What follows belongs to an exercise in optimizing a design on an open flow for small area and a short achievable clock period; a production flow would make more cautious choices.
Function was checked by simulation only, so behaviour that the tests miss may differ from the original.
Some runs may be left out. An edit can pass the tests and still lose a function that they never use.

$ cat flow/config.mk
export PLATFORM = sky130hd
export DESIGN_NAME = RISCV_Top
export DESIGN_NICKNAME = RISCV_Top
export VERILOG_FILES = /design/flow/design.v
export SDC_FILE = /design/flow/constraint.sdc
export NUM_CORES = 4
export LEC_CHECK = 0
export CAP_MARGIN = 20
export CORE_MARGIN = 2
export CORE_UTILIZATION = 40
export SLEW_MARGIN = 20
$ cat flow/constraint.sdc
create_clock -name core_clock -period 250.0 [get_ports {clk}]
set_input_delay 50.0000 -clock core_clock [delete_from_list [all_inputs] [get_ports {clk}]]
set_output_delay 50.0000 -clock core_clock [all_outputs]
set_load 0.01 [all_outputs]
$ cat flow/design.v
`timescale 1ns / 1ps
module Division(
    input  [31:0] A, B,
    output [31:0] Div, Rem
);
    wire [31:0] ua = A[31] ? -A : A;
    wire [31:0] ub = B[31] ? -B : B;
    wire [33:0] b3 = {2'b00, ub} + {1'b0, ub, 1'b0};
    wire [31:0] quo;
    wire [31:0] rr [0:16];
    assign rr[0] = 32'd0;
    genvar j;
    generate
        for (j = 0; j < 16; j = j + 1) begin : step
            localparam W = 2*j + 2;
            wire [W-1:0] t;
            if (j == 0) begin : t0
                assign t = ua[31:30];
            end else begin : tj
                assign t = {rr[j][W-3:0], ua[31-2*j:30-2*j]};
            end
            wire z1, z2, z3;
            if (j == 15) begin : h15
                assign z1 = 1'b1;
                assign z2 = ~ub[31];
                assign z3 = ~|b3[33:32];
            end else begin : hj
                assign z1 = ~|ub[31:W];
                assign z2 = ~|ub[31:W-1];
                assign z3 = ~|b3[33:W];
            end
            wire [W:0] d1 = {1'b0, t} - {1'b0, ub[W-1:0]};
            wire [W:0] d2 = {1'b0, t} - {1'b0, ub[W-2:0], 1'b0};
            wire [W:0] d3 = {1'b0, t} - {1'b0, b3[W-1:0]};
            wire g1 = z1 & ~d1[W];
            wire g2 = z2 & ~d2[W];
            wire g3 = z3 & ~d3[W];
            assign quo[31-2*j] = g2;
            assign quo[30-2*j] = g3 | (g1 & ~g2);
            wire [W-1:0] rn = g3 ? d3[W-1:0] : g2 ? d2[W-1:0] : g1 ? d1[W-1:0] : t;
            if (j == 15) begin : r15
                assign rr[16] = rn;
            end else begin : rj
                assign rr[j+1] = {{(32-W){1'b0}}, rn};
            end
        end
    endgenerate
    wire bz = ~|B;
    assign Div = bz ? 32'hFFFFFFFF : ((A[31] ^ B[31]) ? -quo : quo);
    assign Rem = A[31] ? -rr[16] : rr[16];
endmodule
`timescale 1ns / 1ps
module RISCV_Top(
    input clk,
    input rst,
    output [31:0] imem_addr,
    input  [31:0] imem_rdata,
    output [31:0] dmem_addr,
    output [31:0] dmem_wdata,
    output dmem_we,
    input  [31:0] dmem_rdata,
    output [31:0] ResultW
);
    reg  [31:0] PCF;
    reg  [31:0] InstrD, PCD;
    wire        PCSrcE;
    wire [31:0] PCTargetE;
    always @(posedge clk or posedge rst) begin
        if (rst) begin
            PCF    <= 32'd0;
            InstrD <= 32'd0;
            PCD    <= 32'd0;
        end else begin
            PCF    <= PCSrcE ? PCTargetE : PCF + 32'd4;
            InstrD <= imem_rdata;
            PCD    <= PCF;
        end
    end
    assign imem_addr = PCF;
    wire [6:0] op     = InstrD[6:0];
    wire [2:0] funct3 = InstrD[14:12];
    wire [6:0] funct7 = InstrD[31:25];
    wire [4:0] rs1D   = InstrD[19:15];
    wire [4:0] rs2D   = InstrD[24:20];
    wire [4:0] rdD    = InstrD[11:7];
    wire isLoad   = (op == 7'b0000011);
    wire isOpImm  = (op == 7'b0010011);
    wire isOp     = (op == 7'b0110011);
    wire isStore  = (op == 7'b0100011);
    wire isBranch = (op == 7'b1100011);
    wire RegWriteD = isLoad | isOpImm | isOp;
    wire ALUSrcD   = isLoad | isStore | isOpImm;
    wire f7_0 = funct7[0];
    wire f7_5 = funct7[5];
    wire r_and  = isOp & (funct3 == 3'b111);
    wire r_sltu = isOp & (funct3 == 3'b010);
    wire r_sll  = isOp & (funct3 == 3'b001);
    wire r_rem  = isOp & (funct3 == 3'b110) &  f7_0;
    wire r_or   = isOp & (funct3 == 3'b110) & ~f7_0;
    wire r_srl  = isOp & (funct3 == 3'b101);
    wire r_div  = isOp & (funct3 == 3'b100) &  f7_0;
    wire r_xor  = isOp & (funct3 == 3'b100) & ~f7_0;
    wire r_mul  = isOp & (funct3 == 3'b000) & ~f7_5 &  f7_0;
    wire r_sub  = isOp & (funct3 == 3'b000) &  f7_5 & ~f7_0;
    wire subD   = isBranch | r_sub;
    wire addsubD = ~(r_and | r_sltu | r_sll | r_rem | r_or | r_srl | r_div |
                     r_xor | r_mul);
    reg  [31:0] regs [1:31];
    reg  [31:1] valid;
    wire [31:0] RD1D = (rs1D != 5'd0 && valid[rs1D]) ? regs[rs1D] : 32'd0;
    wire [31:0] RD2D = (rs2D != 5'd0 && valid[rs2D]) ? regs[rs2D] : 32'd0;
    wire [31:0] immI = {{20{InstrD[31]}}, InstrD[31:20]};
    wire [31:0] immS = {{20{InstrD[31]}}, InstrD[31:25], InstrD[11:7]};
    wire [31:0] immB = {{20{InstrD[31]}}, InstrD[7], InstrD[30:25], InstrD[11:8], 1'b0};
    wire [31:0] BopD = ALUSrcD ? (isStore ? immS : immI) : RD2D;
    reg         RegWriteE, MemWriteE, ResultSrcE, BranchE, ALUSrcE;
    reg         subE, addsubE, mulE, divE, remE, xorE, orE, andE, sltuE, sllE, srlE;
    reg  [4:0]  RDE;
    reg  [31:0] RD1E, BopE, RD2E, PCTargetE_r;
    reg         fAM, fAW, fBM, fBW, fSM, fSW;
    reg         RegWriteM, MemWriteM, ResultSrcM;
    reg  [4:0]  RDM;
    reg  [31:0] ALUResultM, WriteDataM;
    reg         RegWriteW;
    reg  [4:0]  RDW;
    reg  [31:0] ResultW_r;
    wire mA = RegWriteE & (RDE != 5'd0) & (RDE == rs1D);
    wire wA = RegWriteM & (RDM != 5'd0) & (RDM == rs1D);
    wire mB = RegWriteE & (RDE != 5'd0) & (RDE == rs2D);
    wire wB = RegWriteM & (RDM != 5'd0) & (RDM == rs2D);
    always @(posedge clk or posedge rst) begin
        if (rst) begin
            RegWriteE <= 1'b0; MemWriteE <= 1'b0; ResultSrcE <= 1'b0;
            BranchE <= 1'b0; ALUSrcE <= 1'b0;
            subE <= 1'b0; addsubE <= 1'b1; mulE <= 1'b0; divE <= 1'b0;
            remE <= 1'b0; xorE <= 1'b0; orE <= 1'b0; andE <= 1'b0;
            sltuE <= 1'b0; sllE <= 1'b0; srlE <= 1'b0;
            RDE <= 5'd0;
            RD1E <= 32'd0; BopE <= 32'd0; RD2E <= 32'd0; PCTargetE_r <= 32'd0;
            fAM <= 1'b0; fAW <= 1'b0; fBM <= 1'b0; fBW <= 1'b0;
            fSM <= 1'b0; fSW <= 1'b0;
        end else begin
            RegWriteE <= RegWriteD; MemWriteE <= isStore; ResultSrcE <= isLoad;
            BranchE <= isBranch; ALUSrcE <= ALUSrcD;
            subE <= subD; addsubE <= addsubD; mulE <= r_mul; divE <= r_div;
            remE <= r_rem; xorE <= r_xor; orE <= r_or; andE <= r_and;
            sltuE <= r_sltu; sllE <= r_sll; srlE <= r_srl;
            RDE <= rdD;
            RD1E <= RD1D; BopE <= BopD; RD2E <= RD2D;
            PCTargetE_r <= PCD + immB;
            fAM <= mA; fAW <= ~mA & wA;
            fBM <= ~ALUSrcD & mB; fBW <= ~ALUSrcD & ~mB & wB;
            fSM <= mB; fSW <= ~mB & wB;
        end
    end
    wire [31:0] SrcA  = fAM ? ALUResultM : fAW ? ResultW_r : RD1E;
    wire [31:0] SrcB  = fBM ? ALUResultM : fBW ? ResultW_r : BopE;
    wire [31:0] WData = fSM ? ALUResultM : fSW ? ResultW_r : RD2E;
    wire [31:0] Div, Rem;
    Division DIV (.A(SrcA), .B(SrcB), .Div(Div), .Rem(Rem));
    wire [31:0] sum  = SrcA + (subE ? ~SrcB : SrcB) + {31'd0, subE};
    wire [31:0] prod = SrcA * SrcB;
    wire        big  = |SrcB[31:5];
    wire [31:0] shl  = big ? 32'd0 : (SrcA << SrcB[4:0]);
    wire [31:0] shr  = big ? 32'd0 : (SrcA >> SrcB[4:0]);
    wire [31:0] ALUResultE =
          ({32{addsubE}} & sum)
        | ({32{mulE}}    & prod)
        | ({32{divE}}    & Div)
        | ({32{remE}}    & Rem)
        | ({32{xorE}}    & (SrcA ^ SrcB))
        | ({32{orE}}     & (SrcA | SrcB))
        | ({32{andE}}    & (SrcA & SrcB))
        | ({32{sltuE}}   & {31'd0, SrcA < SrcB})
        | ({32{sllE}}    & shl)
        | ({32{srlE}}    & shr);
    assign PCSrcE    = BranchE & (SrcA == SrcB);
    assign PCTargetE = PCTargetE_r;
    always @(posedge clk or posedge rst) begin
        if (rst) begin
            RegWriteM <= 1'b0; MemWriteM <= 1'b0; ResultSrcM <= 1'b0;
            RDM <= 5'd0;
            ALUResultM <= 32'd0; WriteDataM <= 32'd0;
        end else begin
            RegWriteM <= RegWriteE; MemWriteM <= MemWriteE; ResultSrcM <= ResultSrcE;
            RDM <= RDE;
            ALUResultM <= ALUResultE; WriteDataM <= WData;
        end
    end
    always @(posedge clk or posedge rst) begin
        if (rst) begin
            RegWriteW <= 1'b0;
            RDW <= 5'd0;
            ResultW_r <= 32'd0;
        end else begin
            RegWriteW <= RegWriteM;
            RDW <= RDM;
            ResultW_r <= ResultSrcM ? dmem_rdata : ALUResultM;
        end
    end
    assign dmem_addr  = ALUResultM;
    assign dmem_wdata = WriteDataM;
    assign dmem_we    = MemWriteM;
    assign ResultW    = ResultW_r;
    always @(posedge clk or posedge rst) begin
        if (rst) valid <= 31'd0;
        else if (RegWriteW && RDW != 5'd0) valid[RDW] <= 1'b1;
    end
    always @(posedge clk) begin
        if (RegWriteW && RDW != 5'd0) regs[RDW] <= ResultW_r;
    end
endmodule
$ cat flow/run.sh
#!/bin/bash
# synth_recipe.tcl (not shown) runs the flow's synth.tcl, then flattens the netlist and writes it again
# the make line also repeats each setting of config.mk as NAME=value (left out here)
make -C /OpenROAD-flow-scripts/flow DESIGN_CONFIG=/design/flow/config.mk WORK_HOME=/design/flow/orfs CLKGATE_MAP_FILE= SYNTH_SCRIPT=/design/flow/synth_recipe.tcl finish
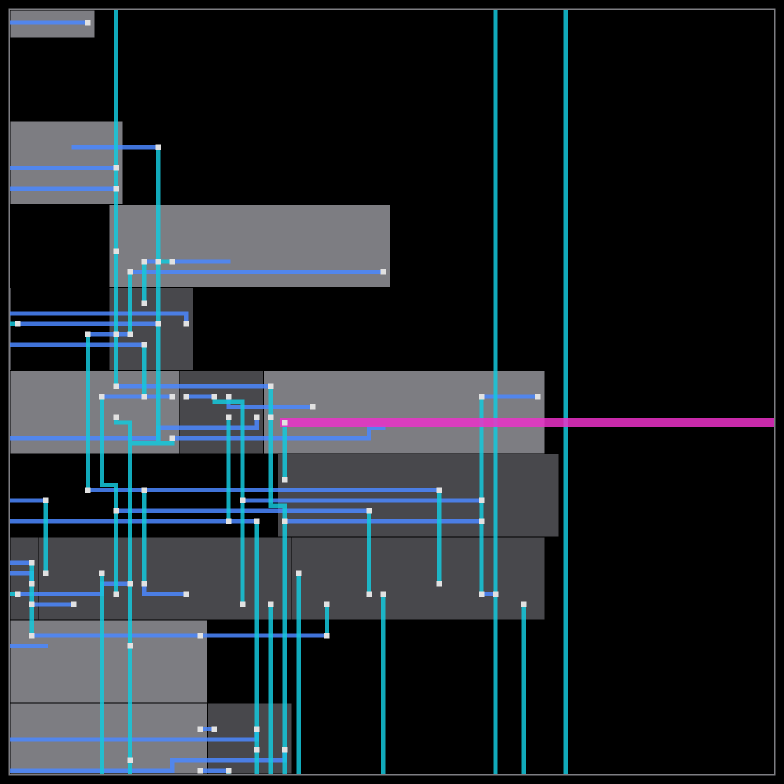
**Above:** run 1 (zoomed window).
Window x 132 to 157, y 422 to 447 µm. Cells in grey, sequential cells in the stronger grey; small squares are vias.
- cyan: metal 2
- blue: metal 1
- magenta: metal 3
- cells with their middle in the window: 11
- netlist names of flops here include: valid (5)
- most frequent: dfrtp_1 (5), o21bai_1 (3), mux4_2 (2)
- sequential cells in the window: 5

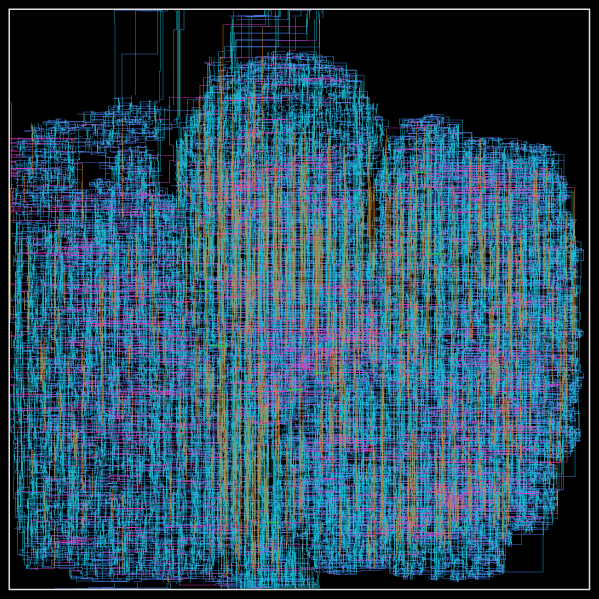
**Above:** run 1 (metal layers overlaid).
Scale: 1 px per µm.
- orange: metal 4 (wire length 47.8 mm)
- green: metal 5 (wire length 128 µm)
- cyan: metal 2 (wire length 257 mm)
- blue: metal 1 (wire length 213 mm)
- magenta: metal 3 (wire length 49.1 mm)

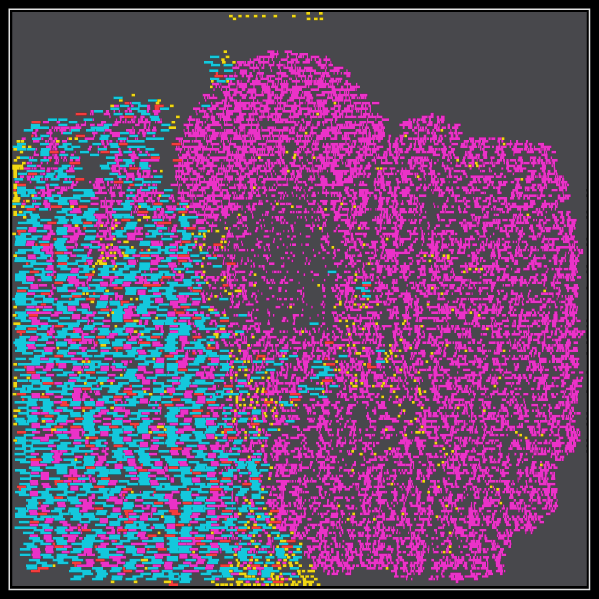
**Above:** run 1 (placed cells, one colour a class).
Scale: 1 px per µm. Fill, decap, tap and diode cells in grey.
- magenta: combinational and other logic (cells 11577; share of their area 65%)
- red: clock drivers and dummy loads (cells 259; share of their area 3.5%)
- yellow: remaining buffers and delay cells (cells 574; share of their area 3.5%)
- cyan: sequential cells (cells 1383; share of their area 28%)
Core Util, Final: 0.442
CORE AREA: 0.329 mm²
placement row count: 211
Seq area share: 0.272
cell area after layout: 0.146 mm²

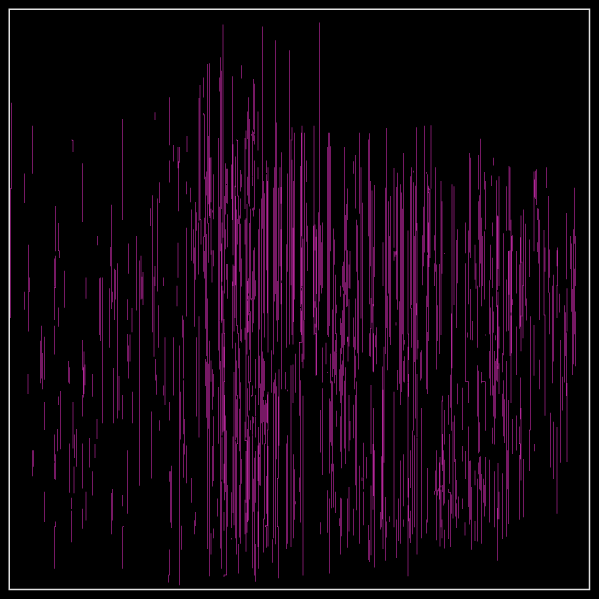
**Above:** run 1 (metal 4).
Scale: 1 px per µm.
- wire length on this layer: 47.8 mm
- main direction: vertical

==> impl_metrics.ini, run 1 <==
[worst_setup_path]
critical-path-slowest-cell = nor2_1
cp_max_fo = 38
critPathTopFamily = compound AO/OA/AOI/OAI gates
required_ps = 250670
crit_end = ALUResultM[29]

[cells_and_area]
syn2layout_area_growth_pct = 10.1
drive_above_1_share = 0.107
final-nonclk-buf-share = 0.0333
largestClassByArea = multi-input combinational cells
inv_count = 1039
nFillCells = 31600
multi_input_area_share = 0.596
multi_input_area_mm2 = 0.0868
register_area_mm2 = 0.0396

[synthesis]
netlist_top_cells_count = nand2_1, nor2_1, ha_1
synthXorXnorAreaFrac = 0.0601
synthSimpleGateAreaFrac = 0.127
synth_edf_count = 992
synth_compound_area_frac = 0.165
synth.most_common_cell = nand2_1

[global_routing]
grt_util_met2 = 0.534
grt_pass1_vias = 110000

[min_path]
min_path_cells = 0

[clocking]
clock_sinks = 1383
clockRootBuffer = clkbuf_16

[routing]
detailroute.wirelength.met2_mm = 257
drt-met1-wl_mm = 213
top_layer = met5
remaining_drc_errors = 0
wl_per_cell_um = 31.2
finalWirelength_mm = 566

[outcome]
run_status = complete, no violations

[timing]
hold_slack_ps = 351
tns_ps = 0
final.setup_skew_ps = 100
setup_ws_ps = 176480

[flow_run]
maxCapViolations = 0
**Run 1: wires after detailed routing**

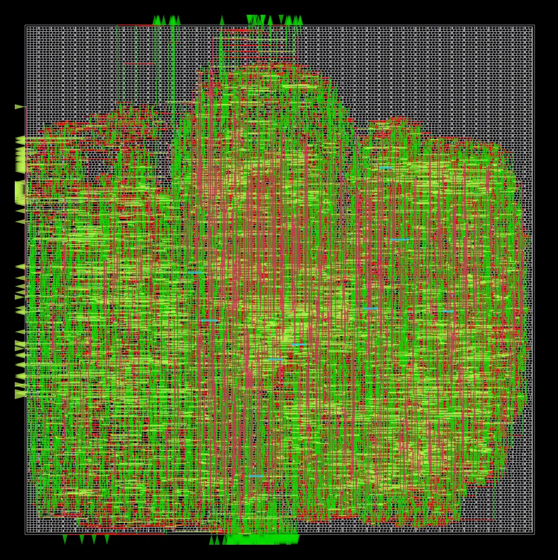

--- run 2 (changed files replaced; the others as in run 1) ---
removed: flow/run.sh
==> flow/design.v <==
`timescale 1ns / 1ps
module Division(
    input  [31:0] A, B,
    output [31:0] Div, Rem
);
    wire [31:0] ua = A[31] ? -A : A;
    wire [31:0] ub = B[31] ? -B : B;
    wire [33:0] b3 = {2'b00, ub} + {1'b0, ub, 1'b0};
    wire [31:0] quo;
    wire [31:0] rr [0:16];
    assign rr[0] = 32'd0;
    genvar j;
    generate
        for (j = 0; j < 16; j = j + 1) begin : step
            localparam W = 2*j + 2;
            wire [W-1:0] t;
            if (j == 0) begin : t0
                assign t = ua[31:30];
            end else begin : tj
                assign t = {rr[j][W-3:0], ua[31-2*j:30-2*j]};
            end
            wire z1, z2, z3;
            if (j == 15) begin : h15
                assign z1 = 1'b1;
                assign z2 = ~ub[31];
                assign z3 = ~|b3[33:32];
            end else begin : hj
                assign z1 = ~|ub[31:W];
                assign z2 = ~|ub[31:W-1];
                assign z3 = ~|b3[33:W];
            end
            wire [W:0] d1 = {1'b0, t} - {1'b0, ub[W-1:0]};
            wire [W:0] d2 = {1'b0, t} - {1'b0, ub[W-2:0], 1'b0};
            wire [W:0] d3 = {1'b0, t} - {1'b0, b3[W-1:0]};
            wire g1 = z1 & ~d1[W];
            wire g2 = z2 & ~d2[W];
            wire g3 = z3 & ~d3[W];
            assign quo[31-2*j] = g2;
            assign quo[30-2*j] = g3 | (g1 & ~g2);
            wire [W-1:0] rn = g3 ? d3[W-1:0] : g2 ? d2[W-1:0] : g1 ? d1[W-1:0] : t;
            if (j == 15) begin : r15
                assign rr[16] = rn;
            end else begin : rj
                assign rr[j+1] = {{(32-W){1'b0}}, rn};
            end
        end
    endgenerate
    wire bz = ~|B;
    assign Div = bz ? 32'hFFFFFFFF : ((A[31] ^ B[31]) ? -quo : quo);
    assign Rem = A[31] ? -rr[16] : rr[16];
endmodule
`timescale 1ns / 1ps
module RISCV_Top(
    input clk,
    input rst,
    output [31:0] imem_addr,
    input  [31:0] imem_rdata,
    output [31:0] dmem_addr,
    output [31:0] dmem_wdata,
    output dmem_we,
    input  [31:0] dmem_rdata,
    output [31:0] ResultW
);
    reg  [31:0] PCF;
    reg  [6:0]  InstrOpD;
    reg  [31:7] InstrHiD;
    reg  [31:0] PCD;
    wire [31:0] InstrD = {InstrHiD, InstrOpD};
    wire        PCSrcE;
    wire [31:0] PCTargetE;
    wire [31:0] PCNext = PCSrcE ? PCTargetE : PCF + 32'd4;
    always @(posedge clk or posedge rst) begin
        if (rst) begin
            PCF         <= 32'd0;
            InstrOpD    <= 7'd0;
        end else begin
            PCF         <= {PCNext[31:1], 1'b0};
            InstrOpD    <= imem_rdata[6:0];
        end
    end
    always @(posedge clk) begin
        InstrHiD     <= imem_rdata[31:7];
        PCD          <= PCF;
    end
    assign imem_addr = PCF;
    wire [6:0] op     = InstrD[6:0];
    wire [2:0] funct3 = InstrD[14:12];
    wire [6:0] funct7 = InstrD[31:25];
    wire [4:0] rs1D   = InstrD[19:15];
    wire [4:0] rs2D   = InstrD[24:20];
    wire [4:0] rdD    = InstrD[11:7];
    wire isLoad   = (op == 7'b0000011);
    wire isOpImm  = (op == 7'b0010011);
    wire isOp     = (op == 7'b0110011);
    wire isStore  = (op == 7'b0100011);
    wire isBranch = (op == 7'b1100011);
    wire RegWriteD = isLoad | isOpImm | isOp;
    wire ALUSrcD   = isLoad | isStore | isOpImm;
    wire f7_0 = funct7[0];
    wire f7_5 = funct7[5];
    wire r_and  = isOp & (funct3 == 3'b111);
    wire r_sltu = isOp & (funct3 == 3'b010);
    wire r_sll  = isOp & (funct3 == 3'b001);
    wire r_rem  = isOp & (funct3 == 3'b110) &  f7_0;
    wire r_or   = isOp & (funct3 == 3'b110) & ~f7_0;
    wire r_srl  = isOp & (funct3 == 3'b101);
    wire r_div  = isOp & (funct3 == 3'b100) &  f7_0;
    wire r_xor  = isOp & (funct3 == 3'b100) & ~f7_0;
    wire r_mul  = isOp & (funct3 == 3'b000) & ~f7_5 &  f7_0;
    wire r_sub  = isOp & (funct3 == 3'b000) &  f7_5 & ~f7_0;
    wire subD   = isBranch | r_sub | r_sltu;
    wire addsubD = ~(r_and | r_sltu | r_sll | r_rem | r_or | r_srl | r_div |
                     r_xor | r_mul);
    reg  [31:0] regs [1:31];
    reg  [31:1] valid;
    wire [31:0] RD1D = (rs1D != 5'd0 && valid[rs1D]) ? regs[rs1D] : 32'd0;
    wire [31:0] RD2D = (rs2D != 5'd0 && valid[rs2D]) ? regs[rs2D] : 32'd0;
    wire [31:0] immI = {{20{InstrD[31]}}, InstrD[31:20]};
    wire [31:0] immS = {{20{InstrD[31]}}, InstrD[31:25], InstrD[11:7]};
    wire [31:0] immB = {{20{InstrD[31]}}, InstrD[7], InstrD[30:25], InstrD[11:8], 1'b0};
    wire [31:0] BopD = ALUSrcD ? (isStore ? immS : immI) : RD2D;
    reg         RegWriteE, MemWriteE, ResultSrcE, BranchE;
    reg         subE, addsubE, mulE, divE, remE, xorE, orE, andE, sltuE, sllE, srlE;
    reg  [4:0]  RDE;
    reg  [31:0] RD1E, BopE, RD2E, PCTargetE_r;
    reg         fAM, fAW, fBM, fBW, fSM, fSW;
    reg         RegWriteM, MemWriteM, ResultSrcM;
    reg  [4:0]  RDM;
    reg  [31:0] ALUResultM, WriteDataM;
    reg         RegWriteW;
    reg  [4:0]  RDW;
    reg  [31:0] ResultW_r;
    wire mA = RegWriteE & (RDE != 5'd0) & (RDE == rs1D);
    wire wA = RegWriteM & (RDM != 5'd0) & (RDM == rs1D);
    wire mB = RegWriteE & (RDE != 5'd0) & (RDE == rs2D);
    wire wB = RegWriteM & (RDM != 5'd0) & (RDM == rs2D);
    always @(posedge clk or posedge rst) begin
        if (rst) begin
            RegWriteE <= 1'b0; MemWriteE <= 1'b0; ResultSrcE <= 1'b0;
            BranchE <= 1'b0;
            subE <= 1'b0; addsubE <= 1'b0; mulE <= 1'b0; divE <= 1'b0;
            remE <= 1'b0; xorE <= 1'b0; orE <= 1'b0; andE <= 1'b0;
            sltuE <= 1'b0; sllE <= 1'b0; srlE <= 1'b0;
        end else begin
            RegWriteE <= RegWriteD; MemWriteE <= isStore; ResultSrcE <= isLoad;
            BranchE <= isBranch;
            subE <= subD; addsubE <= addsubD; mulE <= r_mul; divE <= r_div;
            remE <= r_rem; xorE <= r_xor; orE <= r_or; andE <= r_and;
            sltuE <= r_sltu; sllE <= r_sll; srlE <= r_srl;
        end
    end
    always @(posedge clk) begin
        RDE <= rdD;
        RD1E <= RD1D; BopE <= BopD; RD2E <= RD2D;
        PCTargetE_r <= PCD + immB;
        fAM <= mA; fAW <= ~mA & wA;
        fBM <= ~ALUSrcD & mB; fBW <= ~ALUSrcD & ~mB & wB;
        fSM <= mB; fSW <= ~mB & wB;
    end
    wire [31:0] SrcA  = fAM ? ALUResultM : fAW ? ResultW_r : RD1E;
    wire [31:0] SrcB  = fBM ? ALUResultM : fBW ? ResultW_r : BopE;
    wire [31:0] WData = fSM ? ALUResultM : fSW ? ResultW_r : RD2E;
    wire [31:0] Div, Rem;
    Division DIV (.A(SrcA), .B(SrcB), .Div(Div), .Rem(Rem));
    wire [31:0] sum;
    wire        cout;
    assign {cout, sum} = {1'b0, SrcA} + {1'b0, subE ? ~SrcB : SrcB} + {32'd0, subE};
    wire [31:0] prod = SrcA * SrcB;
    wire        big = |SrcB[31:5];
    wire [31:0] SrcAr;
    genvar gi;
    generate
        for (gi = 0; gi < 32; gi = gi + 1) begin : rev_a
            assign SrcAr[gi] = SrcA[31-gi];
        end
    endgenerate
    wire [31:0] shin = sllE ? SrcAr : SrcA;
    wire [31:0] shr  = shin >> SrcB[4:0];
    wire [31:0] shl;
    generate
        for (gi = 0; gi < 32; gi = gi + 1) begin : rev_s
            assign shl[gi] = shr[31-gi];
        end
    endgenerate
    wire [31:0] ALUResultE =
          ({32{addsubE}} & sum)
        | ({32{mulE}}    & prod)
        | ({32{divE}}    & Div)
        | ({32{remE}}    & Rem)
        | ({32{xorE}}    & (SrcA ^ SrcB))
        | ({32{orE}}     & (SrcA | SrcB))
        | ({32{andE}}    & (SrcA & SrcB))
        | ({32{sltuE}}   & {31'd0, ~cout})
        | ({32{sllE & ~big}} & shl)
        | ({32{srlE & ~big}} & shr);
    assign PCSrcE    = BranchE & ~|sum;
    assign PCTargetE = PCTargetE_r;
    always @(posedge clk or posedge rst) begin
        if (rst) begin
            RegWriteM <= 1'b0; MemWriteM <= 1'b0; ResultSrcM <= 1'b0;
            ALUResultM <= 32'd0;
        end else begin
            RegWriteM <= RegWriteE; MemWriteM <= MemWriteE; ResultSrcM <= ResultSrcE;
            ALUResultM <= ALUResultE;
        end
    end
    always @(posedge clk) begin
        RDM <= RDE;
        WriteDataM <= WData;
    end
    always @(posedge clk or posedge rst) begin
        if (rst) begin
            RegWriteW <= 1'b0;
            ResultW_r <= 32'd0;
        end else begin
            RegWriteW <= RegWriteM;
            ResultW_r <= ResultSrcM ? dmem_rdata : ALUResultM;
        end
    end
    always @(posedge clk) RDW <= RDM;
    assign dmem_addr  = ALUResultM;
    assign dmem_wdata = WriteDataM;
    assign dmem_we    = MemWriteM;
    assign ResultW    = ResultW_r;
    always @(posedge clk or posedge rst) begin
        if (rst) valid <= 31'd0;
        else if (RegWriteW && RDW != 5'd0) valid[RDW] <= 1'b1;
    end
    always @(posedge clk) begin
        if (RegWriteW && RDW != 5'd0) regs[RDW] <= ResultW_r;
    end
endmodule
==> flow/flow/run.sh <==
#!/bin/bash
set -euo pipefail
bash standard.sh SETUP_SLACK_MARGIN=197 finish > standard_make.log 2>&1
==> flow/standard.sh <==
#!/bin/bash
# synth_recipe.tcl (not shown) runs the flow's synth.tcl, then flattens the netlist and writes it again
# the make line also repeats each setting of config.mk as NAME=value (left out here)
make -C /OpenROAD-flow-scripts/flow DESIGN_CONFIG=/design/flow/config.mk WORK_HOME=/design/flow/orfs CLKGATE_MAP_FILE= SYNTH_SCRIPT=/design/flow/synth_recipe.tcl "${@:-finish}"
==> flow/config.mk <==
export PLATFORM = sky130hd
export DESIGN_NAME = RISCV_Top
export DESIGN_NICKNAME = RISCV_Top
export VERILOG_FILES = /design/flow/design.v
export SDC_FILE = /design/flow/constraint.sdc
export NUM_CORES = 4
export LEC_CHECK = 0
export ABC_AREA = 1
export CAP_MARGIN = 20
export CORE_MARGIN = 2
export CORE_UTILIZATION = 40
export SLEW_MARGIN = 20
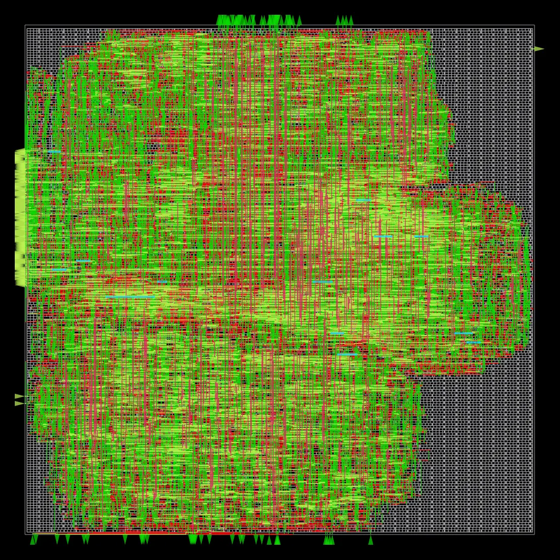
**Above:** run 2 (wires after detailed routing).
Routed WL per cell: 27.8 µm
final WL: 602 mm
DR top layer: met5
wl on met1: 250 mm
GRT Util Overall: 0.354

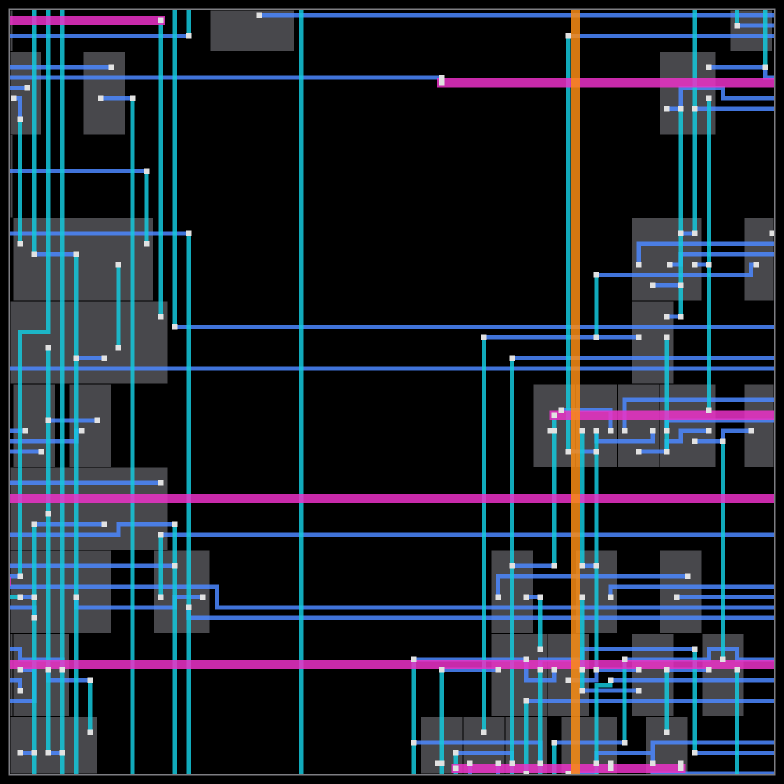
**Above:** run 2 (zoomed window).
Window x 131 to 156, y 417 to 442 µm. Cells in grey, sequential cells in the stronger grey; small squares are vias.
- magenta: metal 3
- cyan: metal 2
- orange: metal 4
- blue: metal 1
- sequential cells in the window: 0
- most frequent: nand2_1 (9), inv_1 (8), nand3_1 (5)
- cells with their middle in the window: 32

==> impl_metrics.ini, run 2 <==
[outcome]
run_status = complete, no violations

[cells_and_area]
syn2layout_area_growth_pct = 13.8
register_area_mm2 = 0.0384
multi_input_area_mm2 = 0.0830
drive_above_1_share = 0.103
final-nonclk-buf-share = 0.0485
fin_util = 0.458
inv_count = 2136
nFillCells = 31900
seq_area_frac = 0.261
final_area_mm2 = 0.147
largestClassByArea = multi-input combinational cells
signal_buffers = 777
fin_cells = 21600

[worst_setup_path]
crit_end = ResultW[23]
required_ps = 200000
cp_max_fo = 34
critPathTopFamily = buffers and inverters
ff2ff_path_depth = 337

[synthesis]
synthXorXnorAreaFrac = 0.0522
netlist_top_cells_count = nand2_1, inv_1, a21oi_1
synth_edf_count = 992
synth_compound_area_frac = 0.193
synth_seq_cells = 1380
synthSimpleGateAreaFrac = 0.197
async_reset_ff_frac = 0.110
synth.most_common_cell = nand2_1

[die]
rows = 208
io_pins = 195
coreArea_mm2 = 0.321

[timing]
setup_ws_ps = 197300
final.setup_skew_ps = 86.6

[min_path]
min_path_type = register to register
min_path_cells = 0

[global_routing]
grt_util_met1 = 0.495
grt_util_met2 = 0.508
grt_pass1_vias = 119000

[routing]
detailroute.wirelength.met2_mm = 244
remaining_drc_errors = 0

[placed_design]
place_hpwl_mm = 426
place_congestion = 1.05

[clocking]
clock_sinks = 1380
clockRootBuffer = clkbuf_16
cts_buffers = 160

[flow_run]
maxCapViolations = 0
**Run 2: placed cells, one colour a class**

Scale: 1 px per µm. Fill, decap, tap and diode cells in grey.
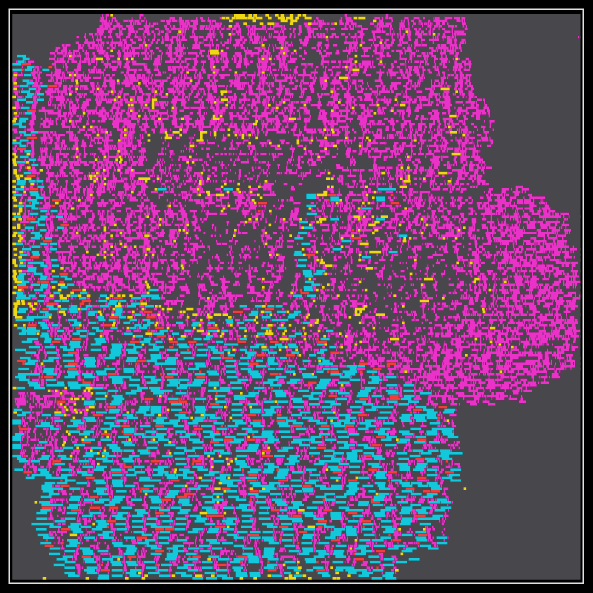

## Run 3: large edit since run 2, in outline
flow/design.v: 232 -> 1102 lines; modules unchanged: 1
  Mul: new, 868 lines
  RISCV_Top: edited, 180 -> 181 lines
==> module RISCV_Top as of run 3 <==
module RISCV_Top(
    input clk,
    input rst,
    output [31:0] imem_addr,
    input  [31:0] imem_rdata,
    output [31:0] dmem_addr,
    output [31:0] dmem_wdata,
    output dmem_we,
    input  [31:0] dmem_rdata,
    output [31:0] ResultW
);
    reg  [31:0] PCF;
    reg  [6:0]  InstrOpD;
    reg  [31:7] InstrHiD;
    reg  [31:0] PCD;
    wire [31:0] InstrD = {InstrHiD, InstrOpD};
    wire        PCSrcE;
    wire [31:0] PCTargetE;
    wire [31:0] PCNext = PCSrcE ? PCTargetE : PCF + 32'd4;
    always @(posedge clk or posedge rst) begin
        if (rst) begin
            PCF         <= 32'd0;
            InstrOpD    <= 7'd0;
        end else begin
            PCF         <= {PCNext[31:1], 1'b0};
            InstrOpD    <= imem_rdata[6:0];
        end
    end
    always @(posedge clk) begin
        InstrHiD     <= imem_rdata[31:7];
        PCD          <= PCF;
    end
    assign imem_addr = PCF;
    wire [6:0] op     = InstrD[6:0];
    wire [2:0] funct3 = InstrD[14:12];
    wire [6:0] funct7 = InstrD[31:25];
    wire [4:0] rs1D   = InstrD[19:15];
    wire [4:0] rs2D   = InstrD[24:20];
    wire [4:0] rdD    = InstrD[11:7];
    wire isLoad   = (op == 7'b0000011);
    wire isOpImm  = (op == 7'b0010011);
    wire isOp     = (op == 7'b0110011);
    wire isStore  = (op == 7'b0100011);
    wire isBranch = (op == 7'b1100011);
    wire RegWriteD = isLoad | isOpImm | isOp;
    wire ALUSrcD   = isLoad | isStore | isOpImm;
    wire f7_0 = funct7[0];
    wire f7_5 = funct7[5];
    wire r_and  = isOp & (funct3 == 3'b111);
    wire r_sltu = isOp & (funct3 == 3'b010);
    wire r_sll  = isOp & (funct3 == 3'b001);
    wire r_rem  = isOp & (funct3 == 3'b110) &  f7_0;
    wire r_or   = isOp & (funct3 == 3'b110) & ~f7_0;
    wire r_srl  = isOp & (funct3 == 3'b101);
    wire r_div  = isOp & (funct3 == 3'b100) &  f7_0;
    wire r_xor  = isOp & (funct3 == 3'b100) & ~f7_0;
    wire r_mul  = isOp & (funct3 == 3'b000) & ~f7_5 &  f7_0;
    wire r_sub  = isOp & (funct3 == 3'b000) &  f7_5 & ~f7_0;
    wire subD   = isBranch | r_sub | r_sltu;
    wire addsubD = ~(r_and | r_sltu | r_sll | r_rem | r_or | r_srl | r_div |
                     r_xor | r_mul);
    reg  [31:0] regs [1:31];
    reg  [31:1] valid;
    wire [31:0] RD1D = (rs1D != 5'd0 && valid[rs1D]) ? regs[rs1D] : 32'd0;
    wire [31:0] RD2D = (rs2D != 5'd0 && valid[rs2D]) ? regs[rs2D] : 32'd0;
    wire [31:0] immI = {{20{InstrD[31]}}, InstrD[31:20]};
    wire [31:0] immS = {{20{InstrD[31]}}, InstrD[31:25], InstrD[11:7]};
    wire [31:0] immB = {{20{InstrD[31]}}, InstrD[7], InstrD[30:25], InstrD[11:8], 1'b0};
    wire [31:0] BopD = ALUSrcD ? (isStore ? immS : immI) : RD2D;
    reg         RegWriteE, MemWriteE, ResultSrcE, BranchE;
    reg         subE, addsubE, mulE, divE, remE, xorE, orE, andE, sltuE, sllE, srlE;
    reg  [4:0]  RDE;
    reg  [31:0] RD1E, BopE, RD2E, PCTargetE_r;
    reg         fAM, fAW, fBM, fBW, fSM, fSW;
    reg         RegWriteM, MemWriteM, ResultSrcM;
    reg  [4:0]  RDM;
    reg  [31:0] ALUResultM, WriteDataM;
    reg         RegWriteW;
    reg  [4:0]  RDW;
    reg  [31:0] ResultW_r;
    wire mA = RegWriteE & (RDE != 5'd0) & (RDE == rs1D);
    wire wA = RegWriteM & (RDM != 5'd0) & (RDM == rs1D);
    wire mB = RegWriteE & (RDE != 5'd0) & (RDE == rs2D);
    wire wB = RegWriteM & (RDM != 5'd0) & (RDM == rs2D);
    always @(posedge clk or posedge rst) begin
        if (rst) begin
            RegWriteE <= 1'b0; MemWriteE <= 1'b0; ResultSrcE <= 1'b0;
            BranchE <= 1'b0;
            subE <= 1'b0; addsubE <= 1'b0; mulE <= 1'b0; divE <= 1'b0;
            remE <= 1'b0; xorE <= 1'b0; orE <= 1'b0; andE <= 1'b0;
            sltuE <= 1'b0; sllE <= 1'b0; srlE <= 1'b0;
        end else begin
            RegWriteE <= RegWriteD; MemWriteE <= isStore; ResultSrcE <= isLoad;
            BranchE <= isBranch;
            subE <= subD; addsubE <= addsubD; mulE <= r_mul; divE <= r_div;
            remE <= r_rem; xorE <= r_xor; orE <= r_or; andE <= r_and;
            sltuE <= r_sltu; sllE <= r_sll; srlE <= r_srl;
        end
    end
    always @(posedge clk) begin
        RDE <= rdD;
        RD1E <= RD1D; BopE <= BopD; RD2E <= RD2D;
        PCTargetE_r <= PCD + immB;
        fAM <= mA; fAW <= ~mA & wA;
        fBM <= ~ALUSrcD & mB; fBW <= ~ALUSrcD & ~mB & wB;
        fSM <= mB; fSW <= ~mB & wB;
    end
    wire [31:0] SrcA  = fAM ? ALUResultM : fAW ? ResultW_r : RD1E;
    wire [31:0] SrcB  = fBM ? ALUResultM : fBW ? ResultW_r : BopE;
    wire [31:0] WData = fSM ? ALUResultM : fSW ? ResultW_r : RD2E;
    wire [31:0] Div, Rem;
    Division DIV (.A(SrcA), .B(SrcB), .Div(Div), .Rem(Rem));
    wire [31:0] sum;
    wire        cout;
    assign {cout, sum} = {1'b0, SrcA} + {1'b0, subE ? ~SrcB : SrcB} + {32'd0, subE};
    wire [31:0] prod;
    Mul MUL (.A(SrcA), .B(SrcB), .P(prod));
    wire        big = |SrcB[31:5];
    wire [31:0] SrcAr;
    genvar gi;
    generate
        for (gi = 0; gi < 32; gi = gi + 1) begin : rev_a
            assign SrcAr[gi] = SrcA[31-gi];
        end
    endgenerate
    wire [31:0] shin = sllE ? SrcAr : SrcA;
    wire [31:0] shr  = shin >> SrcB[4:0];
    wire [31:0] shl;
    generate
        for (gi = 0; gi < 32; gi = gi + 1) begin : rev_s
            assign shl[gi] = shr[31-gi];
        end
    endgenerate
    wire [31:0] ALUResultE =
          ({32{addsubE}} & sum)
        | ({32{mulE}}    & prod)
        | ({32{divE}}    & Div)
        | ({32{remE}}    & Rem)
        | ({32{xorE}}    & (SrcA ^ SrcB))
        | ({32{orE}}     & (SrcA | SrcB))
        | ({32{andE}}    & (SrcA & SrcB))
        | ({32{sltuE}}   & {31'd0, ~cout})
        | ({32{sllE & ~big}} & shl)
        | ({32{srlE & ~big}} & shr);
    assign PCSrcE    = BranchE & ~|sum;
    assign PCTargetE = PCTargetE_r;
    always @(posedge clk or posedge rst) begin
        if (rst) begin
            RegWriteM <= 1'b0; MemWriteM <= 1'b0; ResultSrcM <= 1'b0;
            ALUResultM <= 32'd0;
        end else begin
            RegWriteM <= RegWriteE; MemWriteM <= MemWriteE; ResultSrcM <= ResultSrcE;
            ALUResultM <= ALUResultE;
        end
    end
    always @(posedge clk) begin
        RDM <= RDE;
        WriteDataM <= WData;
    end
    always @(posedge clk or posedge rst) begin
        if (rst) begin
            RegWriteW <= 1'b0;
            ResultW_r <= 32'd0;
        end else begin
            RegWriteW <= RegWriteM;
            ResultW_r <= ResultSrcM ? dmem_rdata : ALUResultM;
        end
    end
    always @(posedge clk) RDW <= RDM;
    assign dmem_addr  = ALUResultM;
    assign dmem_wdata = WriteDataM;
    assign dmem_we    = MemWriteM;
    assign ResultW    = ResultW_r;
    always @(posedge clk or posedge rst) begin
        if (rst) valid <= 31'd0;
        else if (RegWriteW && RDW != 5'd0) valid[RDW] <= 1'b1;
    end
    always @(posedge clk) begin
        if (RegWriteW && RDW != 5'd0) regs[RDW] <= ResultW_r;
    end
endmodule
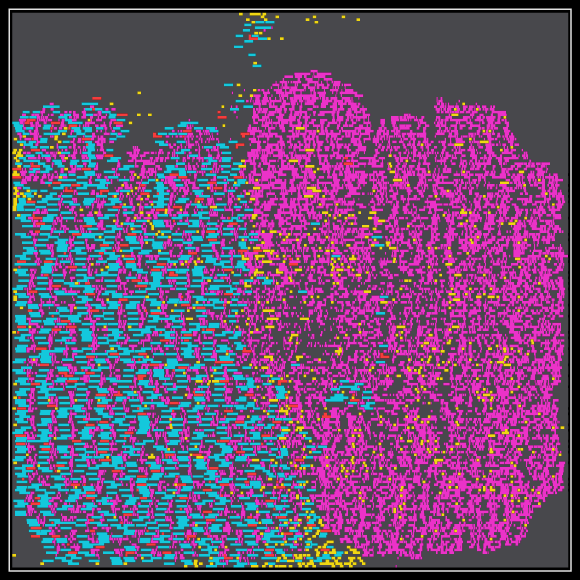
**Above:** run 3 (placed cells, one colour a class).
Scale: 1 px per µm. Fill, decap, tap and diode cells in grey.
- cyan: sequential cells (cells 1380; share of their area 28%)
- yellow: remaining buffers and delay cells (cells 833; share of their area 5.7%)
- magenta: combinational and other logic (cells 13778; share of their area 63%)
- red: clock drivers and dummy loads (cells 268; share of their area 3.5%)
Core Util, Final: 0.464
Seq area share: 0.268
placement row count: 204
cell area after layout: 0.143 mm²
CORE AREA: 0.308 mm²

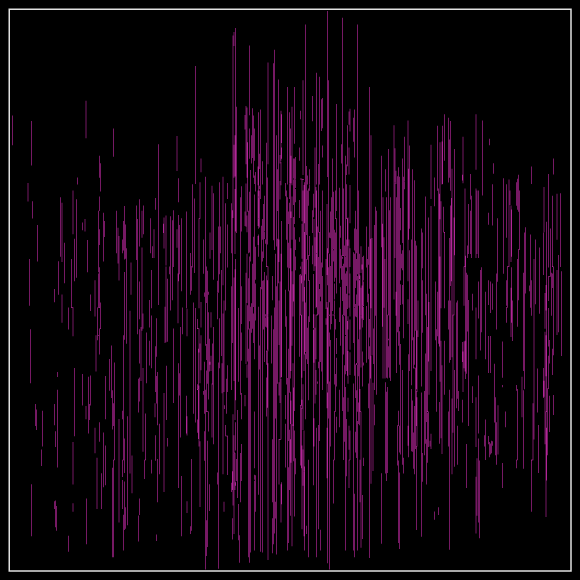
**Above:** run 3 (metal 4).
Scale: 1 px per µm.
final WL: 559 mm
Vias: 123000

==> impl_metrics.ini, run 3 <==
[outcome]
run_status = complete, no violations

[global_routing]
grt-ovfl-total = 0
grt_pass1_vias = 113000
grt_util_met2 = 0.525
grt.total_usage = 0.336
grt_util_met1 = 0.410

[worst_setup_path]
ff2ff_path_depth = 344
cp_max_fo = 34
critPathTopFamily = buffers and inverters
required_ps = 200000
crit_chain = clkdlybuf4s50_1

[synthesis]
synth_seq_cells = 1380
async_reset_ff_frac = 0.110
synthSimpleGateAreaFrac = 0.174
yosys.area.top_type_share = 0.241
synth_edf_count = 992
netlist_top_cells_count = nand2_1, inv_1, a21oi_1
synthesis.area_mm2 = 0.124
synthFlopType = edfxtp_1
synth_compound_area_frac = 0.217
synthXorXnorAreaFrac = 0.0739

[cells_and_area]
register_area_mm2 = 0.0384
final-nonclk-buf-share = 0.0550
syn2layout_area_growth_pct = 15.4
fin_cells = 20400
multi_input_area_mm2 = 0.0797
signal_buffers = 833
drive_above_1_share = 0.123
largestClassByArea = multi-input combinational cells

[clocking]
clockRootBuffer = clkbuf_16
cts_buffers = 151
clock_sinks = 1380

[timing]
setup_ws_ps = 197500
final.setup_skew_ps = 104

[die]
die_h_um = 560
io_pins = 195

[routing]
top_layer = met5
remaining_drc_errors = 0
drt-met1-wl_mm = 205
detailroute.wirelength.met2_mm = 244
wl_per_cell_um = 27.4

[placed_design]
place_congestion = 1.14

[min_path]
min_path_cells = 0
min_path_type = register to register

[flow_run]
maxCapViolations = 0
**Run 3: wires after detailed routing**

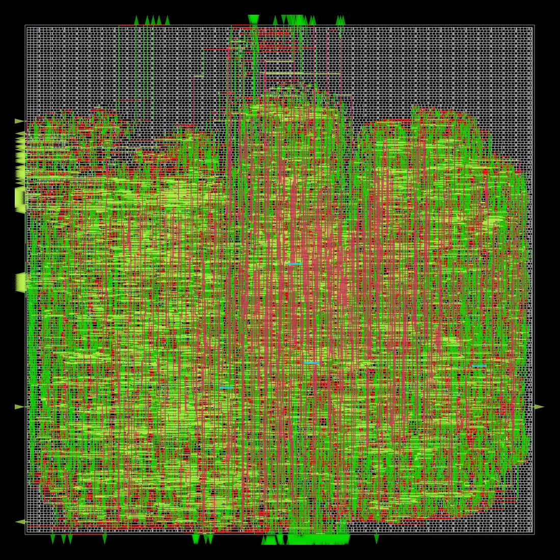

==> run 4: changes to the inputs <==
--- a/flow/design.v
+++ b/flow/design.v
@@ -996,9 +996,11 @@
     reg         RegWriteM, MemWriteM, ResultSrcM;
     reg  [4:0]  RDM;
     reg  [31:0] ALUResultM, WriteDataM;
+    reg  [31:0] ALUResultMi;    
     reg         RegWriteW;
     reg  [4:0]  RDW;
     reg  [31:0] ResultW_r;
+    reg  [31:0] ResultWi;       
     wire mA = RegWriteE & (RDE != 5'd0) & (RDE == rs1D);
     wire wA = RegWriteM & (RDM != 5'd0) & (RDM == rs1D);
     wire mB = RegWriteE & (RDE != 5'd0) & (RDE == rs2D);
@@ -1026,9 +1028,9 @@
         fBM <= ~ALUSrcD & mB; fBW <= ~ALUSrcD & ~mB & wB;
         fSM <= mB; fSW <= ~mB & wB;
     end
-    wire [31:0] SrcA  = fAM ? ALUResultM : fAW ? ResultW_r : RD1E;
-    wire [31:0] SrcB  = fBM ? ALUResultM : fBW ? ResultW_r : BopE;
-    wire [31:0] WData = fSM ? ALUResultM : fSW ? ResultW_r : RD2E;
+    wire [31:0] SrcA  = fAM ? ALUResultMi : fAW ? ResultWi : RD1E;
+    wire [31:0] SrcB  = fBM ? ALUResultMi : fBW ? ResultWi : BopE;
+    wire [31:0] WData = fSM ? ALUResultMi : fSW ? ResultWi : RD2E;
     wire [31:0] Div, Rem;
     Division DIV (.A(SrcA), .B(SrcB), .Div(Div), .Rem(Rem));
     wire [31:0] sum;
@@ -1075,6 +1077,7 @@
         end
     end
     always @(posedge clk) begin
+        ALUResultMi <= ALUResultE;
         RDM <= RDE;
         WriteDataM <= WData;
     end
@@ -1087,7 +1090,10 @@
             ResultW_r <= ResultSrcM ? dmem_rdata : ALUResultM;
         end
     end
-    always @(posedge clk) RDW <= RDM;
+    always @(posedge clk) begin
+        RDW <= RDM;
+        ResultWi <= ResultSrcM ? dmem_rdata : ALUResultMi;
+    end
     assign dmem_addr  = ALUResultM;
     assign dmem_wdata = WriteDataM;
     assign dmem_we    = MemWriteM;
@@ -1097,6 +1103,6 @@
         else if (RegWriteW && RDW != 5'd0) valid[RDW] <= 1'b1;
     end
     always @(posedge clk) begin
-        if (RegWriteW && RDW != 5'd0) regs[RDW] <= ResultW_r;
+        if (RegWriteW && RDW != 5'd0) regs[RDW] <= ResultWi;
     end
 endmodule
==> flow/flow/run.sh (replaced) <==
#!/bin/bash
set -euo pipefail
bash standard.sh SETUP_SLACK_MARGIN=198 SKIP_PIN_SWAP=1 SKIP_GATE_CLONING=1 finish > standard_make.log 2>&1
--- a/flow/config.mk
+++ b/flow/config.mk
@@ -9,4 +9,5 @@
 export CAP_MARGIN = 20
 export CORE_MARGIN = 2
 export CORE_UTILIZATION = 40
+export CTS_BUF_LIST = sky130_fd_sc_hd__clkbuf_4 sky130_fd_sc_hd__clkbuf_8
 export SLEW_MARGIN = 20
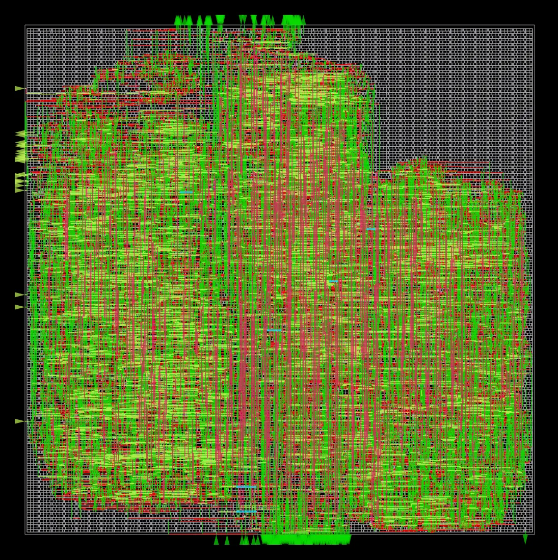
**Above:** run 4 (wires after detailed routing).
final WL: 579 mm
wl on met1: 216 mm

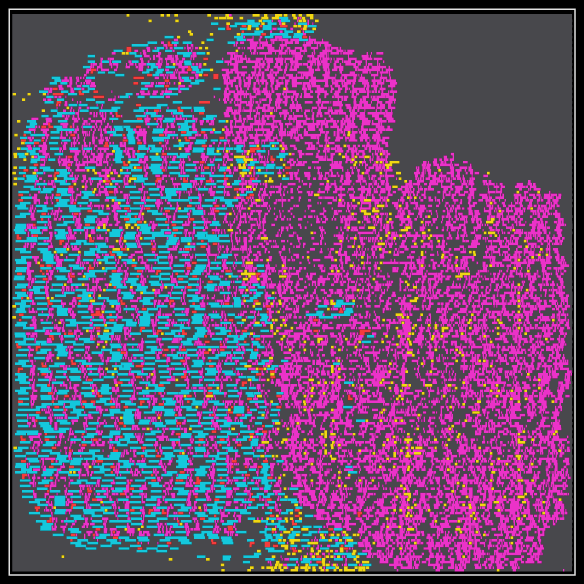
**Above:** run 4 (placed cells, one colour a class).
Scale: 1 px per µm. Fill, decap, tap and diode cells in grey.
- magenta: combinational and other logic (cells 14069; share of their area 63%)
- red: clock drivers and dummy loads (cells 424; share of their area 3.4%)
- cyan: sequential cells (cells 1444; share of their area 29%)
- yellow: remaining buffers and delay cells (cells 854; share of their area 5.4%)
Seq area share: 0.275
CORE AREA: 0.312 mm²
cell area after layout: 0.144 mm²

==> impl_metrics.ini, run 4 <==
[outcome]
run_status = complete, no violations

[cells_and_area]
fin_util = 0.462
final-nonclk-buf-share = 0.0517
fin_cells = 21000
signal_buffers = 854
multi_input_area_mm2 = 0.0798

[synthesis]
synthSimpleGateAreaFrac = 0.175
async_reset_ff_frac = 0.105
synthXorXnorAreaFrac = 0.0712
yosys.area.top_type_share = 0.237
synth_edf_count = 992

[clocking]
cts_buffers = 230
clockRootBuffer = clkbuf_8

[placed_design]
place_congestion = 1.07

[global_routing]
grt.total_usage = 0.348
grt_pass1_vias = 116000
grt_util_met2 = 0.544
grt-ovfl-total = 0

[timing]
final.setup_skew_ps = 114
setup_ws_ps = 198080

[flow_run]
maxCapViolations = 0

[worst_setup_path]
cp_max_fo = 1
critPathTopFamily = buffers and inverters

[die]
die_h_um = 564

[min_path]
min_path_type = register to register
**Run 4: metal layers overlaid**

Scale: 1 px per µm.
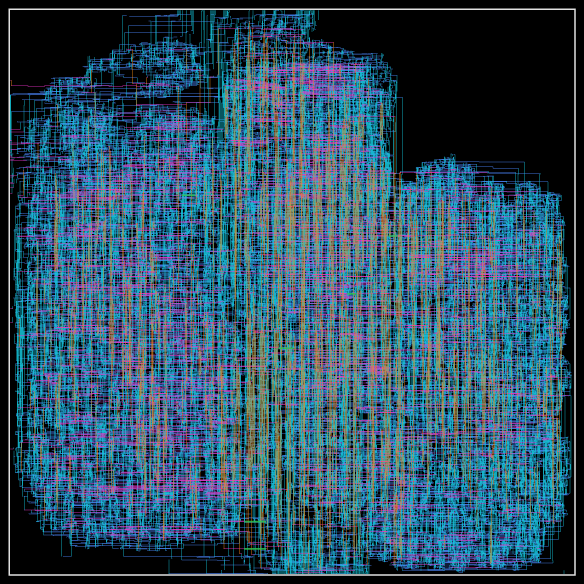

==> run 5: changes to the inputs <==
==> flow/run.sh (new file) <==
#!/bin/bash
# synth_recipe.tcl (not shown) runs the flow's synth.tcl, then flattens the netlist and writes it again
# the make line also repeats each setting of config.mk as NAME=value (left out here)
make -C /OpenROAD-flow-scripts/flow DESIGN_CONFIG=/design/flow/config.mk WORK_HOME=/design/flow/orfs CLKGATE_MAP_FILE= SYNTH_SCRIPT=/design/flow/synth_recipe.tcl finish
removed: flow/flow/run.sh
removed: flow/standard.sh
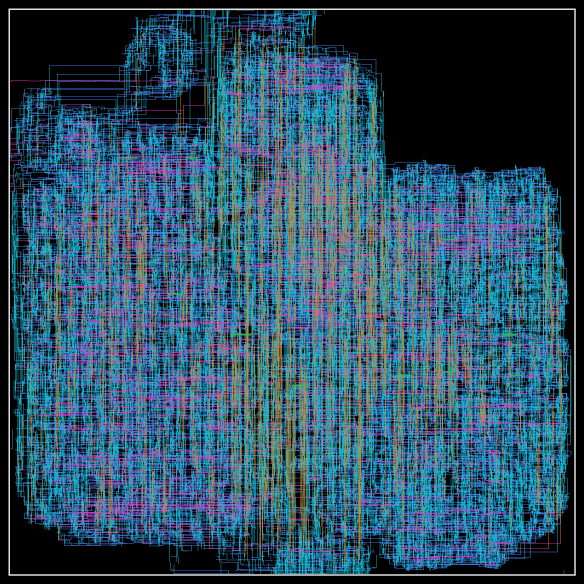
**Above:** run 5 (metal layers overlaid).
Scale: 1 px per µm.
- green: metal 5 (wire length 179 µm)
- blue: metal 1 (wire length 209 mm)
- cyan: metal 2 (wire length 251 mm)
- orange: metal 4 (wire length 50.2 mm)
- magenta: metal 3 (wire length 52.0 mm)
GRT Util Overall: 0.340
Vias: 123000

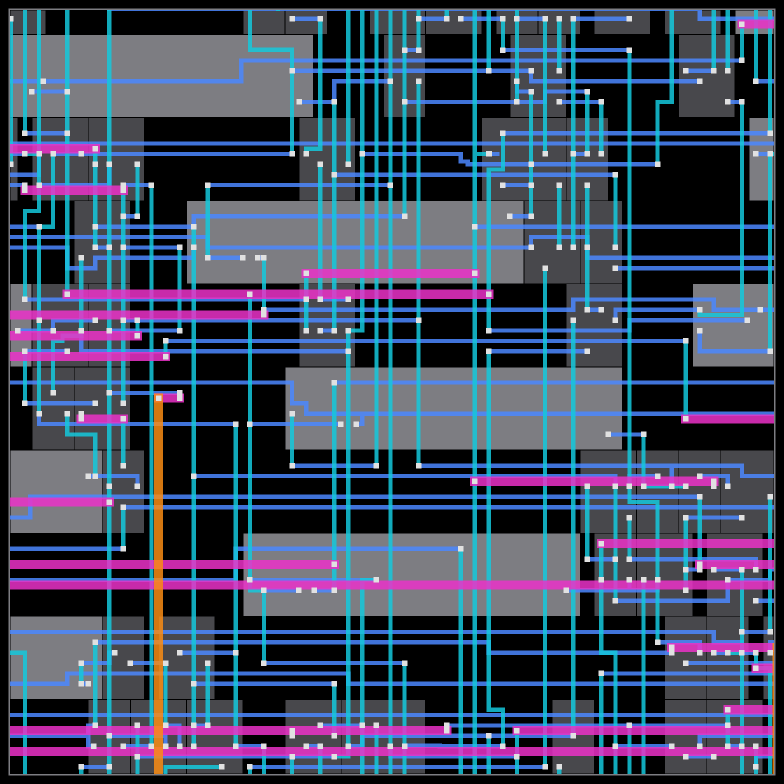
**Above:** run 5 (zoomed window).
Window x 129 to 154, y 411 to 436 µm. Cells in grey, sequential cells in the stronger grey; small squares are vias.
- blue: metal 1
- orange: metal 4
- cyan: metal 2
- magenta: metal 3
- netlist names of flops here include: regs (4)
- sequential cells in the window: 4
- cells with their middle in the window: 41
- most frequent: nand2_1 (11), o21ai_0 (11), nand3_1 (5)

==> impl_metrics.ini, run 5 <==
[cells_and_area]
largestClassByArea = multi-input combinational cells
fin_cells = 20700
seq_area_frac = 0.287
largest_register_ffs = 992
signal_buffers = 541
fin_util = 0.443
final_area_mm2 = 0.138
multi_input_area_mm2 = 0.0767
final-nonclk-buf-share = 0.0333

[synthesis]
synth_compound_area_frac = 0.212
synthMuxAreaShare = 0.00428
synth_edf_count = 992
yosys.area.top_type_share = 0.237
synthXorXnorAreaFrac = 0.0712
synthSimpleGateAreaFrac = 0.175
async_reset_ff_frac = 0.105

[clocking]
cts_buffers = 229
clockRootBuffer = clkbuf_8
insertion_delay_ps = 1050

[timing]
final.setup_skew_ps = 169
setup_ws_ps = 180630

[worst_setup_path]
cp_max_fo = 41
critPathTopFamily = compound AO/OA/AOI/OAI gates
critPathLaunch = fBW
end_kind = register

[global_routing]
grt-ovfl-total = 0
grt_pass1_vias = 114000
grt_util_met2 = 0.541

[flow_run]
maxCapViolations = 0

[die]
coreArea_mm2 = 0.312
die_h_um = 564

[routing]
finalWirelength_mm = 562
top_layer = met5
drt-met1-wl_mm = 209

[outcome]
run_status = complete, no violations

[placed_design]
place_congestion = 1.08

[min_path]
min_path_type = register to register
**Run 5: wires after detailed routing**

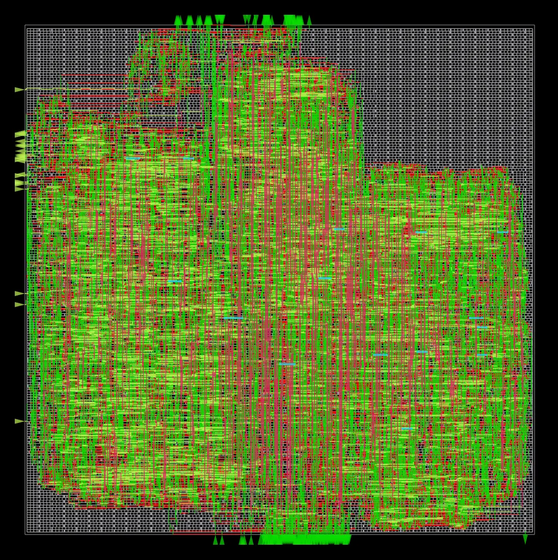

==> run 6: changes to the inputs <==
--- a/flow/design.v
+++ b/flow/design.v
@@ -1,7 +1,8 @@
 `timescale 1ns / 1ps
 module Division(
     input  [31:0] A, B,
-    output [31:0] Div, Rem
+    input         IsDiv,
+    output [31:0] Y
 );
     wire [31:0] ua = A[31] ? -A : A;
     wire [31:0] ub = B[31] ? -B : B;
@@ -45,9 +46,11 @@
             end
         end
     endgenerate
-    wire bz = ~|B;
-    assign Div = bz ? 32'hFFFFFFFF : ((A[31] ^ B[31]) ? -quo : quo);
-    assign Rem = A[31] ? -rr[16] : rr[16];
+    wire        bz  = ~|B;
+    wire [31:0] mag = IsDiv ? quo : rr[16];
+    wire        neg = A[31] ^ (IsDiv & B[31]);
+    wire [31:0] sgd = neg ? -mag : mag;
+    assign Y = (IsDiv & bz) ? 32'hFFFFFFFF : sgd;
 endmodule
 `timescale 1ns / 1ps
 module Mul(
@@ -1031,8 +1034,8 @@
     wire [31:0] SrcA  = fAM ? ALUResultMi : fAW ? ResultWi : RD1E;
     wire [31:0] SrcB  = fBM ? ALUResultMi : fBW ? ResultWi : BopE;
     wire [31:0] WData = fSM ? ALUResultMi : fSW ? ResultWi : RD2E;
-    wire [31:0] Div, Rem;
-    Division DIV (.A(SrcA), .B(SrcB), .Div(Div), .Rem(Rem));
+    wire [31:0] DivRem;
+    Division DIV (.A(SrcA), .B(SrcB), .IsDiv(divE), .Y(DivRem));
     wire [31:0] sum;
     wire        cout;
     assign {cout, sum} = {1'b0, SrcA} + {1'b0, subE ? ~SrcB : SrcB} + {32'd0, subE};
@@ -1057,8 +1060,7 @@
     wire [31:0] ALUResultE =
           ({32{addsubE}} & sum)
         | ({32{mulE}}    & prod)
-        | ({32{divE}}    & Div)
-        | ({32{remE}}    & Rem)
+        | ({32{divE | remE}} & DivRem)
         | ({32{xorE}}    & (SrcA ^ SrcB))
         | ({32{orE}}     & (SrcA | SrcB))
         | ({32{andE}}    & (SrcA & SrcB))
==> flow/flow/run.sh (new file) <==
#!/bin/bash
set -euo pipefail
bash standard.sh SETUP_SLACK_MARGIN=198 SKIP_PIN_SWAP=1 SKIP_GATE_CLONING=1 finish > standard_make.log 2>&1
==> flow/standard.sh (new file) <==
#!/bin/bash
# synth_recipe.tcl (not shown) runs the flow's synth.tcl, then flattens the netlist and writes it again
# the make line also repeats each setting of config.mk as NAME=value (left out here)
make -C /OpenROAD-flow-scripts/flow DESIGN_CONFIG=/design/flow/config.mk WORK_HOME=/design/flow/orfs CLKGATE_MAP_FILE= SYNTH_SCRIPT=/design/flow/synth_recipe.tcl "${@:-finish}"
removed: flow/run.sh
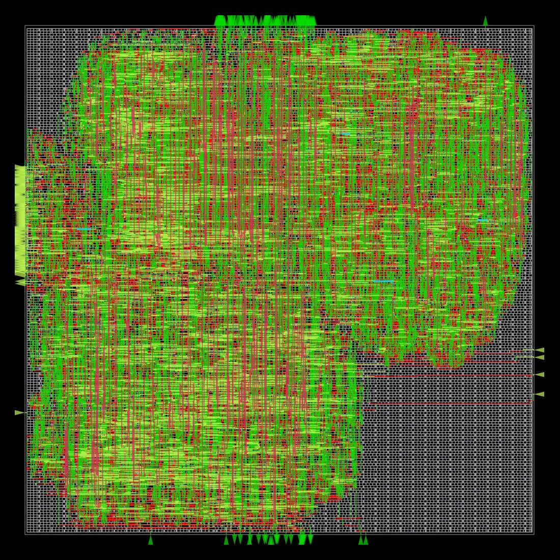
**Above:** run 6 (wires after detailed routing).
Met2 Wirelength: 233 mm
GRT Util Overall: 0.328
routed wire length on met3: 52.3 mm

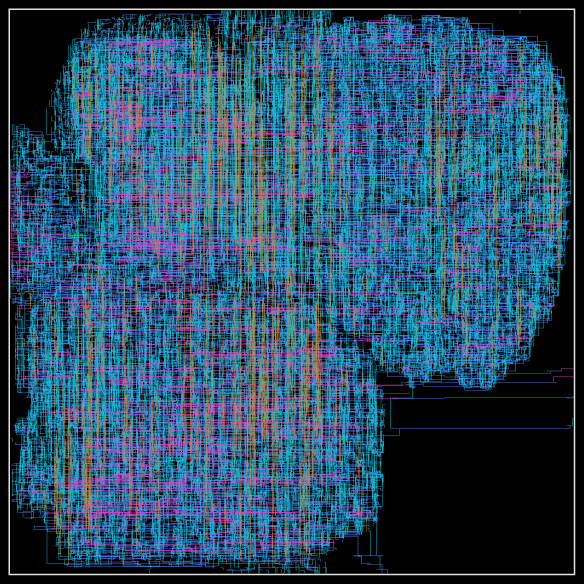
**Above:** run 6 (metal layers overlaid).
Scale: 1 px per µm.
- magenta: metal 3 (wire length 52.3 mm)
- blue: metal 1 (wire length 223 mm)
- green: metal 5 (wire length 50.6 µm)
- orange: metal 4 (wire length 36.4 mm)
- cyan: metal 2 (wire length 233 mm)
final WL: 545 mm
Routed WL per cell: 26.2 µm
Vias: 122000

==> impl_metrics.ini, run 6 <==
[outcome]
run_status = complete, no violations

[synthesis]
synthMuxAreaShare = 0.00409
synth_edf_count = 992
synthXorXnorAreaFrac = 0.0699
async_reset_ff_frac = 0.105
synth_compound_area_frac = 0.208

[placed_design]
place_congestion = 1.03

[timing]
final.setup_skew_ps = 173
setup_ws_ps = 198020

[cells_and_area]
largest_register_ffs = 992
largestClassByArea = multi-input combinational cells
final-nonclk-buf-share = 0.0505
fin_cells = 20800
multi_input_area_mm2 = 0.0795
seq_area_frac = 0.277
final_area_mm2 = 0.144
signal_buffers = 807

[flow_run]
maxCapViolations = 0

[die]
coreArea_mm2 = 0.312
die_h_um = 564

[min_path]
min_path_type = register to register

[global_routing]
grt_pass1_vias = 113000
grt-ovfl-total = 0

[worst_setup_path]
critPathTopFamily = buffers and inverters
end_kind = output port

[clocking]
cts_buffers = 234

-- separate check: timing with driven ports --
In the flow no input, the clock included, has a driving cell. The finished layouts below were timed again as built, in two steps. Step 1 sets driving cells, clkbuf_16 on the clock port and buf_2 on the other inputs (assumed; they add their load-dependent delay and slew). Step 2 also shifts input and output timing later by t, the mid clock arrival at the registers, as if the neighbouring blocks saw the same clock. a / b / c = ideal ports / drivers / drivers and shift; a / b = the first two.
run | t (ns) | setup WS [ns] | clock arrival spread, ns | worst register clock-pin slew, ns | worst data-port slew with drivers (ns)
run 1 | 0.867 | 176.477 / 176.477 / 176.477 | 0.103 / 0.103 | 0.07 / 0.07 | 0.09
run 2 | 0.929 | 197.304 / 197.196 / 197.579 | 0.086 / 0.087 | 0.08 / 0.08 | 0.12
run 3 | 0.883 | 197.498 / 197.414 / 197.025 | 0.108 / 0.107 | 0.09 / 0.09 | 0.11
run 4 | 1.058 | 198.083 / 197.996 / 197.947 | 0.114 / 0.115 | 0.08 / 0.08 | 0.18
run 5 | 1.052 | 180.625 / 180.625 / 180.625 | 0.171 / 0.171 | 0.08 / 0.08 | 0.11
run 6 | 1.024 | 198.022 / 197.962 / 197.863 | 0.174 / 0.173 | 0.08 / 0.08 | 0.08
After both steps setup and hold are still met in every run listed. For run 3, which loses most, drivers alone change the setup slack by -0.084 ns; drivers and shift together by -0.473 ns. The worst setup slack also covers recovery checks on asynchronous resets.
